Background: an optimization exercise with open tools, aiming at small area and a short achievable clock period. Do not read the settings as production practice. RTL that was checked went through simulation tests only; none was proved equivalent to the original. Some runs may be left out. An edit can pass the tests and still lose a function that they never use. No functional check of the RTL was part of runs 5 to 8 and 10. Power figures rest on the tool's default switching activity, not on a simulated workload.

==> run_1/cts.png <==
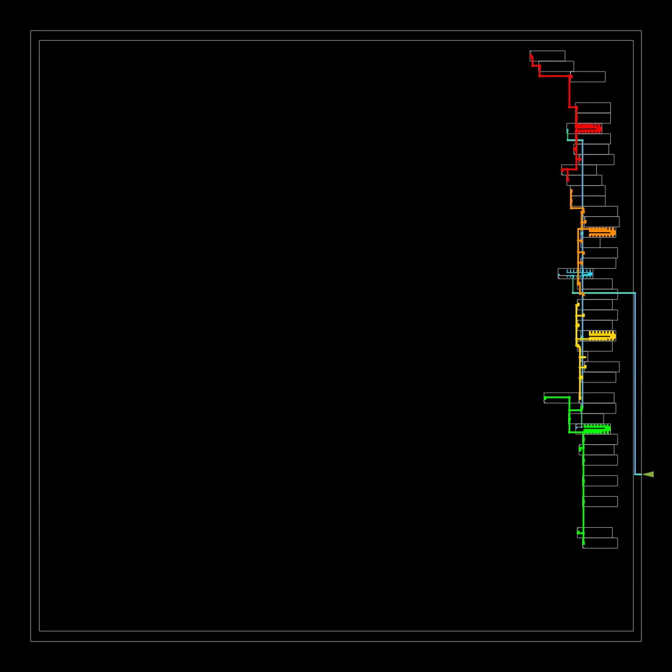
==> run_1/sizing.png <==
(4 px per um)
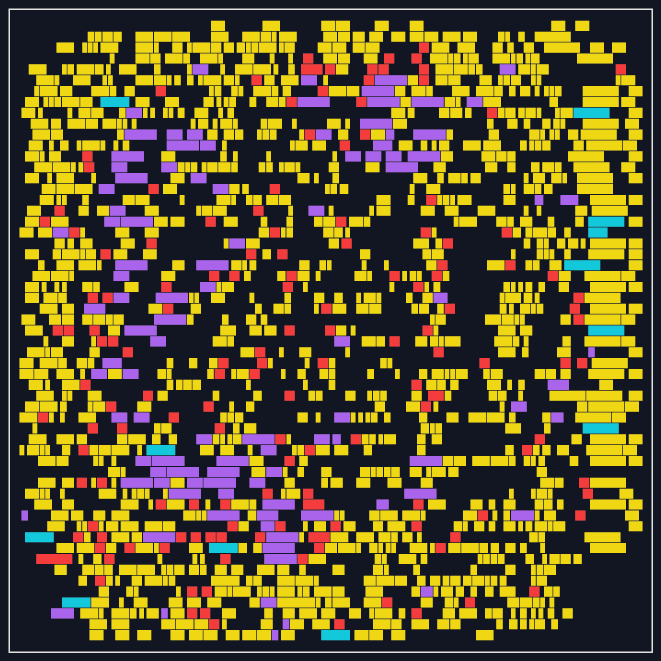
==> run_1/routed.png <==
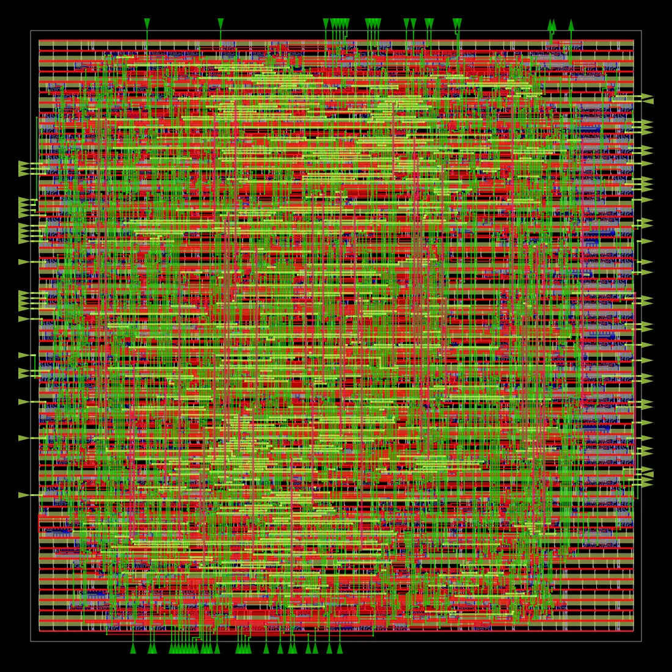
==> flow/design.v <==
`timescale 1ns / 1ps
module ALU(
    input clk,
    input reset,
    input [31:0] A, 
    input [31:0] B, 
    input [3:0] ALU_control, 
    output reg [31:0] result,
    output reg Z, 
    output reg N, 
    output reg C,
    output reg V
    );
    wire Cout;
    wire Z_wire, C_wire, V_wire, N_wire;
    wire [31:0] sum, mux1;
    reg [31:0] result_wire;
    assign mux1 = ALU_control[0] ? ~B : B;
    assign {Cout, sum} = A + mux1 + ALU_control[0];
    always @(*) begin
        case(ALU_control)
            4'b0000:  result_wire = sum;                                 
            4'b0001:  result_wire = sum;                                 
            4'b0010:  result_wire = A | B;                               
            4'b0011:  result_wire = A & B;                               
            4'b0100:  result_wire = A ^ B;                               
            4'b0101:  result_wire = A << B[4:0];                         
            4'b0110:  result_wire = A >> B[4:0];                         
            4'b0111:  result_wire = {31'b0, $signed(A) < $signed(B)};    
            4'b1000:  result_wire = {31'b0, A < B};                      
            default:  result_wire = 32'b0;
        endcase
    end 
    assign Z_wire = (result_wire == 32'b0);
    assign N_wire = result_wire[31]; 
    assign C_wire = (ALU_control[3:1] == 3'b000) & Cout;
    assign V_wire = (ALU_control[3:1] == 3'b000) & (A[31] == mux1[31]) & (result_wire[31] != A[31]);
    always @(posedge clk or posedge reset) begin
        if(reset) begin
            result <= 32'b0;
            Z <= 0;
            N <= 0;
            V <= 0;
            C <= 0;
        end
        else begin
            result <= result_wire;
            Z <= Z_wire;
            N <= N_wire;
            V <= V_wire;
            C <= C_wire;
        end
    end
endmodule
==> flow/run.sh <==
#!/bin/bash
# synth_recipe.tcl (not shown) runs the flow's synth.tcl, then flattens the netlist and writes it again
# the make line also repeats each setting of config.mk as NAME=value (left out here)
make -C /OpenROAD-flow-scripts/flow DESIGN_CONFIG=/design/flow/config.mk WORK_HOME=/design/flow/orfs CLKGATE_MAP_FILE= SYNTH_SCRIPT=/design/flow/synth_recipe.tcl finish
==> flow/config.mk <==
export PLATFORM = sky130hd
export DESIGN_NAME = ALU
export DESIGN_NICKNAME = ALU
export VERILOG_FILES = /design/flow/design.v
export SDC_FILE = /design/flow/constraint.sdc
export NUM_CORES = 4
export LEC_CHECK = 0
export CAP_MARGIN = 20
export CORE_MARGIN = 2
export CORE_UTILIZATION = 40
export SLEW_MARGIN = 20
==> flow/constraint.sdc <==
create_clock -name core_clock -period 5.5 [get_ports {clk}]
set_input_delay 1.1000 -clock core_clock [delete_from_list [all_inputs] [get_ports {clk}]]
set_output_delay 1.1000 -clock core_clock [all_outputs]
set_load 0.01 [all_outputs]
==> impl_summary.log, run 1 <==
INFO  metric share_of_yosys_cell_area_claimed_by_the_top_area_cell_type = 0.1689
INFO  metric cts_inserted_buffers = 5
INFO  metric postCtsHoldBufs = 0
INFO  metric powerDensity = 152.2 nW/um^2
INFO  metric insertedDiodeCount = 0
INFO  metric end_kind = flop
INFO  metric arrival = 5250 ps
INFO  metric fin_tns_setup = 0 ps
INFO  metric fp.coreArea = 24180 um^2
INFO  metric detail_route.wirelength = 48840 um
INFO  metric via_per_inst = 6.491
INFO  metric synthTopCellsByCount = sky130_fd_sc_hd__ha_1 (132), sky130_fd_sc_hd__nand2_1 (97), sky130_fd_sc_hd__nor2_1 (92)
INFO  metric layout-drive-gt1-share = 0.1851
INFO  metric synth_cell_types = 83
INFO  metric clockBufferDepth = 2
INFO  metric layout.cells.most_common_list = sky130_fd_sc_hd__buf_4 (142), sky130_fd_sc_hd__ha_1 (132), sky130_fd_sc_hd__clkdlybuf4s50_1 (100)
INFO  metric buffer_ports.inserted = 105
INFO  metric startpoint_type = primary input
INFO  metric post_cts_resized = 0
INFO  metric grt_pass1_vias = 10.73k
INFO  metric globalRoute.totalOverflow = 0
INFO  metric worst_path_fanout_max = 4
INFO  metric syn_to_final_growth = 24.57%
INFO  metric total_leakage_power = 5.440 nW
INFO  metric postRouteAntennaNets = 0
INFO  metric timing.fmax = 197.0 MHz
INFO  metric drv_slew = 0
INFO  metric worst-path-stages = 14
INFO  metric crit_path_cell_trace = clkdlybuf4s50_1 -> mux2i_1 -> fa_1 -> nand3b_1 -> nand2_1 -> a31oi_1 -> o41ai_2 -> xor2_1 -> a2111o_1 -> or4_1 -> nor4_1 -> buf_4 -> nand4b_1 -> nor4_2
INFO  metric post_syn_instances = 1231
INFO  metric netlist.top_cell.by_area = sky130_fd_sc_hd__ha_1
INFO  metric synthArstFlopShare = 1.000
INFO  metric antenna_found_initial = 0
INFO  metric chipWidth = 160.4 um
INFO  metric hold_viol = 0
INFO  metric holdCritPathClass = in2async
INFO  metric fin_crit_share = 0.9230
INFO  metric worst-path-buf-inv = 2
INFO  metric worst_margin_pin_slew = 919.7 ps
INFO  metric ys_seq_elements = 35
INFO  metric timing.setup.critical_path_class = in2reg
INFO  metric die-area = 25720 um^2
INFO  metric globalplace.congestion = 1.042
INFO  metric ys_top_cells_by_area = sky130_fd_sc_hd__ha_1 (17%), sky130_fd_sc_hd__dfrtp_1 (9.0%), sky130_fd_sc_hd__mux4_2 (8.3%)
INFO  metric num-nets-final = 1608
INFO  metric syn-cell-area = 9779 um^2
INFO  metric drv.max_cap_violation_count = 0
INFO  metric ir_worst_vdd = 0.1499 mV
INFO  metric timing.critical_path.max_delay_family = simple AND/OR/NAND/NOR gates
INFO  metric initial_core_util = 0.4045
INFO  metric crit_start = A[0]
INFO  metric post-cts-setup-buffers = 0
INFO  metric grt_first_pass_wirelength = 71160 um
INFO  metric setup_viol_count_final = 0
INFO  metric timing.slew.headroom = 0.3816
INFO  metric ys.flop_type = sky130_fd_sc_hd__dfrtp_1
INFO  metric worst_ep_required_time = 5680 ps
INFO  metric global_route.usage.total = 0.3717
INFO  metric hpwl_dp = 40550 um
INFO  metric mostFrequentLayoutCell = sky130_fd_sc_hd__buf_4
INFO  metric cts_tree = yes
INFO  metric final.min_clock_period = 5077 ps
INFO  metric grt_start_max_net_pins = 63
INFO  metric dr.pass1.iters = 6
INFO  metric post_place_setup_slack = 195.9 ps
INFO  metric synthesis.area_per_instance = 7.944 um^2
INFO  metric initialDrtViolationCount = 1411
INFO  metric rows = 57
INFO  metric synth_seq_area_share = 0.08956
INFO  metric ys_warn_count = 1
INFO  metric unrepaired_setup_endpoints_after_global_routing = no
INFO  metric number_of_enable_flip_flop_cells_after_synthesis = 0
INFO  metric cp-endpoint = Z$_DFF_PP0_
INFO  metric drc = 0
INFO  metric final_layout_fill_cell_count = 2364
INFO  metric layout_setup_ws = 423.3 ps
INFO  metric clk_pin_slew = 50 ps
INFO  metric cts-htree-levels = 2
INFO  metric critical-path-slowest-cell = sky130_fd_sc_hd__o41ai_2
INFO  metric mappedNetlistNets = 1434
INFO  metric slowest_delay = 670 ps
INFO  metric chipHeight = 160.4 um
INFO  metric vias = 11.22k
INFO  metric design.portCount = 106
INFO  metric whs = 1217 ps
INFO  metric outcome = complete, no violations
INFO  metric yosys.cell_count.top_type = sky130_fd_sc_hd__ha_1
Back to the opening pictures, cts.png:
number of sinks handled by clock tree synthesis: 35
Seq Cell Count: 35
buffer cell driving the clock tree root: sky130_fd_sc_hd__clkbuf_16

Back to the opening pictures, sizing.png:
size	color	cells	share
x6 and larger	cyan	12	0.85%
x3 and x4	red	147	10%
x1 and smaller	yellow	1145	81%
x2	purple	101	7.2%

Back to the opening pictures, routed.png:
Routed met3 length: 5452 um
length of routed met2 wiring: 21180 um
DR WL/cell: 28.25 um

[run 1: cell type report]
| cell class | count | area [um^2] | area share |
|---|---|---|---|
| Inverter | 91 | 341.6 | 0.02804 |
| Tap cell | 324 | 405.4 | 0.03328 |
| Clock inverter | 1 | 5.005 | 0.0004108 |
| Timing Repair Buffer | 252 | 2207 | 0.1812 |
| Sequential cell | 35 | 875.8 | 0.07190 |
| Clock buffer | 6 | 138.9 | 0.01140 |
| Multi-Input combinational cell | 1020 | 8208 | 0.6738 |
[run 1: power breakdown]
group | switching (W) | total [W] | internal [W]
combinational | 0.000769 | 0.00130 | 0.000530
clock | 0.0000868 | 0.000262 | 0.000176
sequential | 0.00000633 | 0.000293 | 0.000286
total | 0.000863 | 0.00185 | 0.000992
[run 1: kinds of logic (layout without fill, tap and decap cells)]
logic type | after synthesis | after routing | synth area share
compound gates | 361 | 361 | 0.2550
fa+ha+maj | 133 | 133 | 0.1709
xor+xnor | 50 | 50 | 0.04478
buf+inv | 176 | 350 | 0.07523
flops | 35 | 35 | 0.08956
mux | 135 | 135 | 0.1937
simple gates | 341 | 341 | 0.1708
[run 1: stage by stage]
stage          instance area, um^2  cells    util  total power (W)
3_5_place_dp                 12040   1722  0.4979         0.001554
6_report                     12180   1729  0.5039         0.001854
3_3_place_gp                 12040   1722  0.4979         0.001553
2_1_floorplan                 9788   1231       -         0.001003
4_1_cts                      12180   1729  0.5039         0.001824
5_1_grt                      12180   1729  0.5039         0.001955
[run 1: layer usage]
| layer | part of all wire | wire length, um | vias up | GRT usage |
|---|---|---|---|---|
| met2 | 0.43 | 21180 | 704 | 0.5740 |
| li1 | - | - | 4982 | - |
| met1 | 0.42 | 20360 | 5440 | 0.5156 |
| met4 | 0.038 | 1859 | 0 | 0.1274 |
| met5 | 0 | 0 | - | 0 |
| met3 | 0.11 | 5452 | 97 | 0.07800 |
[run 1: registers in the layout (all words and copies together) (netlist names)]
signal  flops
Z           1
result     31
V           1
C           1
N           1
==> run 2: changes to the inputs <==
==> flow/design.v (replaced) <==
`timescale 1ns / 1ps
module ALU(
    input clk,
    input reset,
    input [31:0] A,
    input [31:0] B,
    input [3:0] ALU_control,
    output reg [31:0] result,
    output reg Z,
    output reg N,
    output reg C,
    output reg V
    );
    wire [3:0] op = ALU_control;
    wire op_add  = (op == 4'b0000);
    wire op_sub  = (op == 4'b0001);
    wire op_or   = (op == 4'b0010);
    wire op_and  = (op == 4'b0011);
    wire op_xor  = (op == 4'b0100);
    wire op_sll  = (op == 4'b0101);
    wire op_srl  = (op == 4'b0110);
    wire op_slt  = (op == 4'b0111);
    wire op_sltu = (op == 4'b1000);
    wire op_arith = (op[3:1] == 3'b000);
    wire inv = op[3] | (op[0] & ~(op[1] & ~op[2]));
    wire [31:0] bx = B ^ {32{inv}};
    wire [31:0] p = A ^ bx;
    wire [31:0] g = A & bx;
    wire [32:0] s = {1'b0, A} + {1'b0, bx} + {32'b0, inv};
    wire [31:0] sum = s[31:0];
    wire cout = s[32];
    wire ltu = ~cout;
    wire lts = (A[31] ^ B[31]) ? A[31] : ~cout;
    function [31:0] rev(input [31:0] x);
        integer k;
        for (k = 0; k < 32; k = k + 1) rev[k] = x[31 - k];
    endfunction
    wire [31:0] sh_in = op_sll ? rev(A) : A;
    wire [31:0] sh_out = sh_in >> B[4:0];
    wire [31:0] sh_rev = rev(sh_out);
    wire [31:0] r =
          ({32{op_add | op_sub}} & sum)
        | ({32{op_xor | op_or}} & p)
        | ({32{op_and | op_or}} & g)
        | ({32{op_srl}} & sh_out)
        | ({32{op_sll}} & sh_rev)
        | {31'b0, (op_slt & lts) | (op_sltu & ltu)};
    wire z_w = ~|r;
    wire c_w = op_arith & cout;
    wire v_w = op_arith & (A[31] == bx[31]) & (sum[31] != A[31]);
    always @(posedge clk or posedge reset) begin
        if (reset) begin
            result <= 32'b0;
            Z <= 1'b0;
            N <= 1'b0;
            C <= 1'b0;
            V <= 1'b0;
        end else begin
            result <= r;
            Z <= z_w;
            N <= r[31];
            C <= c_w;
            V <= v_w;
        end
    end
endmodule
--- a/flow/config.mk
+++ b/flow/config.mk
@@ -10,2 +10,3 @@
 export CORE_UTILIZATION = 40
+export GPL_TIMING_DRIVEN = 0
 export SLEW_MARGIN = 20
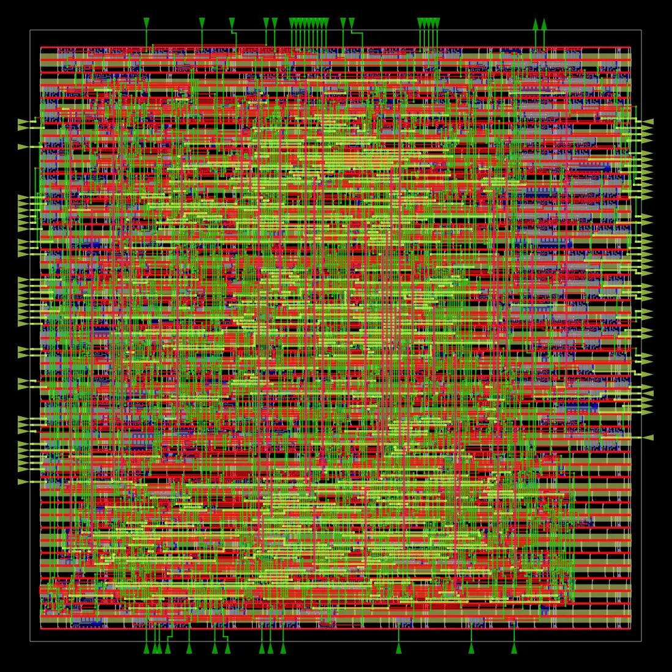
(run_2/routed.png)
final wirelength: 31570 um
Post-Route M1 WL: 12960 um
Routed met3 length: 3883 um

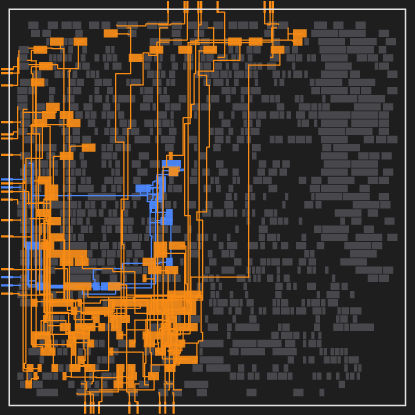
(run_2/port_trees.png)
(3 px per um)
port	color	bits	direction	edge	end cells	buffers	wire
`ALU_control`	blue	4	input	left	18	5	537 um
`A`	orange	32	input	14 left, 9 bottom, 9 top	115	32	3600 um
number of placed I/O pins: 106
port buffer count: 103

==> run 2 against run 1 <==
Still clean on timing, DRC and antenna. Die area decreased by 33%. Flip-flop and latch count unchanged. Clock power increased by 19%. Sequential share of layout area increased by 3.4 points. Critical path type unchanged. Largest cell class unchanged.
==> impl_summary.log, run 2 <==
INFO  metric clock_buffers = 5 (-1)
INFO  metric internal_power = 0.0009482 W (-4.4%)
INFO  metric grt_pass1_vias = 7446 (-31%)
INFO  metric globalRouteMet3Util = 0.07253 (-0.005465)
INFO  metric worst_path_fanout_max = 10 (+6)
INFO  metric initial_core_util = 0.4098 (+0.005322)
INFO  metric cell_type_taking_the_most_area = multi-input combinational cells
INFO  metric layout-drive-gt1-share = 0.09613 (-0.08892)
INFO  metric synthesis.area_per_instance = 7.695 um^2 (-3.1%)
INFO  metric drv_slew = 0 (unchanged)
INFO  metric number_of_sinks_handled_by_clock_tree_synthesis = 35 (unchanged)
INFO  metric fp.coreArea = 15890 um^2 (-34%)
INFO  metric whs = 1244 ps (+27.59 ps)
INFO  metric cts-htree-levels = 2 (unchanged)
INFO  metric num-nets-final = 1067 (-34%)
INFO  metric yosys.cell_count.top_type = sky130_fd_sc_hd__nand2_1
INFO  metric globalRouteMet1Util = 0.5027 (-0.01291)
INFO  metric post_syn_instances = 846 (-31%)
INFO  metric holdCritPathClass = in2async
INFO  metric ys_top_cells_by_area = sky130_fd_sc_hd__dfrtp_1 (13%), sky130_fd_sc_hd__ha_1 (7.7%), sky130_fd_sc_hd__mux4_2 (7.6%)
INFO  metric largest_reg_flops = 31 (unchanged)
INFO  metric ys_seq_elements = 35 (unchanged)
INFO  metric count_of_multi_input_gates = 737 (-28%)
INFO  metric powerDensity = 209.6 nW/um^2 (+38%)
INFO  metric seq-cell-share = 0.1061 (+0.03424)
INFO  metric root_buffer = sky130_fd_sc_hd__clkbuf_16
INFO  metric fin_crit_share = 0.9730 (+0.04996)
INFO  metric synthArstFlopShare = 1.000 (unchanged)
INFO  metric postCtsHoldBufs = 0 (unchanged)
INFO  metric hpwl_dp = 25810 um (-36%)
INFO  metric synth-compound-area-share = 0.3415 (+0.08654)
INFO  metric globalRoute.totalOverflow = 0 (unchanged)
INFO  metric end_kind = flop
INFO  metric synth_seq_area_share = 0.1345 (+0.04498)
INFO  metric arrival = 5530 ps (+280 ps)
INFO  metric worst_ep_required_time = 5680 ps (about the same)
INFO  metric drv.max_cap_violation_count = 0 (unchanged)
INFO  metric chipWidth = 131.6 um (-18%)
INFO  metric use_met2 = 0.5218 (-0.05217)
INFO  metric n_tap_cell = 216 (-33%)
INFO  metric startpoint_type = primary input
INFO  metric timing.setup.critical_path_class = in2reg
INFO  metric number_of_enable_flip_flop_cells_after_synthesis = 0 (unchanged)
INFO  metric clkCellAreaFrac = 0.02047 (+0.008658)
INFO  metric yosys.area_share.adder = 0.07995 (-0.09098)
INFO  metric grt_start_max_net_pins = 36 (-43%)
INFO  metric worst_margin_pin_slew = 1065 ps (+145.2 ps)
INFO  metric clockBufferDepth = 2 (unchanged)
INFO  metric grt_most_used_layer = met2
INFO  metric logic_inverters = 18 (-80%)
INFO  metric signal_buffer_area_fraction = 0.1738 (-0.007415)
INFO  metric seqCellArea = 875.8 um^2 (unchanged)
INFO  metric initialDrtViolationCount = 1211 (-14%)
INFO  metric switching_share = 0.4518 (-0.01341)
INFO  metric registers.top_by_ff_count = result
INFO  metric route.top_layer_used = met4
INFO  metric synthTopCellsByCount = sky130_fd_sc_hd__nand2_1 (99), sky130_fd_sc_hd__a21oi_1 (81), sky130_fd_sc_hd__o21ai_0 (56)
INFO  metric antenna_found_initial = 0 (unchanged)
INFO  metric fin_tns_setup = 0 ps (unchanged)
INFO  metric dr.pass1.iters = 8 (+2)
INFO  metric netlist.top_cell.by_area = sky130_fd_sc_hd__dfrtp_1
INFO  metric globalplace.congestion = 1.029 (-1.2%)
INFO  metric chipHeight = 131.6 um (-18%)
INFO  metric outcome = complete, no violations
INFO  metric hold_viol = 0 (unchanged)
INFO  metric die-area = 17310 um^2 (-33%)
INFO  metric mostFrequentLayoutCell = sky130_fd_sc_hd__clkdlybuf4s50_1
INFO  metric sequential_cell_total = 35 (unchanged)
INFO  metric clk_pin_slew = 50 ps (about the same)
INFO  metric setup_viol_count_final = 0 (unchanged)
INFO  metric synth_top_family_by_area = compound AO/OA/AOI/OAI gates
INFO  metric yosys.area_share.xor_xnor = 0.07400 (+0.02922)
INFO  metric insertedDiodeCount = 0 (unchanged)
INFO  metric ys.flop_type = sky130_fd_sc_hd__dfrtp_1
INFO  metric syn-cell-area = 6510 um^2 (-33%)
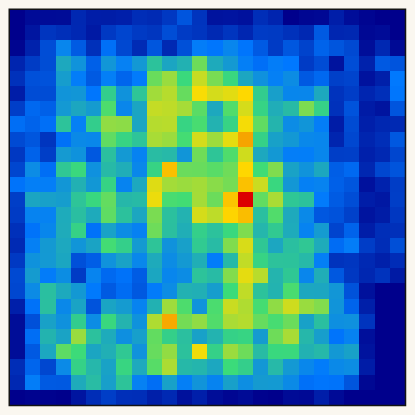
(run_2/route_heat.png)
(3 px per um) 26 x 26 tiles, from dark blue (low) to red (high), scaled to the fullest tile. Values are wire area over tile area, all layers added.
emptiest ninth of the die	upper right
densest ninth of the die	center
tiles over half the peak	17%
fullest tile	1.0
mean over tiles	0.32
via count of the routed design: 8071
total track usage: 0.3554
DR WL/cell: 26.92 um

run 2: how the worst max path moves through the flow:
stage | from | end | slack, ps | cells after the start
5_1_grt | ALU_control[2] | Z$_DFF_PP0_ | -20 | 20
3_5_place_dp | ALU_control[2] | Z$_DFF_PP0_ | -2120 | 21
3_3_place_gp | ALU_control[2] | Z$_DFF_PP0_ | -2200 | 21
6_report | ALU_control[2] | Z$_DFF_PP0_ | 150 | 20
4_1_cts | ALU_control[0] | Z$_DFF_PP0_ | 0.4 | 13
2_1_floorplan | ALU_control[2] | Z$_DFF_PP0_ | 20 | 19
run 2: metrics by stage:
stage | cells | util | cell area, um^2 | setup slack, ps
after CTS | 1175 | 0.5165 | 8204 | 0.3983
after detailed placement | 1165 | 0.4920 | 7816 | -2121
after global routing | 1173 | 0.5195 | 8252 | -15.68
after global placement | 1165 | 0.4920 | 7816 | -2201
after floorplan | 846 | - | 6515 | 16.45
final | 1173 | 0.5195 | 8252 | 148.5
run 2: critical path: stages:
cell and delay, ps:
sky130_fd_sc_hd__dlygate4sd2_1 290, sky130_fd_sc_hd__clkbuf_8 190, sky130_fd_sc_hd__nor2_4 160, sky130_fd_sc_hd__clkbuf_8 160, sky130_fd_sc_hd__nor2_4 60, sky130_fd_sc_hd__buf_12 140
sky130_fd_sc_hd__clkbuf_16 160, sky130_fd_sc_hd__xor2_1 160, sky130_fd_sc_hd__ha_1 260, sky130_fd_sc_hd__a21o_1 230, sky130_fd_sc_hd__o21bai_1 180, sky130_fd_sc_hd__a311oi_2 380
sky130_fd_sc_hd__o221ai_4 170, sky130_fd_sc_hd__o211ai_1 340, sky130_fd_sc_hd__nand2_1 180, sky130_fd_sc_hd__a211o_1 340, sky130_fd_sc_hd__or4_1 530, sky130_fd_sc_hd__nor4_1 230
sky130_fd_sc_hd__nand2_1 120, sky130_fd_sc_hd__nor4_2 140
run 2: power by group through the flow:
| stage | Clock (W) | Combinational, W | Sequential [W] |
|---|---|---|---|
| global placement | 0 | 0.00103 | 0.000307 |
| global route | 0.000330 | 0.00118 | 0.000307 |
| finish | 0.000313 | 0.00111 | 0.000302 |
| detailed placement | 0 | 0.00102 | 0.000307 |
| floorplan | 0 | 0.000604 | 0.000327 |
| CTS | 0.000318 | 0.00106 | 0.000303 |
run 2: repair_timing:
action                     in CTS  in global routing
pin swaps                       6                  6
setup buffers                   8                  0
resized for setup              35                 20
setup endpoints to repair      28                  2
==> run_2/class_map.png <==
(6 px per um)
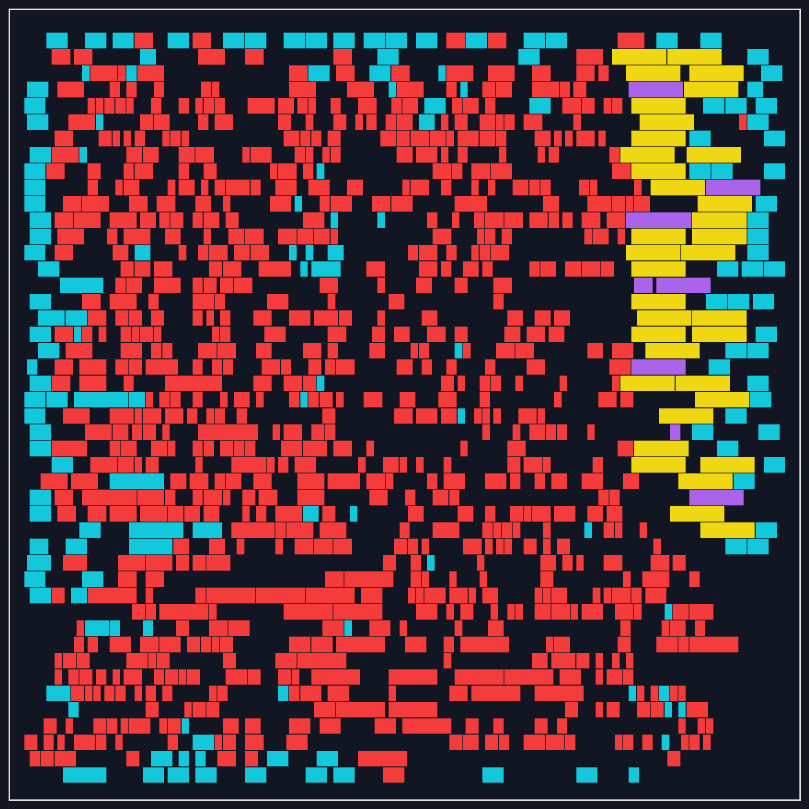

==> run 3: changes to the inputs <==
--- a/flow/config.mk
+++ b/flow/config.mk
@@ -10,3 +10,2 @@
 export CORE_UTILIZATION = 40
-export GPL_TIMING_DRIVEN = 0
 export SLEW_MARGIN = 20
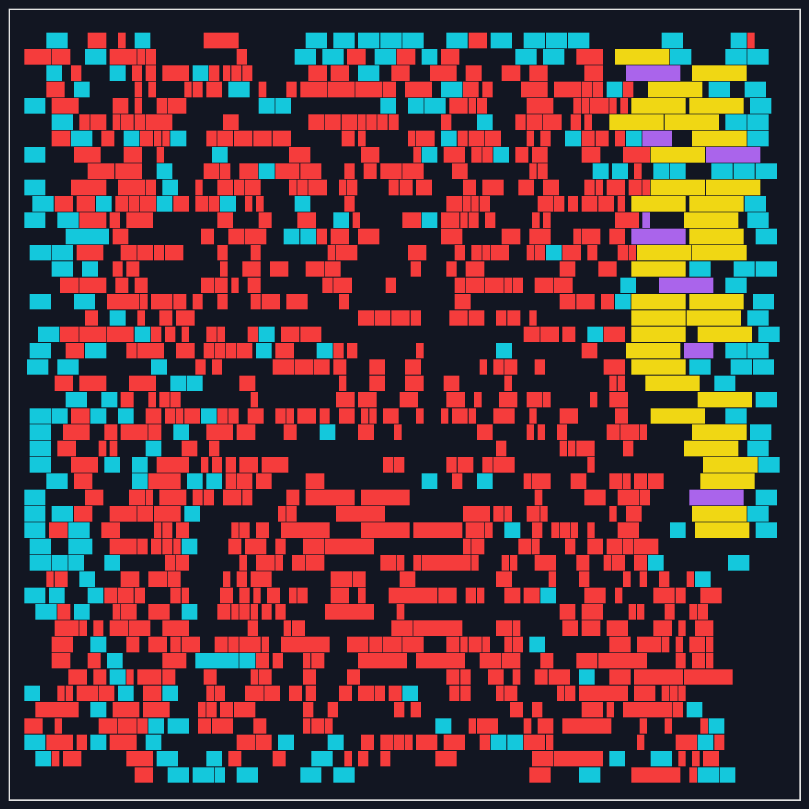
(run_3/class_map.png)
(6 px per um)
class	color	cells	share of their area
remaining logic cells	red	755	65%
sequential cells	yellow	35	10%
remaining buffers and delay cells	cyan	214	23%
clock drivers and dummy loads	purple	8	1.9%

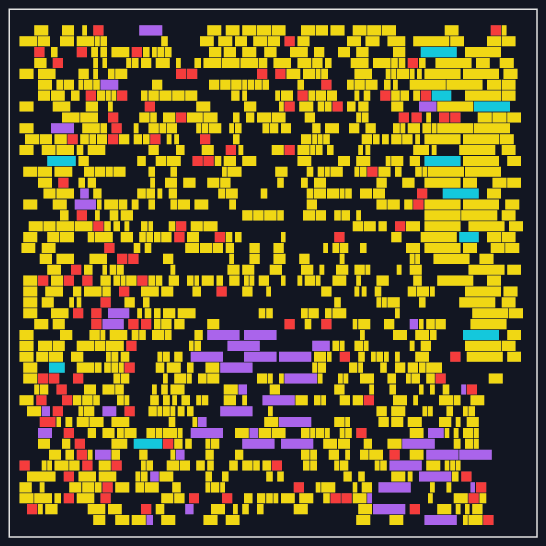
(run_3/sizing.png)
(4 px per um)
size	color	cells	share
x6 and larger	cyan	10	0.99%
x1 and smaller	yellow	848	84%
x3 and x4	red	107	11%
x2	purple	47	4.6%
post-route standard cell area excluding fillers: 8627 um^2
final setup slack of the worst path: 258.9 ps
growth of design area from synthesis to finish: 32.52%
nonclk buf count: 214

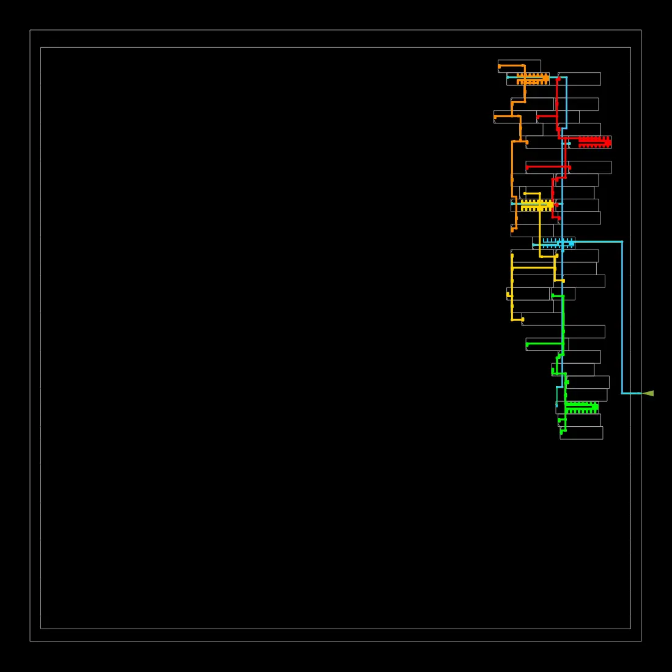
(run_3/cts.png)
TritonCTS buffer count: 5
deepest level of the CTS H-tree: 2

==> run 3 against run 2 <==
Routed wire length decreased by 1.1%. Largest power group unchanged. Critical path type unchanged. Hold slack got worse by 26 ps. Design area rose by 4.5%. Clock power down 9.6%. Count of clock-buffer cells in the layout grew 3. Synthesized area unchanged. Largest cell class unchanged.
==> impl_summary.log, run 3 <==
INFO  metric outcome = complete, no violations
INFO  metric arrival = 5420 ps (-110 ps)
INFO  metric worst_ep_required_time = 5680 ps (about the same)
INFO  metric synth_seq_area_share = 0.1345 (unchanged)
INFO  metric timing.setup.critical_path_class = in2reg
INFO  metric rows = 46
INFO  metric ys_warn_count = 1
INFO  metric final_layout_fill_cell_count = 1546
INFO  metric fin_tns_setup = 0 ps (unchanged)
INFO  metric end_kind = flop
INFO  metric chipHeight = 131.6 um (unchanged)
INFO  metric dr.pass1.iters = 6 (-2)
INFO  metric clk_pin_slew = 50 ps (about the same)
INFO  metric mappedNetlistNets = 957
INFO  metric yosys.area_share.xor_xnor = 0.07400 (unchanged)
INFO  metric via_per_inst = 6.559
INFO  metric number_of_sinks_handled_by_clock_tree_synthesis = 35 (unchanged)
INFO  metric drv.max_cap_violation_count = 0 (unchanged)
INFO  metric synthTopCellsByCount = sky130_fd_sc_hd__nand2_1 (99), sky130_fd_sc_hd__a21oi_1 (81), sky130_fd_sc_hd__o21ai_0 (56)
INFO  metric globalRoute.totalOverflow = 0 (unchanged)
INFO  metric ys.flop_type = sky130_fd_sc_hd__dfrtp_1
INFO  metric fin_crit_share = 0.9529 (-0.02006)
INFO  metric holdCritPathClass = in2async
INFO  metric grt_first_pass_wirelength = 47960 um
INFO  metric drc = 0
INFO  metric yosys.area_share.adder = 0.07995 (unchanged)
INFO  metric detail_route.wirelength = 31230 um (-1.1%)
INFO  metric slowest_delay = 600 ps (+70 ps)
INFO  metric total_leakage_power = 3.666 nW
INFO  metric root_buffer = sky130_fd_sc_hd__clkbuf_16
INFO  metric buffer_ports.inserted = 105 (+1.9%)
INFO  metric share_of_yosys_cell_area_claimed_by_the_top_area_cell_type = 0.1345
INFO  metric hold_viol = 0 (unchanged)
INFO  metric timing.slew.headroom = 0.2534
INFO  metric ys_seq_elements = 35 (unchanged)
INFO  metric grt_pass1_vias = 7627 (+2.4%)
INFO  metric synth.area.mux_share = 0.1195
INFO  metric final.min_clock_period = 5241 ps
INFO  metric hpwl_dp = 25840 um (+0.13%)
INFO  metric chipWidth = 131.6 um (unchanged)
INFO  metric syn-cell-area = 6510 um^2 (unchanged)
INFO  metric grt_start_max_net_pins = 55 (+53%)
INFO  metric synth_cell_types = 75
INFO  metric worst_path_fanout_max = 8 (-2)
INFO  metric cts_tree = yes
INFO  metric critical-path-slowest-cell = sky130_fd_sc_hd__or4_1
INFO  metric ir_worst_vdd = 0.1572 mV
INFO  metric postCtsHoldBufs = 0 (unchanged)
INFO  metric registers.top_by_ff_count = result
INFO  metric yosys.cell_count.top_type = sky130_fd_sc_hd__nand2_1
INFO  metric timing.fmax = 190.8 MHz
INFO  metric antenna_found_initial = 0 (unchanged)
INFO  metric fp.coreArea = 15890 um^2 (unchanged)
INFO  metric layout.cells.most_common_list = sky130_fd_sc_hd__buf_4 (106), sky130_fd_sc_hd__clkdlybuf4s50_1 (104), sky130_fd_sc_hd__nand2_1 (99)
INFO  metric global_route.usage.total = 0.3581 (+0.002648)
INFO  metric synthesis.area_per_instance = 7.695 um^2 (unchanged)
INFO  metric netlist.top_cell.by_area = sky130_fd_sc_hd__dfrtp_1
INFO  metric synth-simple-area-share = 0.1997
INFO  metric crit_path_cell_trace = clkdlybuf4s50_1 -> nand2b_1 -> nor2_2 -> nor2_4 -> buf_6 -> buf_4 -> xor2_1 -> ha_1 -> nand4_1 -> or2_2 -> o221ai_2 -> o211ai_1 -> a41o_1 -> a211o_1 -> or4_1 -> nor4_1 -> nand2_1 -> nor4_2
INFO  metric synth-compound-area-share = 0.3415 (unchanged)
INFO  metric vias = 8054 (-0.21%)
INFO  metric detail_route.wl_per_cell = 25.43 um (-5.5%)
INFO  metric synthArstFlopShare = 1.000 (unchanged)
INFO  metric mostFrequentLayoutCell = sky130_fd_sc_hd__buf_4
INFO  metric num-nets-final = 1122 (+5.2%)
INFO  metric drv_slew = 0 (unchanged)
INFO  metric post_syn_instances = 846 (unchanged)
INFO  metric startpoint_type = primary input
INFO  metric powerDensity = 204.9 nW/um^2 (-2.3%)
INFO  metric ys_top_cells_by_area = sky130_fd_sc_hd__dfrtp_1 (13%), sky130_fd_sc_hd__ha_1 (7.7%), sky130_fd_sc_hd__mux4_2 (7.6%)
INFO  metric globalplace.congestion = 1.010 (-1.9%)
INFO  metric initialDrtViolationCount = 1086 (-10%)
INFO  metric number_of_enable_flip_flop_cells_after_synthesis = 0 (unchanged)
INFO  metric die-area = 17310 um^2 (unchanged)
INFO  metric insertedDiodeCount = 0 (unchanged)
INFO  metric p_total = 0.001767 W
INFO  metric synth_top_family_by_area = compound AO/OA/AOI/OAI gates
INFO  metric postRouteAntennaNets = 0
INFO  metric initial_core_util = 0.4098 (unchanged)
INFO  metric design.portCount = 106 (unchanged)
INFO  metric worst_margin_pin_slew = 1116 ps (+50.89 ps)
INFO  metric largest_reg_flops = 31 (unchanged)
INFO  metric clockBufferDepth = 2 (unchanged)
INFO  metric layout-drive-gt1-share = 0.1621 (+0.06592)
INFO  metric setup_viol_count_final = 0 (unchanged)
-- run 3: worst paths after layout --
kind / start / end / depth (start not counted)
max in group asynchronous: reset / result[3]$_DFF_PP0_ / 3
worst max-delay path: ALU_control[3] / Z$_DFF_PP0_ / 18
worst min-delay path: reset / C$_DFF_PP0_ / 3
min in group core_clock: B[0] / result[0]$_DFF_PP0_ / 7
-- run 3: metal layers --
metal  share of wire  global-route usage  vias to the layer above
met1            0.42              0.4945                     3853
li1                -                   -                     3611
met4           0.058              0.1787                        0
met2            0.42              0.5259                      504
met3            0.10             0.07677                       86
met5               0                   0                        -
-- run 3: power by group --
part           internal, W  switching [W]  leakage (nW)  total, W
clock             0.000192      0.0000907        0.0772  0.000283
combinational     0.000519       0.000663          3.13   0.00118
sequential        0.000293     0.00000926         0.462  0.000303
total              0.00100       0.000763          3.67   0.00177
-- run 3: per-stage QoR --
stage          utilization  cells  instance area, um^2  hold WS [ps]  setup slack (ps)
3_3_place_gp        0.5305   1220                 8427          1516             48.36
4_1_cts             0.5403   1228                 8583          1231             111.7
5_1_grt             0.5431   1228                 8627          1287            -5.301
6_report            0.5431   1228                 8627          1219             258.9
2_1_floorplan            -    846                 6515          1254             16.45
3_5_place_dp        0.5305   1220                 8427          1516            -181.6
-- run 3: worst max-delay path, delay by kind of cell --
| family | cells | cell delay, ps |
|---|---|---|
| buffers and inverters | 3 | 750 |
| xor gates and xnor gates | 1 | 150 |
| and+or+nand+nor | 9 | 2000 |
| adders and majority gates | 1 | 350 |
| AOI/OAI and AO/OA | 4 | 1060 |
-- run 3: layout make-up --
class                      count  area, um^2  area share
timing repair buffer         214        1893      0.2194
multi-input combinational    737        5364      0.6218
clock buffer                   8       156.4     0.01813
inverter                      18       67.56    0.007832
sequential                    35       875.8      0.1015
tap                          216       270.3     0.03133
-- run 3: logic make-up (layout without fill, tap and decap cells) --
| kind of cell | count (synthesis) | after routing |
|---|---|---|
| adders and majority gates | 41 | 41 |
| AOI/OAI and AO/OA | 325 | 325 |
| buffers and inverters | 74 | 240 |
| DFF | 35 | 35 |
| muxes | 50 | 50 |
| xor gates and xnor gates | 55 | 55 |
| and+or+nand+nor | 266 | 266 |
-- run 3: timing repair --
item | in CTS | in global routing
setup endpoints to repair | 0 | 3
buffers inserted | 0 | 0
resized for setup | 0 | 10
==> run_3/routed.png <==
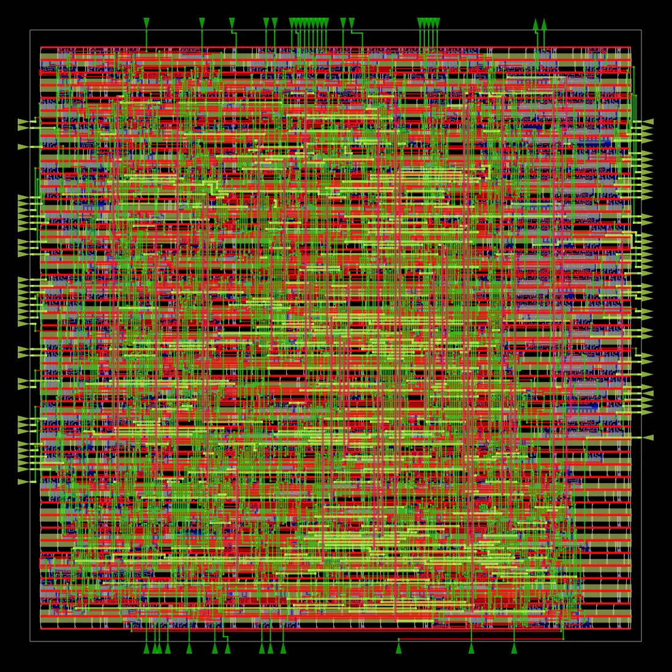

==> run 4: changes to the inputs <==
==> flow/flow/run.sh (new file) <==
#!/bin/bash
# The standard ORFS layout, with three changes: port buffers use the
# smallest buffer, and after global routing gates that are not timing
# critical are sized down (ORFS's power recovery).
set -euo pipefail
bash standard.sh \
  "BUFFER_PORTS_ARGS=-buffer_cell sky130_fd_sc_hd__buf_1" \
  RECOVER_POWER=100 \
  finish > flow_make.log 2>&1
==> flow/standard.sh (new file) <==
#!/bin/bash
# synth_recipe.tcl (not shown) runs the flow's synth.tcl, then flattens the netlist and writes it again
# the make line also repeats each setting of config.mk as NAME=value (left out here)
make -C /OpenROAD-flow-scripts/flow DESIGN_CONFIG=/design/flow/config.mk WORK_HOME=/design/flow/orfs CLKGATE_MAP_FILE= SYNTH_SCRIPT=/design/flow/synth_recipe.tcl "${@:-finish}"
--- a/flow/config.mk
+++ b/flow/config.mk
@@ -10,2 +10,3 @@
 export CORE_UTILIZATION = 40
+export GPL_TIMING_DRIVEN = 0
 export SLEW_MARGIN = 20
removed: flow/run.sh
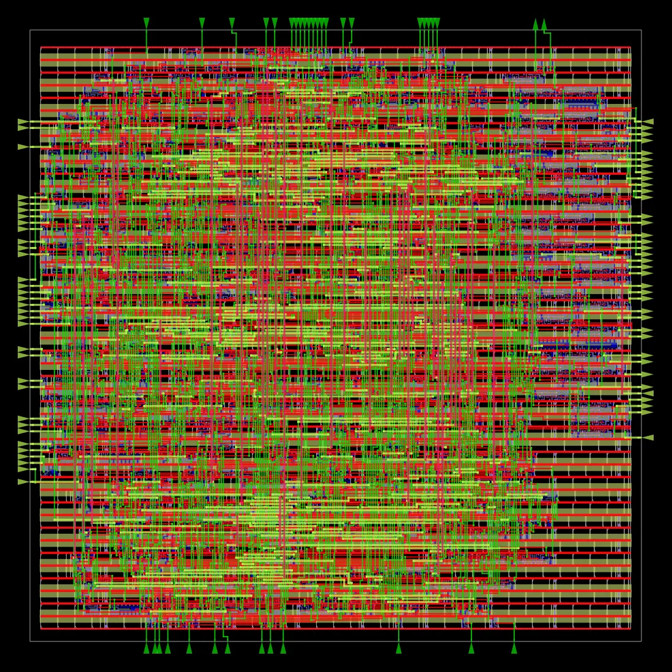
(run_4/routed.png)
top metal layer carrying routed signals: met4
final wirelength: 30850 um
length of routed met2 wiring: 12570 um

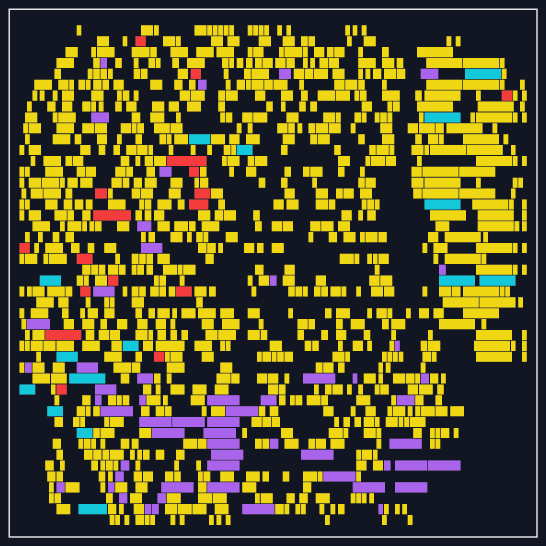
(run_4/sizing.png)
(4 px per um)
size	color	cells	share
x3 and x4	red	17	1.8%
x2	purple	56	5.9%
x6 and larger	cyan	15	1.6%
x1 and smaller	yellow	869	91%

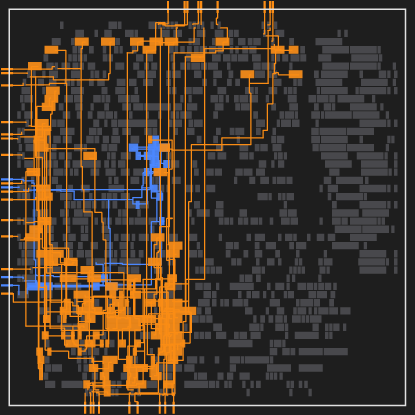
(run_4/port_trees.png)
(3 px per um)
port	color	bits	direction	edge	end cells	buffers	wire
`ALU_control`	blue	4	input	left	18	5	521 um
`A`	orange	32	input	14 left, 9 bottom, 9 top	115	32	3590 um

==> run 4 against run 3 <==
Largest power group unchanged. Via count fell by 0.94%. Synthesized cell count unchanged. Non-clock buffer count down 55. Routed wire length decreased by 1.2%. Still clean. Fmax down 2.3%.
==> impl_summary.log, run 4 <==
INFO  metric netlist.top_cell.by_area = sky130_fd_sc_hd__dfrtp_1
INFO  metric synthArstFlopShare = 1.000 (unchanged)
INFO  metric synthTopCellsByCount = sky130_fd_sc_hd__nand2_1 (99), sky130_fd_sc_hd__a21oi_1 (81), sky130_fd_sc_hd__o21ai_0 (56)
INFO  metric ys_warn_count = 1 (unchanged)
INFO  metric synth_top_family_by_area = compound AO/OA/AOI/OAI gates
INFO  metric detailroute.wirelength.met3 = 3674 um (+12%)
INFO  metric ys.flop_type = sky130_fd_sc_hd__dfrtp_1
INFO  metric rows = 46 (unchanged)
INFO  metric globalRoute.totalOverflow = 0 (unchanged)
INFO  metric ys_top_cells_by_area = sky130_fd_sc_hd__dfrtp_1 (13%), sky130_fd_sc_hd__ha_1 (7.7%), sky130_fd_sc_hd__mux4_2 (7.6%)
INFO  metric registers.top_by_ff_count = result
INFO  metric startpoint_type = primary input
INFO  metric fp.coreArea = 15890 um^2 (unchanged)
INFO  metric syn_to_final_growth = 15.68%
INFO  metric synth_seq_area_share = 0.1345 (unchanged)
INFO  metric total_leakage_power = 3.022 nW (-18%)
INFO  metric end_kind = flop
INFO  metric worst_path_fanout_max = 10 (+2)
INFO  metric setup_viol_count_final = 0 (unchanged)
INFO  metric via_per_inst = 6.801 (+3.7%)
INFO  metric global_route.usage.total = 0.3490 (-0.009093)
INFO  metric whs = 1118 ps (-100.6 ps)
INFO  metric powerDensity = 210.3 nW/um^2 (+2.7%)
INFO  metric root_buffer = sky130_fd_sc_hd__clkbuf_16
INFO  metric comb-power = 0.00103 W (-13%)
INFO  metric fin_crit_share = 0.9752 (+0.02229)
INFO  metric final_layout_fill_cell_count = 1691 (+9.4%)
INFO  metric synth_cell_types = 75 (unchanged)
INFO  metric synthesis.area_per_instance = 7.695 um^2 (unchanged)
INFO  metric worst_ep_required_time = 5680 ps (about the same)
INFO  metric drv.max_cap_violation_count = 0 (unchanged)
INFO  metric clockBufferDepth = 2 (unchanged)
INFO  metric synth-simple-area-share = 0.1997 (unchanged)
INFO  metric use_met2 = 0.5160 (-0.009889)
INFO  metric grt_start_max_net_pins = 36 (-35%)
INFO  metric ys_seq_elements = 35 (unchanged)
INFO  metric die-area = 17310 um^2 (unchanged)
INFO  metric drv_slew = 0 (unchanged)
INFO  metric share_of_yosys_cell_area_claimed_by_the_top_area_cell_type = 0.1345 (unchanged)
INFO  metric vias = 7978 (-0.94%)
INFO  metric grt_first_pass_wirelength = 46470 um (-3.1%)
INFO  metric initial_core_util = 0.4098 (unchanged)
INFO  metric cts_tree = yes
INFO  metric number_of_sinks_handled_by_clock_tree_synthesis = 35 (unchanged)
INFO  metric arrival = 5540 ps (+120 ps)
INFO  metric num-nets-final = 1067 (-4.9%)
INFO  metric post_syn_instances = 846 (unchanged)
INFO  metric globalRouteMet3Util = 0.05671 (-0.02006)
INFO  metric synth.area.mux_share = 0.1195 (unchanged)
INFO  metric cts_inserted_buffers = 5 (unchanged)
INFO  metric layout.core_utilization = 0.4741 (-0.06900)
INFO  metric initialDrtViolationCount = 1174 (+8.1%)
INFO  metric timing.setup.critical_path_class = in2reg
INFO  metric grt_pass1_vias = 7333 (-3.9%)
INFO  metric chipWidth = 131.6 um (unchanged)
INFO  metric routedLengthMet1 = 12640 um (-3.1%)
INFO  metric final.min_clock_period = 5364 ps (+122.6 ps)
INFO  metric hold_viol = 0 (unchanged)
INFO  metric postCtsHoldBufs = 0 (unchanged)
INFO  metric clk_pin_slew = 50 ps (about the same)
INFO  metric globalRouteMet1Util = 0.4948 (about the same)
INFO  metric outcome = complete, no violations
INFO  metric timing.slew.headroom = 0.2082 (-0.04514)
INFO  metric cts-htree-levels = 2 (unchanged)
INFO  metric switchingPower = 0.0007636 W (about the same)
INFO  metric power.sequential.total = 0.000302 W (about the same)
INFO  metric yosys.cell_count.top_type = sky130_fd_sc_hd__nand2_1
INFO  metric final_area = 7531 um^2 (-13%)
INFO  metric largest_reg_flops = 31 (unchanged)
INFO  metric number_of_enable_flip_flop_cells_after_synthesis = 0 (unchanged)
INFO  metric power.sequential.fraction = 0.191 (+0.020)
INFO  metric synth-compound-area-share = 0.3415 (unchanged)
INFO  metric post_place_setup_slack = -1679 ps (-1497 ps)
INFO  metric syn-cell-area = 6510 um^2 (unchanged)
INFO  metric post_dp_cell_area = 7177 um^2 (-15%)
INFO  metric layout.cells.most_common_list = sky130_fd_sc_hd__buf_1 (104), sky130_fd_sc_hd__nand2_1 (98), sky130_fd_sc_hd__a21oi_1 (79)
INFO  metric globalplace.congestion = 1.077 (+6.6%)
INFO  metric chipHeight = 131.6 um (unchanged)
INFO  metric layout-drive-gt1-share = 0.09195 (-0.07010)
INFO  metric drc = 0 (unchanged)
INFO  metric dr.pass1.iters = 7 (+1)
INFO  metric grt_most_used_layer = met2
INFO  metric insertedDiodeCount = 0 (unchanged)
INFO  metric power.clock.fraction = 0.160 (about the same)
INFO  metric clock_power = 0.000253 W (-11%)
INFO  metric largestPowerGroup = combinational cells
INFO  metric crit_start = ALU_control[3]
INFO  metric switching_share = 0.4821 (+0.05025)
INFO  metric design.portCount = 106 (unchanged)
INFO  metric cp-endpoint = Z$_DFF_PP0_
INFO  metric postRouteAntennaNets = 0 (unchanged)
INFO  metric yosys.area_share.adder = 0.07995 (unchanged)
INFO  metric mostFrequentLayoutCell = sky130_fd_sc_hd__buf_1
INFO  metric ir_worst_vdd = 0.1923 mV (+22%)
INFO  metric worst_margin_pin_slew = 1186 ps (+70.52 ps)
INFO  metric buffer_ports.inserted = 103 (-1.9%)
INFO  metric holdCritPathClass = in2async
INFO  metric hpwl_dp = 25290 um (-2.1%)
INFO  metric detail_route.wl_per_cell = 26.30 um (+3.4%)
INFO  metric fin_tns_setup = 0 ps (unchanged)
INFO  metric timing.fmax = 186.4 MHz (-2.3%)
INFO  metric antenna_found_initial = 0 (unchanged)
INFO  metric yosys.area_share.xor_xnor = 0.07400 (unchanged)
INFO  metric layout_setup_ws = 136.3 ps (-122.6 ps)
INFO  metric internal_power = 0.0008204 W (-18%)
INFO  metric power.combinational.fraction = 0.649 (-0.020)
INFO  metric mappedNetlistNets = 957 (unchanged)
## run 4: cell types whose count changed in the layout (fill, tap and decap cells not counted), sizes merged
cell           change
clkbuf            +32
clkinv             +1
clkdlybuf4s50    -104
buf               +16
## run 4: cell type report
type | count | area, um^2 | area share
Multi-Input combinational cell | 737 | 5429 | 0.7209
Sequential cell | 35 | 875.8 | 0.1163
Timing Repair Buffer | 110 | 441.7 | 0.05865
Buffer | 49 | 309.0 | 0.04104
Tap cell | 216 | 270.3 | 0.03589
Clock buffer | 7 | 132.6 | 0.01761
Inverter | 18 | 67.56 | 0.008972
Clock inverter | 1 | 5.005 | 0.0006646
## run 4: logic make-up (layout without fill, tap and decap cells)
group | Yosys count | count (layout)
AO/OA/AOI/OAI | 325 | 325
XOR/XNOR | 55 | 55
adder cells (fa/ha/maj) | 41 | 41
buffers and inverters | 74 | 185
flip-flops | 35 | 35
multiplexers | 50 | 50
AND/OR/NAND/NOR | 266 | 266
## run 4: worst max-delay path, stage by stage
cell,delay [ps]
sky130_fd_sc_hd__clkbuf_4,170
sky130_fd_sc_hd__nand2b_4,170
sky130_fd_sc_hd__nor2_4,150
sky130_fd_sc_hd__buf_8,160
sky130_fd_sc_hd__buf_6,170
sky130_fd_sc_hd__nor2_4,90
sky130_fd_sc_hd__clkbuf_16,190
sky130_fd_sc_hd__xor2_1,160
sky130_fd_sc_hd__ha_2,420
sky130_fd_sc_hd__a21o_1,180
sky130_fd_sc_hd__o21bai_1,140
sky130_fd_sc_hd__a311oi_2,110
sky130_fd_sc_hd__buf_4,170
sky130_fd_sc_hd__o221ai_4,220
sky130_fd_sc_hd__o211ai_1,190
sky130_fd_sc_hd__buf_4,170
sky130_fd_sc_hd__a41o_1,250
sky130_fd_sc_hd__a211o_1,330
sky130_fd_sc_hd__or4_1,530
sky130_fd_sc_hd__nor4_1,230
sky130_fd_sc_hd__nand2_1,110
sky130_fd_sc_hd__nor4_2,120
## run 4: metrics by stage
stage,power [W],instances
2_1_floorplan,0.0009314,846
3_3_place_gp,0.001258,1165
3_5_place_dp,0.001253,1166
4_1_cts,0.001533,1173
5_1_grt,0.001673,1173
6_report,0.001584,1173
## run 4: timing repair
| item | 4_1_cts | 5_1_grt |
|---|---|---|
| buffers inserted | 1 | 5 |
| resized for setup | 29 | 22 |
| endpoints found under the setup margin | 19 | 3 |
| pin swaps | 2 | 5 |
==> run 5: changes to the inputs <==
--- a/flow/design.v
+++ b/flow/design.v
@@ -33,9 +33,8 @@
     wire lts = (A[31] ^ B[31]) ? A[31] : ~cout;
-    function [31:0] rev(input [31:0] x);
-        integer k;
-        for (k = 0; k < 32; k = k + 1) rev[k] = x[31 - k];
-    endfunction
-    wire [31:0] sh_in = op_sll ? rev(A) : A;
-    wire [31:0] sh_out = sh_in >> B[4:0];
-    wire [31:0] sh_rev = rev(sh_out);
+    wire [31:0] sh_out, sh_rev;
+    alu_shr u_shr (.a(A), .s(B[4:0]), .left(op_sll), .y(sh_out));
+    genvar k;
+    generate for (k = 0; k < 32; k = k + 1) begin : g_rev
+        assign sh_rev[k] = sh_out[31 - k];
+    end endgenerate
     wire [31:0] r =
@@ -66 +65,32 @@
 endmodule
+module alu_shr(
+    input [31:0] a,
+    input [4:0] s,
+    input left,
+    output [31:0] y
+    );
+    wire nleft = ~left;
+    wire [4:0] ns = ~s;
+    wire [31:0] t [0:5];
+    genvar i, k;
+    generate
+        for (i = 0; i < 32; i = i + 1) begin : g_in
+            alu_aoi22 u (.a(left), .b(a[31 - i]), .c(nleft), .d(a[i]), .y(t[0][i]));
+        end
+        for (k = 0; k < 5; k = k + 1) begin : g_st
+            for (i = 0; i < 32; i = i + 1) begin : g_b
+                if (i + (1 << k) < 32) begin : g_m
+                    alu_aoi22 u (.a(s[k]), .b(t[k][i + (1 << k)]), .c(ns[k]), .d(t[k][i]), .y(t[k + 1][i]));
+                end else if (k % 2 == 0) begin : g_f0
+                    assign t[k + 1][i] = ~(s[k] | t[k][i]);
+                end else begin : g_f1
+                    assign t[k + 1][i] = ~(ns[k] & t[k][i]);
+                end
+            end
+        end
+    endgenerate
+    assign y = t[5];
+endmodule
+module alu_aoi22(input a, input b, input c, input d, output y);
+    assign y = ~((a & b) | (c & d));
+endmodule
==> flow/run.sh (new file) <==
#!/bin/bash
# synth_recipe.tcl (not shown) runs the flow's synth.tcl, then flattens the netlist and writes it again
# the make line also repeats each setting of config.mk as NAME=value (left out here)
make -C /OpenROAD-flow-scripts/flow DESIGN_CONFIG=/design/flow/config.mk WORK_HOME=/design/flow/orfs CLKGATE_MAP_FILE= SYNTH_SCRIPT=/design/flow/synth_recipe.tcl finish
--- a/flow/config.mk
+++ b/flow/config.mk
@@ -12 +12,3 @@
 export SLEW_MARGIN = 20
+export SYNTH_HIERARCHICAL = 1
+export SYNTH_MINIMUM_KEEP_SIZE = 0
removed: flow/flow/run.sh
removed: flow/standard.sh
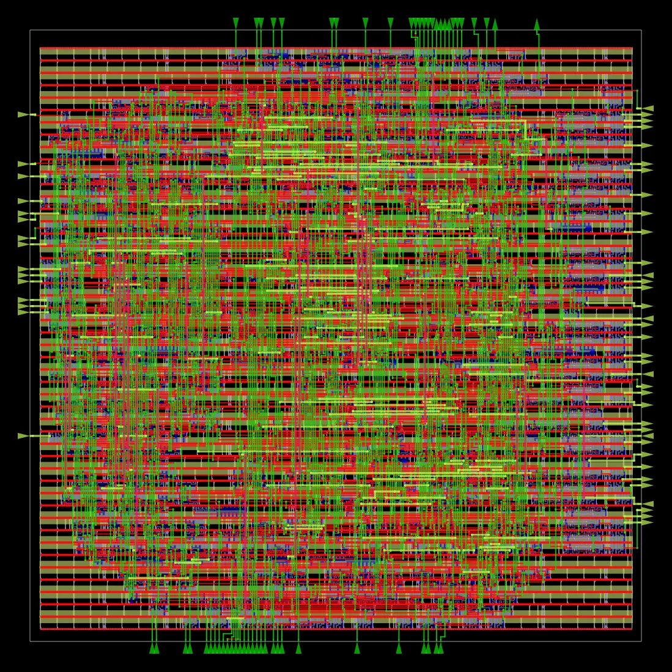
(run_5/routed.png)
Post-Route M1 WL: 12180 um
DR WL/cell: 23.74 um
length of routed met2 wiring: 12940 um

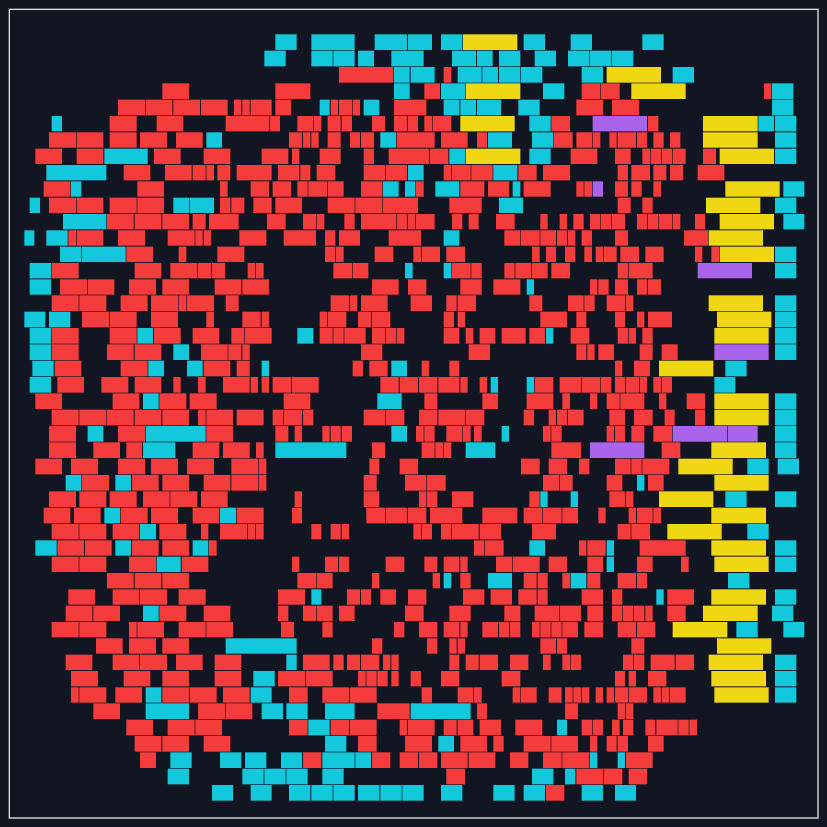
(run_5/class_map.png)
(6 px per um)
class	color	cells	share of their area
remaining logic cells	red	707	67%
sequential cells	yellow	35	10%
remaining buffers and delay cells	cyan	193	21%
clock drivers and dummy loads	purple	7	1.6%

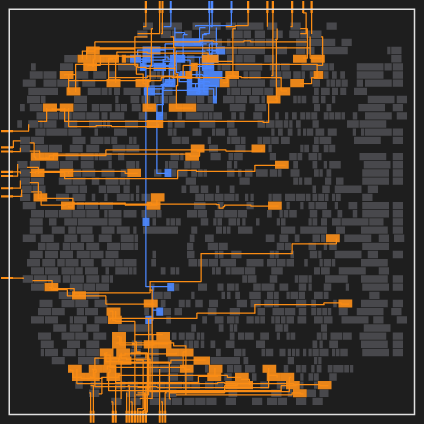
(run_5/port_trees.png)
(3 px per um)
port	color	bits	direction	edge	end cells	buffers	wire
`A`	orange	32	input	15 bottom, 9 top, 8 left	78	32	2620 um
`ALU_control`	blue	4	input	top	30	9	553 um

==> run 5 against run 4 <==
The layout now fails its checks (setup timing). Hold slack better by 130 ps. Sequential share of layout area is 1.9 points lower. Largest power group unchanged. Non-clock buffer count is 34 higher. Die area is 4.6% higher. Final cell count is 0.94% lower.
==> impl_summary.log, run 5 <==
INFO  metric powerDensity = 191.9 nW/um^2 (-8.8%)
INFO  metric layout.cells.non_filler = 1162 (-0.94%)
INFO  metric number_of_sinks_handled_by_clock_tree_synthesis = 35 (unchanged)
INFO  metric ys_top_cells_by_area = sky130_fd_sc_hd__a22oi_2 (30%), sky130_fd_sc_hd__dfrtp_1 (13%), sky130_fd_sc_hd__ha_1 (7.3%)
INFO  metric insertedDiodeCount = 0 (unchanged)
INFO  metric syn_to_final_growth = 32.43%
INFO  metric root_buffer = sky130_fd_sc_hd__clkbuf_16
INFO  metric setup_viol_count_final = 1 (+1)
INFO  metric netlist.top_cell.by_area = sky130_fd_sc_hd__a22oi_2
INFO  metric fin_crit_share = 1.033 (+0.05742)
INFO  metric worst_path_fanout_max = 10 (unchanged)
INFO  metric grt_start_max_net_pins = 36 (unchanged)
INFO  metric clock_power = 0.000269 W (+6%)
INFO  metric hold_viol = 0 (unchanged)
INFO  metric grt_first_pass_wirelength = 42480 um (-8.6%)
INFO  metric registers.top_by_ff_count = result
INFO  metric crit_path_cell_trace = buf_8 -> buf_4 -> buf_4 -> nor3b_4 -> clkbuf_8 -> buf_6 -> nor2_4 -> clkbuf_8 -> xor2_1 -> ha_1 -> buf_4 -> nand4_1 -> or4_1 -> o21ba_4 -> or4b_4 -> a21oi_1 -> nand3b_1 -> or4_1 -> nor4_4 -> nand4b_1 -> nor4_2
INFO  metric worst_margin_pin_slew = 1089 ps (-96.84 ps)
INFO  metric mappedNetlistNets = 893 (-6.7%)
INFO  metric worst_ep_required_time = 5680 ps (about the same)
INFO  metric startpoint_type = primary input
INFO  metric layout_setup_ws = -179.5 ps (-315.8 ps)
INFO  metric largestPowerGroup = combinational cells
INFO  metric drv_slew = 0 (unchanged)
INFO  metric power.sequential.fraction = 0.174 (-0.017)
INFO  metric power.sequential.total = 0.000301 W (about the same)
INFO  metric timing.critical_path.max_delay_family = simple AND/OR/NAND/NOR gates
INFO  metric critical-path-slowest-cell = sky130_fd_sc_hd__or4_1
INFO  metric via_per_inst = 6.411 (-5.7%)
INFO  metric worst-path-buf-inv = 7 (+1)
INFO  metric cts_tree = yes
INFO  metric synthArstFlopShare = 1.000 (unchanged)
INFO  metric final_area = 9029 um^2 (+20%)
INFO  metric initialDrtViolationCount = 788 (-33%)
INFO  metric synth_cell_types = 79 (+5.3%)
INFO  metric power.clock.fraction = 0.155 (-0.005)
INFO  metric layout.core_utilization = 0.5425 (+0.06843)
INFO  metric post_dp_cell_area = 8262 um^2 (+15%)
INFO  metric post_syn_instances = 782 (-7.6%)
INFO  metric yosys.cell_count.top_type = sky130_fd_sc_hd__a22oi_2
INFO  metric total_leakage_power = 3.503 nW (+16%)
INFO  metric hpwl_dp = 21350 um (-16%)
INFO  metric p_total = 0.001733 W (+9.4%)
INFO  metric layout.cells.most_common_list = sky130_fd_sc_hd__a22oi_2 (161), sky130_fd_sc_hd__clkdlybuf4s50_1 (97), sky130_fd_sc_hd__nand2_1 (58)
INFO  metric drc = 0 (unchanged)
INFO  metric timing.slew.headroom = 0.2714 (+0.06315)
INFO  metric dr.pass1.iters = 5 (-2)
INFO  metric globalRouteMet1Util = 0.4228 (-0.07198)
INFO  metric switching_share = 0.4437 (-0.03843)
INFO  metric timing.fmax = 176.1 MHz (-5.6%)
INFO  metric fin_tns_setup = -179.5 ps (-179.5 ps)
INFO  metric clockBufferDepth = 2 (unchanged)
INFO  metric layout-drive-gt1-share = 0.3163 (+0.2244)
INFO  metric synthesis.area_per_instance = 8.718 um^2 (+13%)
INFO  metric post_place_setup_slack = -2457 ps (-778.2 ps)
INFO  metric grt_most_used_layer = met2
INFO  metric outcome = failed layout checks
INFO  metric antenna_found_initial = 0 (unchanged)
INFO  metric cts_inserted_buffers = 5 (unchanged)
INFO  metric grt_pass1_vias = 7063 (-3.7%)
INFO  metric share_of_yosys_cell_area_claimed_by_the_top_area_cell_type = 0.2955 (+0.1609)
INFO  metric synth_seq_area_share = 0.1285 (-0.006074)
INFO  metric cts-htree-levels = 2 (unchanged)
INFO  metric detail_route.wirelength = 27590 um (-11%)
INFO  metric globalplace.congestion = 1.004 (-6.8%)
INFO  metric slowest_delay = 590 ps (+60 ps)
INFO  metric die-area = 18110 um^2 (+4.6%)
INFO  metric ys_seq_elements = 35 (unchanged)
INFO  metric num-nets-final = 1053 (-1.3%)
INFO  metric whs = 1249 ps (+131.1 ps)
INFO  metric chipHeight = 134.6 um (+2.3%)
INFO  metric fp.coreArea = 16640 um^2 (+4.8%)
INFO  metric holdCritPathClass = in2async
INFO  metric ys.flop_type = sky130_fd_sc_hd__dfrtp_1
INFO  metric timing.setup.critical_path_class = in2reg
INFO  metric arrival = 5860 ps (+320 ps)
INFO  metric mostFrequentLayoutCell = sky130_fd_sc_hd__a22oi_2
INFO  metric ys_warn_count = 8 (+7)
INFO  metric syn-cell-area = 6818 um^2 (+4.7%)
INFO  metric comb-power = 0.00116 W (+13%)
INFO  metric buffer_ports.inserted = 103 (unchanged)
INFO  metric chipWidth = 134.6 um (+2.3%)
INFO  metric violatedChecks = setup timing
INFO  metric globalRoute.totalOverflow = 0 (unchanged)
INFO  metric number_of_enable_flip_flop_cells_after_synthesis = 0 (unchanged)
INFO  metric clk_pin_slew = 50 ps (about the same)
INFO  metric crit_path_frequent_cell = sky130_fd_sc_hd__buf_4
INFO  metric design.portCount = 106 (unchanged)
INFO  metric switchingPower = 0.0007688 W (+0.67%)
-- run 5: cell count changes in the layout (fill, tap and decap cells not counted), moves of 10 or more --
cell | previous run | this run
sky130_fd_sc_hd__a21oi_1 | 79 | 47
sky130_fd_sc_hd__a22oi_1 | 29 | 2
sky130_fd_sc_hd__a22oi_2 | 0 | 161
sky130_fd_sc_hd__buf_1 | 104 | 0
sky130_fd_sc_hd__buf_4 | 7 | 38
sky130_fd_sc_hd__clkbuf_1 | 29 | 18
sky130_fd_sc_hd__clkdlybuf4s50_1 | 0 | 97
sky130_fd_sc_hd__mux2i_1 | 26 | 2
sky130_fd_sc_hd__mux4_2 | 22 | 0
sky130_fd_sc_hd__nand2_1 | 98 | 58
sky130_fd_sc_hd__nand2b_1 | 22 | 8
sky130_fd_sc_hd__o21ai_0 | 56 | 36
sky130_fd_sc_hd__xnor2_1 | 20 | 10
-- run 5: layout make-up --
cell class                 count  area, um^2
fill                        1553        7614
multi-input combinational    676        5743
timing repair buffer         153        1578
sequential                    35       875.8
buffer                        40       289.0
tap                          220       275.3
clock buffer                   6       138.9
inverter                      30       116.4
timing repair inverter         1       7.507
clock inverter                 1       5.005
-- run 5: routing by layer --
layer | routed length (um) | share of wire
met5 | 0 | 0
met4 | 824 | 0.030
met3 | 1642 | 0.060
met2 | 12940 | 0.47
met1 | 12180 | 0.44
-- run 5: final timing paths --
check                               start                    to  cells past startpoint
min in group core_clock    ALU_control[3]   result[2]$_DFF_PP0_                      4
min                                 reset   result[1]$_DFF_PP0_                      2
max in group asynchronous           reset  result[12]$_DFF_PP0_                      2
max                        ALU_control[3]           Z$_DFF_PP0_                     21
-- run 5: cells by family (layout without fill, tap and decap cells) --
logic type,count (synthesis),in the layout,synth area share
AO/OA/AOI/OAI,375,375,0.5197
XOR/XNOR,45,45,0.05891
adder cells (fa/ha/maj),41,41,0.07634
buffers and inverters,71,231,0.04753
flip-flops,35,35,0.1285
multiplexers,5,5,0.008441
AND/OR/NAND/NOR,210,210,0.1606
-- run 5: Yosys stat by module, one instance, submodules excluded --
module	cells inside	copies in the design	cell area, um^2
alu_shr	41	1	197.7
alu_aoi22	1	161	12.51
ALU	580	1	4606
-- run 5: repair_timing --
action / CTS / global route
endpoints found under the setup margin: 33 / 6
hold buffers: 0 / 0
hold endpoints to repair: 0 / 0
buffers inserted: 39 / 9
gates resized for setup: 48 / 21
pin swaps: 28 / 29
cloned: 4 / 0
==> run 6: changes to the inputs <==
--- a/flow/design.v
+++ b/flow/design.v
@@ -8,3 +8,3 @@
     output reg [31:0] result,
-    output reg Z,
+    output Z,
     output reg N,
@@ -46,5 +46,6 @@
         | {31'b0, (op_slt & lts) | (op_sltu & ltu)};
-    wire z_w = ~|r;
     wire c_w = op_arith & cout;
     wire v_w = op_arith & (A[31] == bx[31]) & (sum[31] != A[31]);
+    reg zero_ok;
+    assign Z = zero_ok & ~|result;
     always @(posedge clk or posedge reset) begin
@@ -52,3 +53,3 @@
             result <= 32'b0;
-            Z <= 1'b0;
+            zero_ok <= 1'b0;
             N <= 1'b0;
@@ -58,3 +59,3 @@
             result <= r;
-            Z <= z_w;
+            zero_ok <= 1'b1;
             N <= r[31];
==> flow/flow/run.sh (new file) <==
#!/bin/bash
# The standard ORFS layout, with these changes: before the floorplan repair
# every gate gets its smallest size (flow/pre_fp.tcl), and port buffers use
# the smallest buffer.
set -euo pipefail
bash standard.sh \
  "PRE_FLOORPLAN_TCL=$PWD/flow/pre_fp.tcl" \
  "BUFFER_PORTS_ARGS=-buffer_cell sky130_fd_sc_hd__buf_1" \
  finish > flow_make.log 2>&1
==> flow/flow/pre_fp.tcl (new file) <==
# Run before ORFS's floorplan repair: remove the synthesis buffers and give
# every cell the smallest drive strength of its kind; the repair steps that
# follow size up only what timing needs.
remove_buffers
set n 0
foreach inst [get_cells *] {
  set cell [get_property $inst ref_name]
  if {![regexp {^(sky130_fd_sc_hd__[a-z0-9]+)_([0-9]+)$} $cell -> base drive]} { continue }
  if {[string match "*dfr*" $base] || [string match "*df*" $base]} { continue }
  set best $cell
  set best_area [get_property [get_lib_cells */$cell] area]
  foreach lc [get_lib_cells */${base}_*] {
    set name [get_property $lc name]
    if {![regexp "^${base}_\[0-9\]+\$" $name]} { continue }
    if {[get_property $lc dont_use]} { continue }
    set a [get_property $lc area]
    if {$a < $best_area} { set best $name; set best_area $a }
  }
  if {$best ne $cell} {
    replace_cell $inst $best
    incr n
  }
}
puts "pre_fp: downsized $n cells"
==> flow/standard.sh (new file) <==
#!/bin/bash
# synth_recipe.tcl (not shown) runs the flow's synth.tcl, then flattens the netlist and writes it again
# the make line also repeats each setting of config.mk as NAME=value (left out here)
make -C /OpenROAD-flow-scripts/flow DESIGN_CONFIG=/design/flow/config.mk WORK_HOME=/design/flow/orfs CLKGATE_MAP_FILE= SYNTH_SCRIPT=/design/flow/synth_recipe.tcl "${@:-finish}"
removed: flow/run.sh
==> run 6 against run 5 <==
Now clean on timing, DRC and antenna. Final cell count shrank 16%. Count of clock-buffer cells in the layout is the same. Synthesized cell count shrank 13%. Synthesized area shrank 22%. Sequential share of layout area grew 4.3 points. Critical path depth shrank 7. Flip-flop and latch count is the same. Design area shrank 31%. Utilization shrank 6.8 points. Via count shrank 9.1%. Setup slack gained 350 ps. Critical endpoint is now result[15]$_DFF_PP0_. Largest cell class unchanged.
==> impl_summary.log, run 6 <==
INFO  metric layout-drive-gt1-share = 0.03885 (-0.2775)
INFO  metric grt_start_max_net_pins = 66 (+83%)
INFO  metric layout_setup_ws = 170.7 ps (+350.3 ps)
INFO  metric antenna_found_initial = 0 (unchanged)
INFO  metric mappedNetlistNets = 788 (-12%)
INFO  metric via_per_inst = 6.951 (+8.4%)
INFO  metric syn_to_final_growth = 17.18%
INFO  metric fin_crit_share = 0.9690 (-0.06369)
INFO  metric ir_worst_vdd = 0.1128 mV
INFO  metric timing.slew.headroom = 0.3938 (+0.1224)
INFO  metric globalplace.congestion = 0.9690 (-3.5%)
INFO  metric multi_input_area = 4409 um^2 (-23%)
INFO  metric grt_pass1_vias = 6172 (-13%)
INFO  metric powerDensity = 223.3 nW/um^2 (+16%)
INFO  metric cts-htree-levels = 2 (unchanged)
INFO  metric holdCritPathClass = in2async
INFO  metric slowest_delay = 640 ps (+50 ps)
INFO  metric post_dp_cell_area = 6075 um^2 (-26%)
INFO  metric timing.fmax = 187.6 MHz (+6.6%)
INFO  metric worst_path_fanout_max = 18 (+8)
INFO  metric startpoint_type = primary input
INFO  metric dr.pass1.iters = 10 (+5)
INFO  metric layout.core_utilization = 0.4750 (-0.06756)
INFO  metric power.sequential.fraction = 0.229 (+0.055)
INFO  metric timing.setup.critical_path_class = in2reg
INFO  metric seqCellArea = 875.8 um^2 (unchanged)
INFO  metric detail_route.wl_per_cell = 22.82 um (-3.9%)
INFO  metric final_layout_fill_cell_count = 1349 (-13%)
INFO  metric insertedDiodeCount = 0 (unchanged)
INFO  metric registers.top_by_ff_count = result
INFO  metric clk_pin_slew = 50 ps (about the same)
INFO  metric hpwl_dp = 17030 um (-20%)
INFO  metric post_place_setup_slack = -286.3 ps (+2171 ps)
INFO  metric die-area = 14250 um^2 (-21%)
INFO  metric final_area = 6240 um^2 (-31%)
INFO  metric cts_tree = yes
INFO  metric mostFrequentLayoutCell = sky130_fd_sc_hd__a22oi_1
INFO  metric layout.cells.most_common_list = sky130_fd_sc_hd__a22oi_1 (167), sky130_fd_sc_hd__buf_1 (100), sky130_fd_sc_hd__nand2_1 (49)
INFO  metric chipHeight = 119.4 um (-11%)
INFO  metric switching_share = 0.4578 (+0.01415)
INFO  metric worst_ep_required_time = 5650 ps (-30 ps)
INFO  metric buffer_ports.inserted = 105 (+1.9%)
INFO  metric crit_path_cell_trace = buf_1 -> nor2_1 -> nor2_4 -> buf_16 -> xor2_1 -> ha_1 -> a21o_1 -> a211oi_1 -> a21oi_1 -> a31oi_1 -> o21ai_0 -> a21oi_1 -> xor2_1 -> o211ai_1
INFO  metric clockBufferDepth = 2 (unchanged)
INFO  metric hold_viol = 0 (unchanged)
INFO  metric power.clock.fraction = 0.197 (+0.042)
INFO  metric postCtsHoldBufs = 0 (unchanged)
INFO  metric switchingPower = 0.0006378 W (-17%)
INFO  metric cts_inserted_buffers = 5 (unchanged)
INFO  metric post-cts-setup-buffers = 0 (-100%)
INFO  metric grt_first_pass_wirelength = 33610 um (-21%)
INFO  metric root_buffer = sky130_fd_sc_hd__clkbuf_16
INFO  metric globalRoute.totalOverflow = 0 (unchanged)
INFO  metric outcome = complete, no violations
INFO  metric initialDrtViolationCount = 1136 (+44%)
INFO  metric total_leakage_power = 2.649 nW (-24%)
INFO  metric setup_viol_count_final = 0 (-1)
INFO  metric drc = 0 (unchanged)
INFO  metric chipWidth = 119.4 um (-11%)
INFO  metric post_cts_resized = 0 (-100%)
INFO  metric design.portCount = 106 (unchanged)
INFO  metric fp.coreArea = 13140 um^2 (-21%)
INFO  metric synthesis.area_per_instance = 7.866 um^2 (-9.8%)
INFO  metric worst_margin_pin_slew = 908.2 ps (-181.3 ps)
INFO  metric number_of_sinks_handled_by_clock_tree_synthesis = 35 (unchanged)
INFO  metric drv_slew = 0 (unchanged)
INFO  metric post_syn_instances = 677 (-13%)
INFO  metric arrival = 5480 ps (-380 ps)
INFO  metric critical-path-slowest-cell = sky130_fd_sc_hd__a31oi_1
INFO  metric syn-cell-area = 5325 um^2 (-22%)
INFO  metric ys_warn_count = 8 (unchanged)
INFO  metric num-nets-final = 909 (-14%)
INFO  metric fin_tns_setup = 0 ps (+179.5 ps)
-- run 6: changes by cell type in the layout (fill, tap and decap cells not counted), moves of 13 or more --
cell / delta
sky130_fd_sc_hd__buf_4: -34
sky130_fd_sc_hd__buf_1: +100
sky130_fd_sc_hd__a22oi_1: +165
sky130_fd_sc_hd__a22oi_2: -161
sky130_fd_sc_hd__nor3_1: -13
sky130_fd_sc_hd__clkdlybuf4s50_1: -97
sky130_fd_sc_hd__buf_6: -13
sky130_fd_sc_hd__a21o_1: +17
sky130_fd_sc_hd__clkbuf_1: -18
-- run 6: area by class of cell --
type / instances / share of cell area
multi-input combinational: 620 / 0.7066
sequential: 35 / 0.1404
timing repair buffer: 113 / 0.08081
tap: 176 / 0.03529
clock buffer: 6 / 0.02226
inverter: 23 / 0.01384
clock inverter: 1 / 0.0008021
-- run 6: critical path: cells and delay by family --
| family | cells | cell delay [ps] |
|---|---|---|
| adder cells (fa/ha/maj) | 1 | 340 |
| AO/OA/AOI/OAI | 7 | 2170 |
| AND/OR/NAND/NOR | 2 | 830 |
| buffers and inverters | 2 | 740 |
| XOR/XNOR | 2 | 300 |
-- run 6: power by group through the flow --
stage | clock network [W] | logic, W | registers, W
6_report | 0.000275 | 0.000798 | 0.000320
5_1_grt | 0.000291 | 0.000871 | 0.000325
4_1_cts | 0.000279 | 0.000775 | 0.000321
3_5_place_dp | 0 | 0.000772 | 0.000325
3_3_place_gp | 0 | 0.000757 | 0.000323
2_1_floorplan | 0 | 0.000487 | 0.000343
-- run 6: worst paths after layout --
path / from / end / slack, ps
setup / recovery: ALU_control[3] / result[15]$_DFF_PP0_ / 170
min in group core_clock: A[31] / V$_DFF_PP0_ / 1270
max in group asynchronous: reset / result[15]$_DFF_PP0_ / 4150
hold / removal: reset / N$_DFF_PP0_ / 900
-- run 6: metal layers --
metal,wire length (um),vias up,global-route usage,share of wire
li1,-,3077,-,-
met1,9222,3259,0.4183,0.41
met2,10170,396,0.4756,0.46
met3,2328,38,0.05220,0.10
met4,501,0,0.08676,0.023
met5,0,-,0,0
-- run 6: per-stage QoR --
stage               cells  hold WS [ps]  power (W)
finish                974         899.6   0.001393
global route          974         972.4   0.001487
CTS                   972         922.7   0.001375
detailed placement    965          1220   0.001097
global placement      958          1444   0.001080
floorplan             677          1254  0.0008303
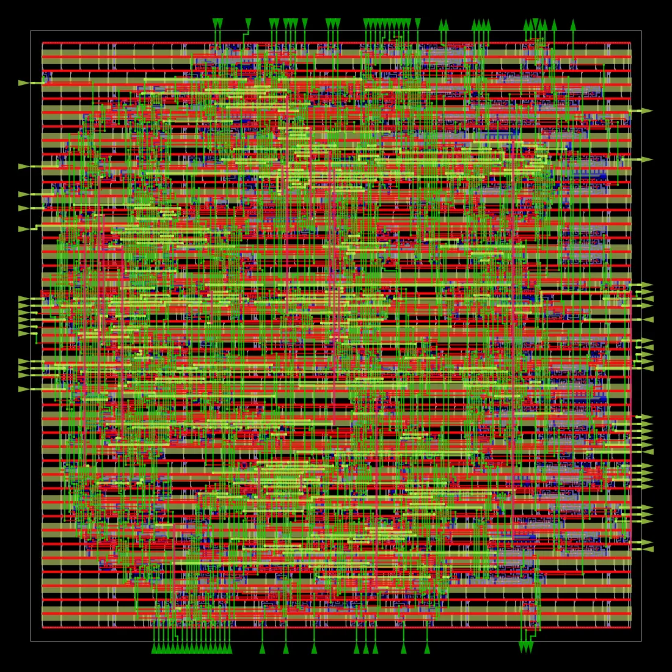
(run_6/routed.png)
total track usage: 0.3000
final wirelength: 22220 um
length of routed met2 wiring: 10170 um

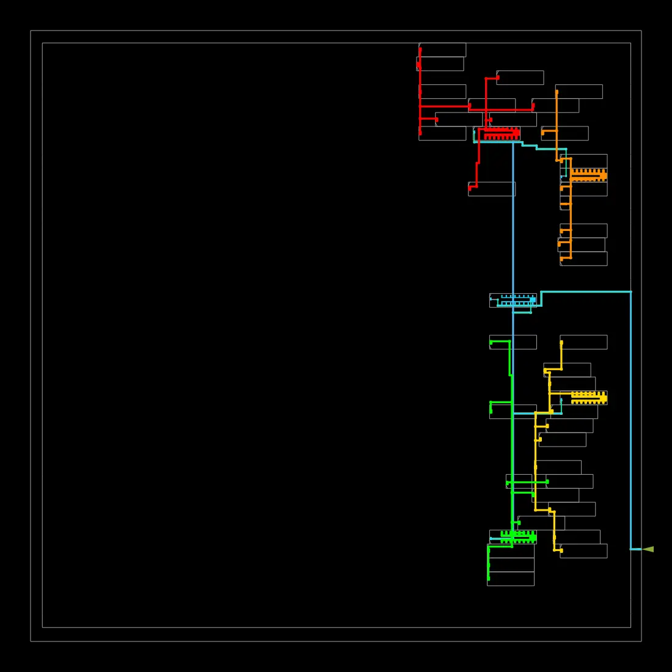
(run_6/cts.png)

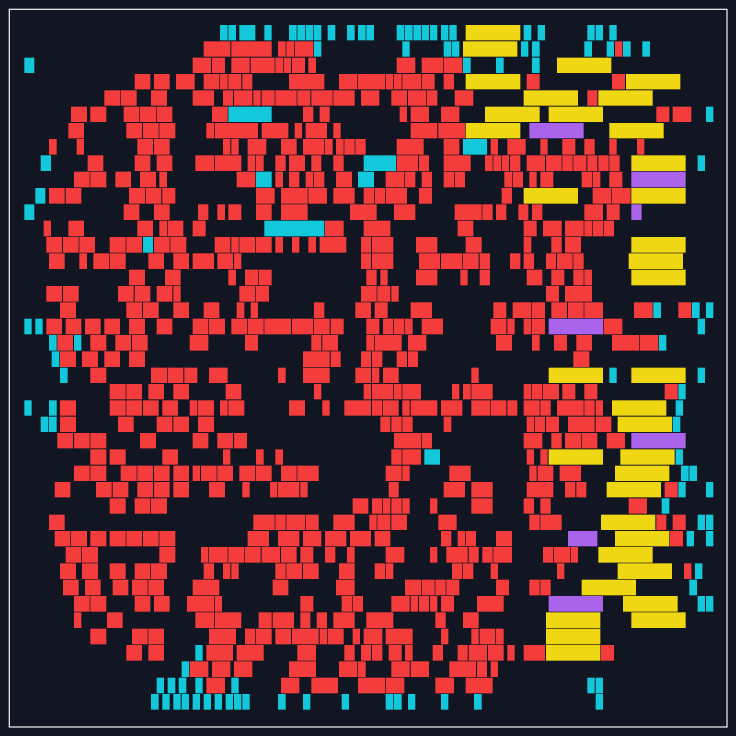
(run_6/class_map.png)
(6 px per um)
class	color	cells	share of their area
clock drivers and dummy loads	purple	7	2.4%
remaining buffers and delay cells	cyan	113	8.4%
sequential cells	yellow	35	15%
remaining logic cells	red	643	75%

==> run 7: changes to the inputs <==
--- a/flow/config.mk
+++ b/flow/config.mk
@@ -11,2 +11,3 @@
 export GPL_TIMING_DRIVEN = 0
+export SETUP_SLACK_MARGIN = 2
 export SLEW_MARGIN = 20
==> run 7 against run 6 <==
Critical path depth unchanged. Design area up 18%. Final cell count up 6.1%. Count of clock-buffer cells in the layout up 1. Largest power group unchanged. Via count up 5.5%. Utilization up 8.7 points. Combinational power up 23%. Critical path type unchanged. Highest routed layer unchanged. Still clean on timing, DRC and antenna. Setup slack better by 1200 ps. First-iteration DRC count down 16%. Total power up 12%. Sequential power about the same. Flip-flop and latch count unchanged. Largest cell class unchanged.
==> impl_summary.log, run 7 <==
INFO  metric synthesis.area_per_instance = 7.866 um^2 (unchanged)
INFO  metric postRouteAntennaNets = 0
INFO  metric power.clock.fraction = 0.169 (-0.028)
INFO  metric syn_to_final_growth = 38.53%
INFO  metric syn-cell-area = 5325 um^2 (unchanged)
INFO  metric timing.slew.headroom = 0.3500 (-0.04381)
INFO  metric cts_inserted_buffers = 5 (unchanged)
INFO  metric chipWidth = 119.4 um (unchanged)
INFO  metric cts-htree-levels = 2 (unchanged)
INFO  metric root_buffer = sky130_fd_sc_hd__clkbuf_16
INFO  metric slowest_delay = 550 ps (-90 ps)
INFO  metric worst_margin_pin_slew = 973.9 ps (+65.64 ps)
INFO  metric chipHeight = 119.4 um (unchanged)
INFO  metric fin_crit_share = 0.7435 (-0.2254)
INFO  metric cts_tree = yes
INFO  metric num-nets-final = 967 (+6.4%)
INFO  metric power.sequential.fraction = 0.204 (-0.025)
INFO  metric layout_setup_ws = 1411 ps (+1240 ps)
INFO  metric timing.setup.critical_path_class = in2reg
INFO  metric timing.critical_path.max_delay_family = compound AO/OA/AOI/OAI gates
INFO  metric switching_share = 0.4534 (-0.004414)
INFO  metric holdCritPathClass = in2async
INFO  metric post_place_setup_slack = -270.0 ps (+16.26 ps)
INFO  metric drc = 0 (unchanged)
INFO  metric number_of_sinks_handled_by_clock_tree_synthesis = 35 (unchanged)
INFO  metric timing.fmax = 244.5 MHz (+30%)
INFO  metric globalplace.congestion = 0.9262 (-4.4%)
INFO  metric end_kind = flop
INFO  metric critical-path-slowest-cell = sky130_fd_sc_hd__a222oi_1
INFO  metric powerDensity = 212.3 nW/um^2 (-4.9%)
INFO  metric outcome = complete, no violations
INFO  metric antenna_found_initial = 1 (+1)
INFO  metric startpoint_type = primary input
INFO  metric mappedNetlistNets = 788 (unchanged)
INFO  metric layout-drive-gt1-share = 0.2345 (+0.1957)
INFO  metric design.portCount = 106 (unchanged)
INFO  metric dr.pass1.iters = 9 (-1)
INFO  metric initialDrtViolationCount = 953 (-16%)
INFO  metric worst_path_fanout_max = 8 (-10)
INFO  metric post_syn_instances = 677 (unchanged)
INFO  metric grt_start_max_net_pins = 42 (-36%)
INFO  metric clk_pin_slew = 50 ps (about the same)
INFO  metric final_layout_fill_cell_count = 1249 (-7.4%)
INFO  metric p_total = 0.001566 W (+12%)
INFO  metric ys_warn_count = 8 (unchanged)
INFO  metric setup_viol_count_final = 0 (unchanged)
INFO  metric mostFrequentLayoutCell = sky130_fd_sc_hd__a22oi_1
INFO  metric ir_worst_vdd = 0.1069 mV (-5.3%)
INFO  metric drv_slew = 0 (unchanged)
INFO  metric final_area = 7377 um^2 (+18%)
INFO  metric switchingPower = 0.0007101 W (+11%)
INFO  metric layout.cells.most_common_list = sky130_fd_sc_hd__a22oi_1 (110), sky130_fd_sc_hd__buf_1 (96), sky130_fd_sc_hd__a22oi_2 (57)
INFO  metric die-area = 14250 um^2 (unchanged)
INFO  metric insertedDiodeCount = 0 (unchanged)
INFO  metric clockBufferDepth = 2 (unchanged)
INFO  metric post_dp_cell_area = 6188 um^2 (+1.9%)
INFO  metric crit_path_cell_trace = buf_12 -> and4bb_4 -> clkinvlp_4 -> buf_6 -> a22oi_2 -> a22oi_2 -> buf_4 -> a22oi_2 -> a22oi_1 -> a22oi_2 -> a22oi_1 -> a222oi_1 -> a21boi_1 -> a21bo_1
INFO  metric hold_viol = 0 (unchanged)
INFO  metric place_inst = 967 (+0.21%)
INFO  metric initial_core_util = 0.4053
INFO  metric layout.cells.non_filler = 1033 (+6.1%)
INFO  metric grt_first_pass_wirelength = 37000 um (+10%)
INFO  metric registers.top_by_ff_count = result
INFO  metric grt_pass1_vias = 6468 (+4.8%)
INFO  metric fp.coreArea = 13140 um^2 (unchanged)
INFO  metric fin_tns_setup = 0 ps (unchanged)
INFO  metric worst_ep_required_time = 5670 ps (+20 ps)
INFO  metric worst-path-buf-inv = 4 (+2)
INFO  metric hpwl_dp = 17280 um (+1.5%)
INFO  metric via_per_inst = 6.911 (-0.57%)
INFO  metric postCtsHoldBufs = 0 (unchanged)
INFO  metric total_leakage_power = 3.021 nW (+14%)
INFO  metric arrival = 4260 ps (-1220 ps)
INFO  metric globalRoute.totalOverflow = 0 (unchanged)
run 7: what timing repair did:
action,CTS,global route
pin swaps,55,26
resized for setup,123,14
endpoints found under the setup margin,34,33
cloned,7,0
setup buffers,44,7
run 7: power by group through the flow:
stage               registers (W)  clock network (W)  logic (W)
global placement         0.000323                  0   0.000781
CTS                      0.000321           0.000271   0.000937
detailed placement       0.000325                  0   0.000797
finish                   0.000320           0.000265   0.000981
floorplan                0.000343                  0   0.000509
global route             0.000325           0.000280    0.00105
run 7: metrics by stage:
stage               utilization  hold WS (ps)
finish                   0.5615         902.8
global route             0.5615         983.8
CTS                      0.5534         930.4
detailed placement       0.4710          1232
global placement         0.4595          1471
floorplan                     -          1254
run 7: worst paths after layout:
| path | cells past startpoint | endpoint | from | slack (ps) |
|---|---|---|---|---|
| setup / recovery | 14 | N$_DFF_PP0_ | ALU_control[1] | 1410 |
| min in group core_clock | 4 | result[3]$_DFF_PP0_ | ALU_control[2] | 1280 |
| max in group asynchronous | 2 | result[20]$_DFF_PP0_ | reset | 4150 |
| hold / removal | 2 | result[28]$_DFF_PP0_ | reset | 900 |
run 7: per-layer routing:
layer	vias up	track usage	wire length (um)
li1	3194	-	-
met1	3481	0.4639	10400
met2	409	0.5417	11130
met3	55	0.02730	1924
met4	0	0.1059	767
met5	-	0	0
run 7: area by class of cell:
class	instances	area, um^2	share of cell area
Clock buffer	7	132.6	0.01798
Multi-Input combinational cell	621	4952	0.6713
Timing Repair Buffer	167	1071	0.1452
Timing Repair inverter	3	22.52	0.003053
Sequential cell	35	875.8	0.1187
Clock inverter	1	5.005	0.0006784
Inverter	23	97.59	0.01323
Tap cell	176	220.2	0.02985
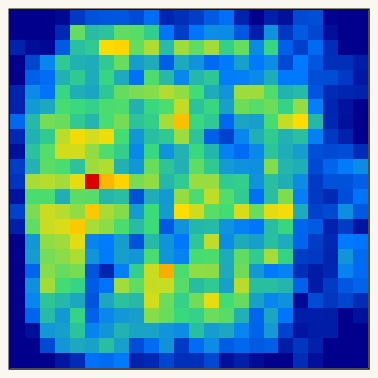
(run_7/route_heat.png)
(3 px per um) 24 x 24 tiles, from dark blue (low) to red (high), scaled to the fullest tile. Values are wire area over tile area, all layers added.
densest ninth of the die	middle left
nearly empty tiles	7.6%
mean over tiles	0.28
total track usage: 0.3315
final wirelength: 24220 um
via count of the routed design: 7139
DR WL/cell: 23.44 um

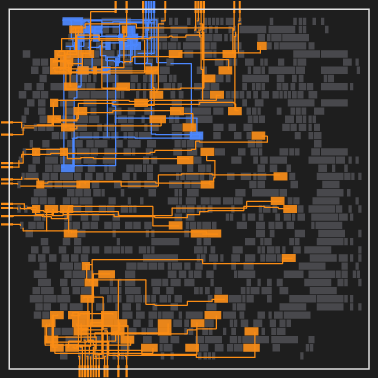
(run_7/port_trees.png)
(3 px per um)
port	color	bits	direction	edge	end cells	buffers	wire
`A`	orange	32	input	12 bottom, 10 top, 10 left	77	32	2460 um
`ALU_control`	blue	4	input	top	17	12	720 um
port buffer count: 105

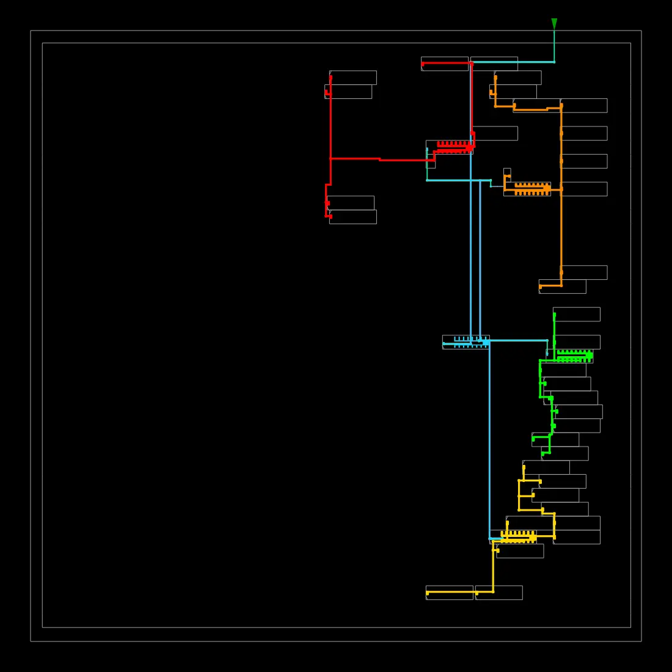
(run_7/cts.png)

==> run 8: changes to the inputs <==
--- a/flow/config.mk
+++ b/flow/config.mk
@@ -11,3 +11,3 @@
 export GPL_TIMING_DRIVEN = 0
-export SETUP_SLACK_MARGIN = 2
+export SETUP_SLACK_MARGIN = 1
 export SLEW_MARGIN = 20
==> run 8 against run 7 <==
Synthesized area unchanged. Routed wire length fell by 4.1%. Setup slack lost 300 ps. Utilization shrank 6.8 points. Via count fell by 2.2%. Sequential share of layout area rose by 1.6 points. Critical path type unchanged. Largest cell class unchanged. Total power down 8.2%. Highest routed layer is now met5. First-iteration DRC count rose by 25%. Largest power group unchanged. Global-route usage is 1.8 points lower. Design area decreased by 12%. Non-clock buffer count down 43.
==> impl_summary.log, run 8 <==
INFO  metric initialDrtViolationCount = 1191 (+25%)
INFO  metric startpoint_type = primary input
INFO  metric global_route.usage.total = 0.3136 (-0.01797)
INFO  metric num-nets-final = 925 (-4.3%)
INFO  metric syn_to_final_growth = 21.66%
INFO  metric setup_viol_count_final = 0 (unchanged)
INFO  metric mostFrequentLayoutCell = sky130_fd_sc_hd__a22oi_1
INFO  metric outcome = complete, no violations
INFO  metric final.min_clock_period = 4387 ps
INFO  metric postCtsHoldBufs = 0 (unchanged)
INFO  metric grt_start_max_net_pins = 39 (-7.1%)
INFO  metric post_syn_instances = 677 (unchanged)
INFO  metric layout_setup_ws = 1113 ps (-298.0 ps)
INFO  metric dr.pass1.iters = 10 (+1)
INFO  metric largest_reg_flops = 31
INFO  metric detail_route.wl_per_cell = 23.41 um (-0.14%)
INFO  metric syn-cell-area = 5325 um^2 (unchanged)
INFO  metric fin_tns_setup = 0 ps (unchanged)
INFO  metric number_of_sinks_handled_by_clock_tree_synthesis = 35 (unchanged)
INFO  metric root_buffer = sky130_fd_sc_hd__clkbuf_16
INFO  metric timing.setup.critical_path_class = in2reg
INFO  metric chipHeight = 119.4 um (unchanged)
INFO  metric powerDensity = 221.9 nW/um^2 (+4.5%)
INFO  metric cts_inserted_buffers = 5 (unchanged)
INFO  metric drc = 0 (unchanged)
INFO  metric clk_pin_slew = 50 ps (about the same)
INFO  metric holdCritPathClass = in2async
INFO  metric clockBufferDepth = 2 (unchanged)
INFO  metric whs = 909.9 ps (+7.029 ps)
INFO  metric grt_first_pass_wirelength = 35210 um (-4.8%)
INFO  metric p_total = 0.001438 W (-8.2%)
INFO  metric drv.max_cap_violation_count = 0
INFO  metric crit_start = ALU_control[1]
INFO  metric layout-drive-gt1-share = 0.07485 (-0.1597)
INFO  metric unrepaired_setup_endpoints_after_global_routing = yes
INFO  metric postRouteAntennaNets = 0 (unchanged)
INFO  metric fin_crit_share = 0.7977 (+0.05419)
INFO  metric die-area = 14250 um^2 (unchanged)
INFO  metric post_place_setup_slack = -221.3 ps (+48.75 ps)
INFO  metric ir_worst_vdd = 0.1053 mV (-1.5%)
INFO  metric grt_pass1_vias = 6089 (-5.9%)
INFO  metric use_met2 = 0.4878 (-0.05388)
INFO  metric total_leakage_power = 2.737 nW (-9.4%)
INFO  metric worst_path_fanout_max = 12 (+4)
INFO  metric layout.cells.non_filler = 992 (-4.0%)
INFO  metric hold_viol = 0 (unchanged)
INFO  metric arrival = 4530 ps (+270 ps)
INFO  metric mappedNetlistNets = 788 (unchanged)
INFO  metric worst_margin_pin_slew = 932.4 ps (-41.47 ps)
INFO  metric globalRoute.totalOverflow = 0 (unchanged)
INFO  metric worst_ep_required_time = 5640 ps (-30 ps)
INFO  metric chipWidth = 119.4 um (unchanged)
INFO  metric antenna_found_initial = 1 (unchanged)
INFO  metric cts-htree-levels = 2 (unchanged)
INFO  metric timing.slew.headroom = 0.3777 (+0.02768)
INFO  metric hpwl_dp = 17070 um (-1.2%)
INFO  metric registers.top_by_ff_count = result
INFO  metric end_kind = flop
INFO  metric drv_slew = 0 (unchanged)
INFO  metric ys_warn_count = 8 (unchanged)
INFO  metric design.portCount = 106 (unchanged)
INFO  metric synthesis.area_per_instance = 7.866 um^2 (unchanged)
INFO  metric layout.cells.most_common_list = sky130_fd_sc_hd__a22oi_1 (162), sky130_fd_sc_hd__buf_1 (96), sky130_fd_sc_hd__nand2_1 (49)
INFO  metric timing.fmax = 227.9 MHz (-6.8%)
INFO  metric globalRouteMet3Util = 0.04406 (+0.01676)
INFO  metric buffer_ports.inserted = 105 (unchanged)
INFO  metric initial_core_util = 0.4053 (unchanged)
INFO  metric via_per_inst = 7.038 (+1.8%)
INFO  metric grt_most_used_layer = met2
INFO  metric place_inst = 966 (-0.10%)
INFO  metric cts_tree = yes
INFO  metric globalplace.congestion = 0.9689 (+4.6%)
INFO  metric post_dp_cell_area = 6082 um^2 (-1.7%)
INFO  metric globalRouteMet1Util = 0.4549 (-0.008957)
[run 8: final timing paths]
kind                                   endpoint  slack, ps  depth (start not counted)
min in group core_clock             V$_DFF_PP0_       1260                          3
worst max-delay path       result[29]$_DFF_PP0_       1110                         17
worst min-delay path                N$_DFF_PP0_        910                          2
max in group asynchronous  result[15]$_DFF_PP0_       4130                          2
[run 8: worst max-delay path, cell delays in order]
cell and delay, ps:
sky130_fd_sc_hd__buf_2 190, sky130_fd_sc_hd__and4bb_4 510, sky130_fd_sc_hd__clkinvlp_4 230, sky130_fd_sc_hd__buf_4 190, sky130_fd_sc_hd__a22oi_1 220, sky130_fd_sc_hd__a22oi_1 160
sky130_fd_sc_hd__a22oi_1 260, sky130_fd_sc_hd__a22oi_1 150, sky130_fd_sc_hd__a22oi_1 270, sky130_fd_sc_hd__a22oi_2 140, sky130_fd_sc_hd__a22o_1 220, sky130_fd_sc_hd__a21oi_1 220
sky130_fd_sc_hd__nand3_1 110, sky130_fd_sc_hd__a31oi_1 190, sky130_fd_sc_hd__nand4b_1 140, sky130_fd_sc_hd__o31a_1 140, sky130_fd_sc_hd__o21ai_0 100
[run 8: what timing repair did]
| action | in CTS | in global routing |
|---|---|---|
| buffers inserted | 6 | 5 |
| setup endpoints to repair | 34 | 8 |
| cloned | 4 | 2 |
| pin swaps | 2 | 1 |
| resized for setup | 8 | 12 |
[run 8: final cells by class]
cell class,instances,area (um^2)
Tap cell,176,220.2
Sequential cell,35,875.8
Inverter,23,93.84
Timing Repair inverter,3,20.02
Fill cell,1338,6659
Timing Repair Buffer,124,621.8
Antenna cell,1,2.502
Clock buffer,8,156.4
Multi-Input combinational cell,622,4488
[run 8: power by group]
group | switching [W] | internal [W]
clock | 0.0000963 | 0.000192
combinational | 0.000535 | 0.000293
sequential | 0.0000225 | 0.000299
[run 8: metal layers]
layer / share of wire / wire length [um] / vias up
li1: - / - / 3127
met5: 0.00034 / 8 / -
met3: 0.11 / 2555 / 49
met4: 0.028 / 650 / 2
met1: 0.42 / 9688 / 3304
met2: 0.44 / 10320 / 500
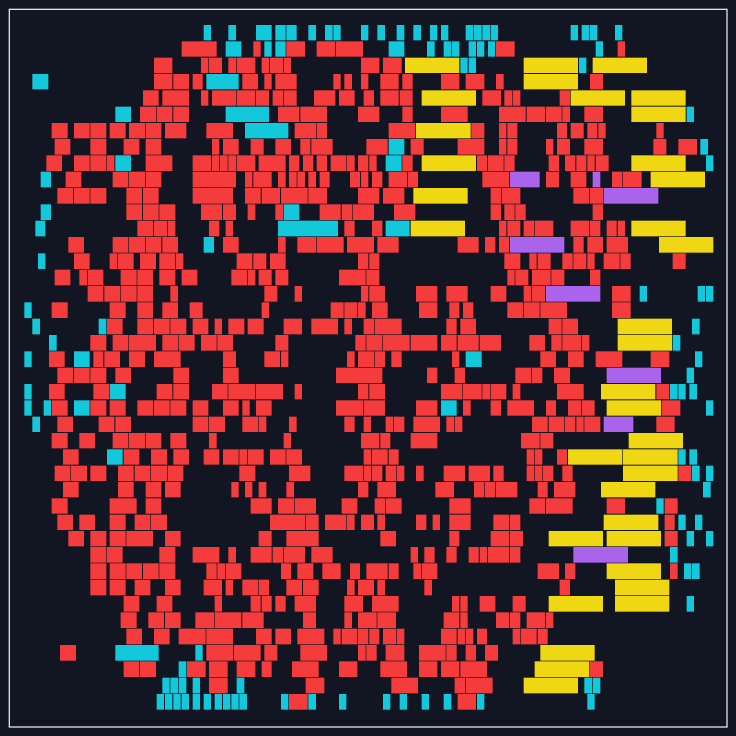
(run_8/class_map.png)
(6 px per um)
class	color	cells	share of their area
remaining logic cells	red	648	74%
sequential cells	yellow	35	14%
clock drivers and dummy loads	purple	8	2.5%
remaining buffers and delay cells	cyan	124	9.9%
row count: 42
core region area: 13140 um^2
utilization after layout: 0.4931
fraction of standard cell area that is sequential: 0.1352
post-route standard cell area excluding fillers: 6479 um^2

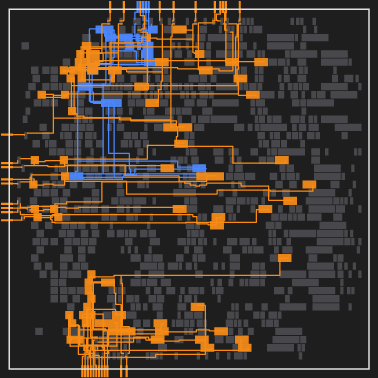
(run_8/port_trees.png)
(3 px per um)
port	color	bits	direction	edge	end cells	buffers	wire
`A`	orange	32	input	12 bottom, 11 top, 9 left	77	32	2330 um
`ALU_control`	blue	4	input	top	18	4	599 um

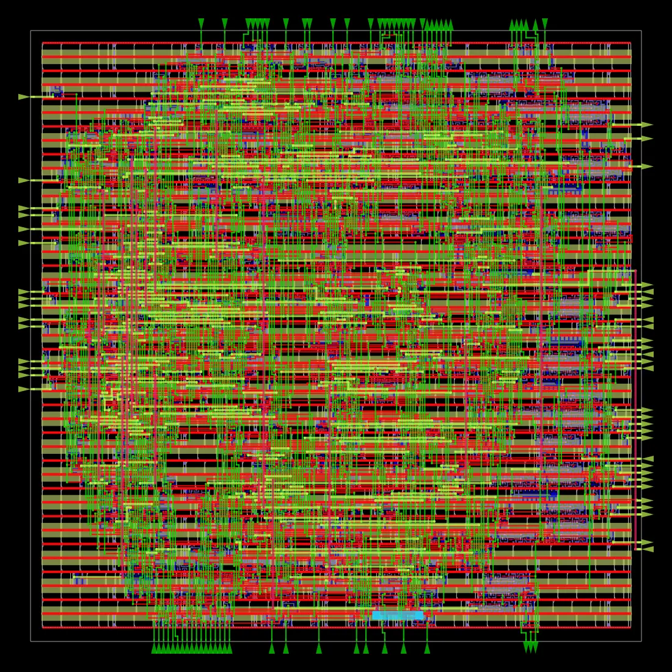
(run_8/routed.png)
Post-Route M1 WL: 9688 um
final wirelength: 23230 um
Routed met3 length: 2555 um
via count of the routed design: 6982

==> run 9: a larger rewrite; changed files in full <==
==> flow/design.v <==
`timescale 1ns / 1ps
module ALU(
    input clk,
    input reset,
    input [31:0] A,
    input [31:0] B,
    input [3:0] ALU_control,
    output reg [31:0] result,
    output Z,
    output reg N,
    output reg C,
    output reg V
    );
    wire [3:0] op = ALU_control;
    wire op_addsub = (op[3:1] == 3'b000);
    wire op_or   = (op == 4'b0010);
    wire op_and  = (op == 4'b0011);
    wire op_xor  = (op == 4'b0100);
    wire op_sll  = (op == 4'b0101);
    wire op_srl  = (op == 4'b0110);
    wire op_slt  = (op == 4'b0111);
    wire op_sltu = (op == 4'b1000);
    wire inv = op[3] | (op[0] & ~(op[1] & ~op[2]));
    wire [31:0] bx = B ^ {32{inv}};
    wire [31:0] p = A ^ bx;
    wire [31:0] g = A & bx;
    wire [31:0] sum;
    wire cout;
    alu_add u_add (.p(p), .g(g), .cin(inv), .sum(sum), .cout(cout));
    wire ltu = ~cout;
    wire lts = (A[31] ^ B[31]) ? A[31] : ~cout;
    wire lt = (op_slt & lts) | (op_sltu & ltu);
    wire [31:0] y;
    alu_shr u_shr (.a(A), .s(B[4:0]), .left(op[0]), .y(y));
    wire sel_s = op_addsub;
    wire sel_p = op_xor | op_or;
    wire sel_g = op_and | op_or;
    wire [31:0] r;
    genvar k;
    generate for (k = 0; k < 32; k = k + 1) begin : g_r
        if (k == 0) begin : g_b0
            alu_rbit0 u (.sel_s(sel_s), .sum(sum[k]), .sel_p(sel_p), .p(p[k]), .sel_g(sel_g), .g(g[k]),
                         .srl(op_srl), .y(y[k]), .sll(op_sll), .yr(y[31 - k]), .lt(lt), .r(r[k]));
        end else begin : g_bn
            alu_rbit u (.sel_s(sel_s), .sum(sum[k]), .sel_p(sel_p), .p(p[k]), .sel_g(sel_g), .g(g[k]),
                        .srl(op_srl), .y(y[k]), .sll(op_sll), .yr(y[31 - k]), .r(r[k]));
        end
    end endgenerate
    wire c_w = op_addsub & cout;
    wire v_w = op_addsub & (A[31] == bx[31]) & (sum[31] != A[31]);
    reg zero_ok;
    assign Z = zero_ok & ~|result;
    always @(posedge clk or posedge reset) begin
        if (reset) begin
            result <= 32'b0;
            zero_ok <= 1'b0;
            N <= 1'b0;
            C <= 1'b0;
            V <= 1'b0;
        end else begin
            result <= r;
            zero_ok <= 1'b1;
            N <= r[31];
            C <= c_w;
            V <= v_w;
        end
    end
endmodule
module alu_rbit(
    input sel_s, input sum, input sel_p, input p, input sel_g, input g,
    input srl, input y, input sll, input yr,
    output r
    );
    wire n1 = ~((sel_s & sum) | (sel_p & p) | (sel_g & g));
    wire n2 = ~((srl & y) | (sll & yr));
    assign r = ~(n1 & n2);
endmodule
module alu_rbit0(
    input sel_s, input sum, input sel_p, input p, input sel_g, input g,
    input srl, input y, input sll, input yr, input lt,
    output r
    );
    wire n1 = ~((sel_s & sum) | (sel_p & p) | (sel_g & g));
    wire n2 = ~((srl & y) | (sll & yr));
    assign r = ~(n1 & n2) | lt;
endmodule
module alu_shr(
    input [31:0] a,
    input [4:0] s,
    input left,
    output [31:0] y
    );
    wire nleft = ~left;
    wire [4:0] ns = ~s;
    wire [31:0] t [0:5];
    genvar i, k;
    generate
        for (i = 0; i < 32; i = i + 1) begin : g_in
            alu_aoi22 u (.a(left), .b(a[31 - i]), .c(nleft), .d(a[i]), .y(t[0][i]));
        end
        for (k = 0; k < 5; k = k + 1) begin : g_st
            for (i = 0; i < 32; i = i + 1) begin : g_b
                if (i + (1 << k) < 32) begin : g_m
                    alu_aoi22 u (.a(s[k]), .b(t[k][i + (1 << k)]), .c(ns[k]), .d(t[k][i]), .y(t[k + 1][i]));
                end else if (k % 2 == 0) begin : g_f0
                    assign t[k + 1][i] = ~(s[k] | t[k][i]);
                end else begin : g_f1
                    assign t[k + 1][i] = ~(ns[k] & t[k][i]);
                end
            end
        end
    endgenerate
    assign y = t[5];
endmodule
module alu_aoi22(input a, input b, input c, input d, output y);
    assign y = ~((a & b) | (c & d));
endmodule
module alu_add(
    input [31:0] p,
    input [31:0] g,
    input cin,
    output [31:0] sum,
    output cout
    );
    function integer pc(input integer x);
        integer t;
        begin
            pc = 0;
            for (t = 0; t < 6; t = t + 1) pc = pc + ((x >> t) & 1);
        end
    endfunction
    wire [31:0] gg [0:5];
    wire [31:0] pp [0:5];
    wire [31:0] ggx [0:4];
    wire [31:0] ppx [0:4];
    assign gg[0] = {g[31:1], g[0] | (p[0] & cin)};
    assign pp[0] = p;
    genvar k, i;
    generate
        for (k = 0; k < 5; k = k + 1) begin : g_lvl
            assign ggx[k] = ~gg[k];
            assign ppx[k] = ~pp[k];
            for (i = 0; i < 32; i = i + 1) begin : g_bit
                if ((i >> k) & 1) begin : g_node
                    localparam integer J = ((i >> k) << k) - 1;
                    localparam integer PI = pc(i % (1 << k)) & 1;
                    localparam integer PJ = k & 1;
                    wire gl = (PI == PJ) ? gg[k][J] : ggx[k][J];
                    wire pl = (PI == PJ) ? pp[k][J] : ppx[k][J];
                    if (i < (1 << (k + 1))) begin : g_go
                        if (PI == 0) begin : g_t
                            alu_gt u (.gh(gg[k][i]), .ph(pp[k][i]), .gl(gl), .y(gg[k + 1][i]));
                        end else begin : g_i
                            alu_gi u (.gh(gg[k][i]), .ph(pp[k][i]), .gl(gl), .y(gg[k + 1][i]));
                        end
                        assign pp[k + 1][i] = 1'b0;
                    end else begin : g_gp
                        if (PI == 0) begin : g_t
                            alu_gt u (.gh(gg[k][i]), .ph(pp[k][i]), .gl(gl), .y(gg[k + 1][i]));
                            alu_pt v (.ph(pp[k][i]), .pl(pl), .y(pp[k + 1][i]));
                        end else begin : g_i
                            alu_gi u (.gh(gg[k][i]), .ph(pp[k][i]), .gl(gl), .y(gg[k + 1][i]));
                            alu_pi v (.ph(pp[k][i]), .pl(pl), .y(pp[k + 1][i]));
                        end
                    end
                end else begin : g_pass
                    assign gg[k + 1][i] = gg[k][i];
                    assign pp[k + 1][i] = pp[k][i];
                end
            end
        end
        assign sum[0] = p[0] ^ cin;
        for (i = 1; i < 32; i = i + 1) begin : g_sum
            if (pc(i - 1) & 1) begin : g_n
                assign sum[i] = ~(p[i] ^ gg[5][i - 1]);
            end else begin : g_p
                assign sum[i] = p[i] ^ gg[5][i - 1];
            end
        end
    endgenerate
    assign cout = ~gg[5][31];
endmodule
module alu_gt(input gh, input ph, input gl, output y);
    assign y = ~(gh | (ph & gl));
endmodule
module alu_gi(input gh, input ph, input gl, output y);
    assign y = ~(gh & (ph | gl));
endmodule
module alu_pt(input ph, input pl, output y);
    assign y = ~(ph & pl);
endmodule
module alu_pi(input ph, input pl, output y);
    assign y = ~(ph | pl);
endmodule
==> flow/config.mk <==
export PLATFORM = sky130hd
export DESIGN_NAME = ALU
export DESIGN_NICKNAME = ALU
export VERILOG_FILES = /design/flow/design.v
export SDC_FILE = /design/flow/constraint.sdc
export NUM_CORES = 4
export LEC_CHECK = 0
export CAP_MARGIN = 20
export CORE_MARGIN = 2
export CORE_UTILIZATION = 40
export GPL_TIMING_DRIVEN = 0
export SETUP_SLACK_MARGIN = 1.5
export SLEW_MARGIN = 20
export SYNTH_HIERARCHICAL = 1
export SYNTH_MINIMUM_KEEP_SIZE = 0
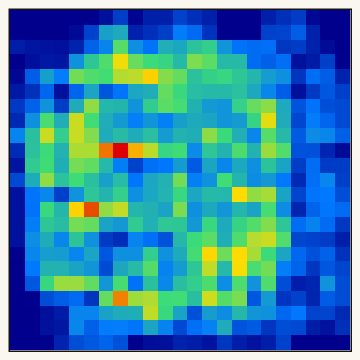
(run_9/route_heat.png)
(3 px per um) 23 x 23 tiles, from dark blue (low) to red (high), scaled to the fullest tile. Values are wire area over tile area, all layers added.
tiles over half the peak	17%
fullest tile	0.83
emptiest ninth of the die	upper right
mean over tiles	0.25

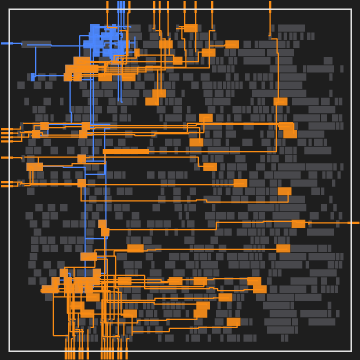
(run_9/port_trees.png)
(3 px per um)
port	color	bits	direction	edge	end cells	buffers	wire
`A`	orange	32	input	15 bottom, 9 top, 7 left, 1 right	66	32	2350 um
`ALU_control`	blue	4	input	3 top, 1 left	44	8	592 um

==> run 9 against run 8 <==
Global-route usage down 2.6 points. Largest power group unchanged. Count of clock-buffer cells in the layout down 1. Highest routed layer unchanged. Flip-flop and latch count unchanged. Critical endpoint is now result[25]$_DFF_PP0_. Still clean on timing, DRC and antenna.
==> impl_summary.log, run 9 <==
INFO  metric outcome = complete, no violations
INFO  metric mostFrequentLayoutCell = sky130_fd_sc_hd__a22oi_1
INFO  metric multi_input_area = 4044 um^2 (-9.9%)
INFO  metric postRouteAntennaNets = 0 (unchanged)
INFO  metric unrepaired_setup_endpoints_after_global_routing = yes
INFO  metric global_route.usage.total = 0.2878 (-0.02581)
INFO  metric detailroute.wirelength.met3 = 1743 um (-32%)
INFO  metric globalplace.congestion = 0.8959 (-7.5%)
INFO  metric post_syn_instances = 619 (-8.6%)
INFO  metric syn-cell-area = 4793 um^2 (-10%)
INFO  metric synthesis.area_per_instance = 7.744 um^2 (-1.6%)
INFO  metric use_met2 = 0.4379 (-0.04986)
INFO  metric dr.pass1.iters = 8 (-2)
INFO  metric post_dp_cell_area = 5574 um^2 (-8.4%)
INFO  metric route.top_layer_used = met5
INFO  metric clk_pin_slew = 50 ps (about the same)
INFO  metric vias = 6052 (-13%)
INFO  metric initial_core_util = 0.4145 (+0.009142)
INFO  metric seqCellArea = 875.8 um^2 (unchanged)
INFO  metric timing.setup.critical_path_class = in2reg
INFO  metric fin_tns_setup = 0 ps (unchanged)
INFO  metric worst_ep_required_time = 5640 ps (about the same)
INFO  metric worst_margin_pin_slew = 920.6 ps (-11.80 ps)
INFO  metric globalRoute.totalOverflow = 0 (unchanged)
INFO  metric layout.cells.most_common_list = sky130_fd_sc_hd__a22oi_1 (194), sky130_fd_sc_hd__buf_1 (97), sky130_fd_sc_hd__nand2_1 (70)
INFO  metric postCtsHoldBufs = 0 (unchanged)
INFO  metric ys_warn_count = 9 (+1)
INFO  metric grt_pass1_vias = 5274 (-13%)
INFO  metric grt_start_max_net_pins = 39 (unchanged)
INFO  metric buffer_ports.inserted = 105 (unchanged)
INFO  metric design.portCount = 106 (unchanged)
INFO  metric fin_crit_share = 0.7271 (-0.07062)
INFO  metric final.min_clock_period = 3999 ps (-388.4 ps)
INFO  metric drv_slew = 0 (unchanged)
INFO  metric layout-drive-gt1-share = 0.1334 (+0.05857)
INFO  metric drc = 0 (unchanged)
INFO  metric timing.slew.headroom = 0.3856 (+0.007874)
INFO  metric number_of_sinks_handled_by_clock_tree_synthesis = 35 (unchanged)
INFO  metric post_place_setup_slack = 119.2 ps (+340.4 ps)
INFO  metric ir_worst_vdd = 0.1201 mV (+14%)
INFO  metric arrival = 4140 ps (-390 ps)
INFO  metric num-nets-final = 874 (-5.5%)
INFO  metric total_leakage_power = 2.649 nW (-3.2%)
INFO  metric detail_route.wl_per_cell = 21.17 um (-9.6%)
INFO  metric worst_path_fanout_max = 8 (-4)
INFO  metric length_of_routed_met2_wiring = 8621 um (-16%)
INFO  metric syn_to_final_growth = 29.84%
INFO  metric cts-htree-levels = 2 (unchanged)
INFO  metric end_kind = flop
INFO  metric holdCritPathClass = in2async
INFO  metric via_per_inst = 6.614 (-6.0%)
INFO  metric cts_inserted_buffers = 5 (unchanged)
INFO  metric cts_tree = yes
INFO  metric grt_most_used_layer = met2
INFO  metric initialDrtViolationCount = 758 (-36%)
INFO  metric final_layout_fill_cell_count = 1126 (-16%)
INFO  metric whs = 902.8 ps (-7.073 ps)
INFO  metric insertedDiodeCount = 0 (-1)
INFO  metric chipHeight = 113.5 um (-5.0%)
INFO  metric chipWidth = 113.5 um (-5.0%)
INFO  metric hpwl_dp = 14560 um (-15%)
INFO  metric timing.fmax = 250.1 MHz (+9.7%)
INFO  metric powerDensity = 231.4 nW/um^2 (+4.3%)
INFO  metric hold_viol = 0 (unchanged)
INFO  metric mappedNetlistNets = 722 (-8.4%)
INFO  metric startpoint_type = primary input
INFO  metric root_buffer = sky130_fd_sc_hd__clkbuf_16
INFO  metric registers.top_by_ff_count = result
INFO  metric globalRouteMet3Util = 0.04357 (-0.0004906)
INFO  metric detail_route.wirelength = 19370 um (-17%)
INFO  metric drv.max_cap_violation_count = 0 (unchanged)
INFO  metric clockBufferDepth = 2 (unchanged)
INFO  metric setup_viol_count_final = 0 (unchanged)
INFO  metric globalRouteMet1Util = 0.4269 (-0.02803)
INFO  metric antenna_found_initial = 1 (unchanged)
INFO  metric layout_setup_ws = 1501 ps (+388.4 ps)
INFO  metric largest_reg_flops = 31 (unchanged)
INFO  metric routedLengthMet1 = 8622 um (-11%)
INFO  metric grt_first_pass_wirelength = 29130 um (-17%)
INFO  metric die-area = 12880 um^2 (-9.7%)
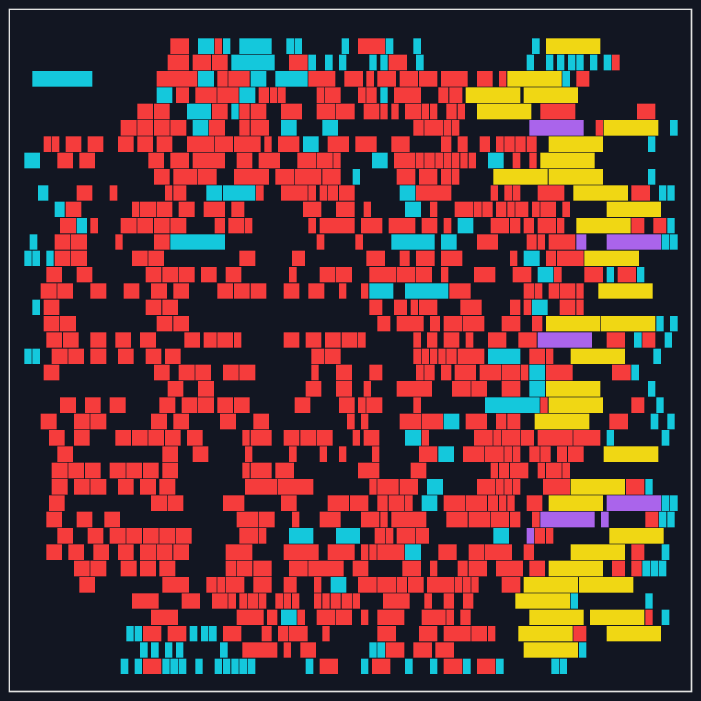
(run_9/class_map.png)
(6 px per um)
class	color	cells	share of their area
clock drivers and dummy loads	purple	8	2.3%
remaining logic cells	red	584	69%
sequential cells	yellow	35	14%
remaining buffers and delay cells	cyan	145	14%
post-route standard cell area excluding fillers: 6223 um^2
core region area: 11560 um^2
fraction of standard cell area that is sequential: 0.1407
row count: 39
utilization after layout: 0.5381

==> run 9: worst max-delay path, cell delays in order <==
cell and delay (ps):
sky130_fd_sc_hd__buf_8 120, sky130_fd_sc_hd__nor3b_4 240, sky130_fd_sc_hd__nor2_4 110, sky130_fd_sc_hd__xor2_1 170
sky130_fd_sc_hd__ha_1 330, sky130_fd_sc_hd__ha_2 170, sky130_fd_sc_hd__or2_4 260, sky130_fd_sc_hd__a21oi_4 210
sky130_fd_sc_hd__o21ai_4 90, sky130_fd_sc_hd__a21oi_4 230, sky130_fd_sc_hd__o21ai_4 130, sky130_fd_sc_hd__clkinv_4 130
sky130_fd_sc_hd__buf_4 120, sky130_fd_sc_hd__o21ai_1 70, sky130_fd_sc_hd__xor2_1 160, sky130_fd_sc_hd__a222oi_1 390
sky130_fd_sc_hd__nand2_1 90
==> run 9: area by class of cell <==
cell class / instances / share of cell area
multi-input combinational: 550 / 0.6498
sequential: 35 / 0.1407
timing repair buffer: 145 / 0.1373
tap: 143 / 0.02875
clock buffer: 7 / 0.02131
inverter: 34 / 0.02131
clock inverter: 1 / 0.0008042
==> run 9: report_power, final <==
part	switching, W	internal (W)	total, W
clock network	0.0000947	0.000167	0.000262
logic	0.000527	0.000343	0.000870
registers	0.0000167	0.000292	0.000309
total	0.000639	0.000802	0.00144
==> run 9: stage by stage <==
| stage | cells | power [W] |
|---|---|---|
| 2_1_floorplan | 619 | 0.0008195 |
| 3_3_place_gp | 867 | 0.001032 |
| 3_5_place_dp | 878 | 0.001051 |
| 4_1_cts | 901 | 0.001360 |
| 5_1_grt | 915 | 0.001536 |
| 6_report | 915 | 0.001440 |
==> run 9: worst max-delay path by stage <==
stage	from	end	slack (ps)	depth (start not counted)
2_1_floorplan	ALU_control[2]	N$_DFF_PP0_	750	15
5_1_grt	ALU_control[1]	result[25]$_DFF_PP0_	1410	16
4_1_cts	ALU_control[0]	result[28]$_DFF_PP0_	1500	15
3_5_place_dp	ALU_control[0]	N$_DFF_PP0_	120	15
3_3_place_gp	ALU_control[0]	result[28]$_DFF_PP0_	-790	16
6_report	ALU_control[3]	result[25]$_DFF_PP0_	1500	17
==> run 9: repair_timing <==
item | 4_1_cts | 5_1_grt
pin swaps | 9 | 37
gates cloned | 0 | 2
endpoints found under the setup margin | 34 | 26
resized for setup | 13 | 53
setup buffers | 15 | 12
==> run 10: too many edits to list; what changed since run 9 <==
flow/design.v: 194 -> 202 lines; modules unchanged: 1
  ALU: edited, 67 -> 72 lines
  alu_pg: new, 5 lines
  alu_add: edited, 65 -> 66 lines
  alu_g0: new, 3 lines
  alu_gt: edited, 3 -> 3 lines
  alu_gi: edited, 3 -> 3 lines
  alu_inv: new, 3 lines
  alu_nand2: new, 3 lines
  alu_nor2: new, 3 lines
  alu_and2b: new, 3 lines
  alu_nand3: new, 3 lines
  alu_a2bb2oi: new, 3 lines
  alu_shr: edited, 28 -> 28 lines
  removed: alu_rbit, alu_rbit0, alu_pt, alu_pi
==> module alu_nor2 as of run 10 <==
module alu_nor2(input a, input b, output y);
    assign y = ~(a | b);
endmodule
==> module alu_a2bb2oi as of run 10 <==
module alu_a2bb2oi(input an, input bn, input c, input d, output y);
    assign y = ~((~an & ~bn) | (c & d));
endmodule
==> module alu_g0 as of run 10 <==
module alu_g0(input gn, input tn, input cin, output y);
    assign y = gn & (tn | ~cin);
endmodule
==> module alu_nand3 as of run 10 <==
module alu_nand3(input a, input b, input c, output y);
    assign y = ~(a & b & c);
endmodule
==> module alu_gt as of run 10 <==
module alu_gt(input gh, input th, input gl, output y);
    assign y = ~(gh | (th & gl));
endmodule
==> module alu_and2b as of run 10 <==
module alu_and2b(input a, input bn, output y);
    assign y = a & ~bn;
endmodule
==> module alu_pg as of run 10 <==
module alu_pg(input a, input b, output p, output gn, output tn);
    alu_nand2 u1 (.a(a), .b(b), .y(gn));
    alu_nor2 u2 (.a(a), .b(b), .y(tn));
    alu_and2b u3 (.a(gn), .bn(tn), .y(p));
endmodule
==> module alu_nand2 as of run 10 <==
module alu_nand2(input a, input b, output y);
    assign y = ~(a & b);
endmodule
==> module alu_inv as of run 10 <==
module alu_inv(input a, output y);
    assign y = ~a;
endmodule
==> module alu_shr as of run 10 <==
module alu_shr(
    input [31:0] a,
    input [4:0] s,
    input left,
    output [31:0] y
    );
    wire nleft = ~left;
    wire [4:0] ns = ~s;
    wire [31:0] t [0:5];
    genvar i, k;
    generate
        for (i = 0; i < 32; i = i + 1) begin : g_in
            alu_aoi22 u (.a(left), .b(a[31 - i]), .c(nleft), .d(a[i]), .y(t[0][i]));
        end
        for (k = 0; k < 5; k = k + 1) begin : g_st
            for (i = 0; i < 32; i = i + 1) begin : g_b
                if (i + (1 << k) < 32) begin : g_m
                    alu_aoi22 u (.a(s[k]), .b(t[k][i + (1 << k)]), .c(ns[k]), .d(t[k][i]), .y(t[k + 1][i]));
                end else if (k % 2 == 0) begin : g_f0
                    alu_nor2 u (.a(s[k]), .b(t[k][i]), .y(t[k + 1][i]));
                end else begin : g_f1
                    alu_nand2 u (.a(ns[k]), .b(t[k][i]), .y(t[k + 1][i]));
                end
            end
        end
    endgenerate
    assign y = t[5];
endmodule
==> module alu_gi as of run 10 <==
module alu_gi(input gh, input th, input gl, output y);
    assign y = ~(gh & (th | gl));
endmodule
--- a/flow/config.mk
+++ b/flow/config.mk
@@ -10,5 +10,5 @@
 export CORE_UTILIZATION = 40
 export GPL_TIMING_DRIVEN = 0
-export SETUP_SLACK_MARGIN = 1.5
+export SETUP_SLACK_MARGIN = 2
 export SLEW_MARGIN = 20
 export SYNTH_HIERARCHICAL = 1
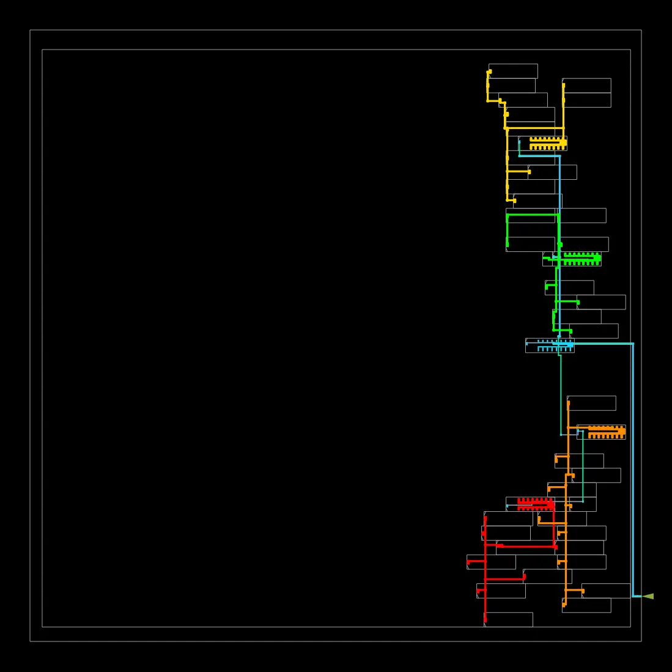
(run_10/cts.png)

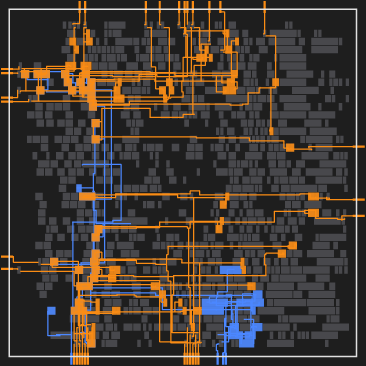
(run_10/port_trees.png)
(3 px per um)
port	color	bits	direction	edge	end cells	buffers	wire
`ALU_control`	blue	4	input	bottom	46	7	813 um
`A`	orange	32	input	12 bottom, 11 top, 6 left, 3 right	98	32	2280 um

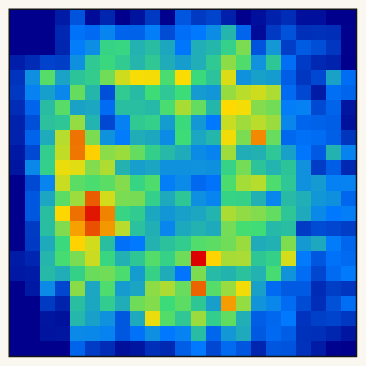
(run_10/route_heat.png)
(3 px per um) 23 x 23 tiles, from dark blue (low) to red (high), scaled to the fullest tile. Values are wire area over tile area, all layers added.
tiles over half the peak	23%
fullest tile	0.79
mean over tiles	0.27
via count of the routed design: 6646
DR WL/cell: 20.41 um

==> run 10 against run 9 <==
First-iteration DRC count rose by 6.5%. Combinational power up 2.5%. Hold slack worse by 1.2 ps. Global-route usage increased by 0.93 points. Critical endpoint is now result[29]$_DFF_PP0_. Non-clock buffer count up 14. Sequential share of layout area decreased by 1.2 points. Synthesized area up 3.2%. Synthesized cell count grew 15%. Fmax increased by 8.5%. Critical path type unchanged.
==> impl_summary.log, run 10 <==
INFO  metric syn_to_final_growth = 37.43%
INFO  metric crit_path_frequent_cell = sky130_fd_sc_hd__buf_4
INFO  metric setup_viol_count_final = 0 (unchanged)
INFO  metric timing.slew.headroom = 0.3536 (-0.03198)
INFO  metric outcome = complete, no violations
INFO  metric drv_slew = 0 (unchanged)
INFO  metric drv.max_cap_violation_count = 0 (unchanged)
INFO  metric root_buffer = sky130_fd_sc_hd__clkbuf_16
INFO  metric grt_start_max_net_pins = 36 (-7.7%)
INFO  metric layout.cells.most_common_list = sky130_fd_sc_hd__a22oi_1 (193), sky130_fd_sc_hd__buf_1 (96), sky130_fd_sc_hd__nand2_1 (88)
INFO  metric total_leakage_power = 2.704 nW (+2.1%)
INFO  metric insertedDiodeCount = 0 (unchanged)
INFO  metric detail_route.wirelength = 21470 um (+11%)
INFO  metric worst_margin_pin_slew = 968.5 ps (+47.91 ps)
INFO  metric final.min_clock_period = 3686 ps (-313.0 ps)
INFO  metric layout-drive-gt1-share = 0.1912 (+0.05776)
INFO  metric rows = 40 (+2.6%)
INFO  metric chipHeight = 115.2 um (+1.5%)
INFO  metric slowest_delay = 260 ps (-130 ps)
INFO  metric timing.setup.critical_path_class = in2reg
INFO  metric worst-path-buf-inv = 5 (+2)
INFO  metric largest_reg_flops = 31 (unchanged)
INFO  metric startpoint_type = primary input
INFO  metric post_dp_cell_area = 5788 um^2 (+3.8%)
INFO  metric crit_start = ALU_control[1]
INFO  metric ys_warn_count = 9 (unchanged)
INFO  metric synthesis.area_per_instance = 6.929 um^2 (-11%)
INFO  metric whs = 901.6 ps (-1.183 ps)
INFO  metric num-nets-final = 953 (+9.0%)
INFO  metric clockBufferDepth = 2 (unchanged)
INFO  metric holdCritPathClass = in2async
INFO  metric dr.pass1.iters = 9 (+1)
INFO  metric postCtsHoldBufs = 0 (unchanged)
INFO  metric number_of_sinks_handled_by_clock_tree_synthesis = 35 (unchanged)
INFO  metric worst_ep_required_time = 5620 ps (-20 ps)
INFO  metric ir_worst_vdd = 0.1081 mV (-10%)
INFO  metric powerDensity = 223.0 nW/um^2 (-3.6%)
INFO  metric via_per_inst = 6.317 (-4.5%)
INFO  metric final_area = 6799 um^2 (+9.2%)
INFO  metric layout.core_utilization = 0.5637 (+0.02556)
INFO  metric syn-cell-area = 4947 um^2 (+3.2%)
INFO  metric mostFrequentLayoutCell = sky130_fd_sc_hd__a22oi_1
INFO  metric postRouteAntennaNets = 0 (unchanged)
INFO  metric antenna_found_initial = 0 (-1)
INFO  metric registers.top_by_ff_count = result
INFO  metric cts_inserted_buffers = 5 (unchanged)
INFO  metric post_syn_instances = 714 (+15%)
INFO  metric buffer_ports.inserted = 105 (unchanged)
INFO  metric end_kind = flop
INFO  metric arrival = 3810 ps (-330 ps)
INFO  metric fin_crit_share = 0.6702 (-0.05691)
INFO  metric seqCellArea = 875.8 um^2 (unchanged)
INFO  metric die-area = 13270 um^2 (+3.1%)
INFO  metric crit_path_cell_trace = buf_12 -> nor2b_4 -> nor2_4 -> nor2_4 -> buf_6 -> buf_4 -> xnor2_1 -> nor2_1 -> o21ai_2 -> a21oi_4 -> o21ai_4 -> a21oi_4 -> buf_4 -> buf_4 -> o21ai_2 -> xor2_1 -> a22oi_1 -> nand3_1
## run 10: cell types whose count changed in the layout (fill, tap and decap cells not counted), sizes merged, moves of 4 or more
| cell | change |
|---|---|
| nand3 | +32 |
| ha | -33 |
| nand2 | +20 |
| nor2 | +49 |
| o21ai | +15 |
| and2 | -4 |
| nor2b | +34 |
| a21oi | -18 |
| xor2 | -33 |
| buf | +13 |
| xnor2 | +34 |
| a2bb2oi | +32 |
| clkinvlp | +6 |
| a222oi | -31 |
## run 10: final cells by class
class                           instances  area share
Timing Repair inverter                  3    0.002944
Sequential cell                        35      0.1288
Clock inverter                          2    0.005153
Tap cell                              168     0.03092
Clock buffer                            6     0.02043
Timing Repair Buffer                  159      0.1426
Multi-Input combinational cell        642      0.6463
Inverter                               37     0.02282
## run 10: through the flow
stage | std cells | setup TNS (ps) | total power (W)
after floorplan | 714 | 0 | 0.0007972
after global placement | 987 | -1979 | 0.001006
after detailed placement | 998 | 0 | 0.001021
after CTS | 1030 | 0 | 0.001410
after global routing | 1052 | 0 | 0.001598
final | 1052 | 0 | 0.001516
## run 10: timing repair
action	CTS	global route
setup buffers	22	18
endpoints found under the setup margin	34	33
pin swaps	19	36
gates resized for setup	42	69
cloned	2	4
## run 10: worst max path at each step
stage,to,slack [ps],cells past startpoint
final,result[29]$_DFF_PP0_,1810,18
after global routing,result[0]$_DFF_PP0_,1730,18
after CTS,result[0]$_DFF_PP0_,1820,18
after detailed placement,result[0]$_DFF_PP0_,400,17
after global placement,result[0]$_DFF_PP0_,-260,17
after floorplan,result[0]$_DFF_PP0_,1410,16
## run 10: power breakdown
part / switching [W] / total, W / leakage [nW] / internal, W
logic: 0.000536 / 0.000892 / 2.16 / 0.000356
registers: 0.0000160 / 0.000306 / 0.461 / 0.000290
clock network: 0.0000944 / 0.000319 / 0.0868 / 0.000225
total: 0.000647 / 0.00152 / 2.70 / 0.000870
## run 10: routing by layer
metal  track usage  vias to the layer above  share of wire
met3       0.01950                       41          0.087
met5             0                        -              0
li1              -                     3062              -
met1        0.4332                     3164           0.43
met2        0.4757                      379           0.46
met4       0.07871                        0          0.025

Re-timed with assumed drivers on the ports (clkbuf_16 on the clock, buf_2 on other inputs), run 10 has 1.650 ns of setup slack against 1.814 ns with ideal ports, and 1.345 ns once port delays also move by the mid clock arrival of 0.305 ns.
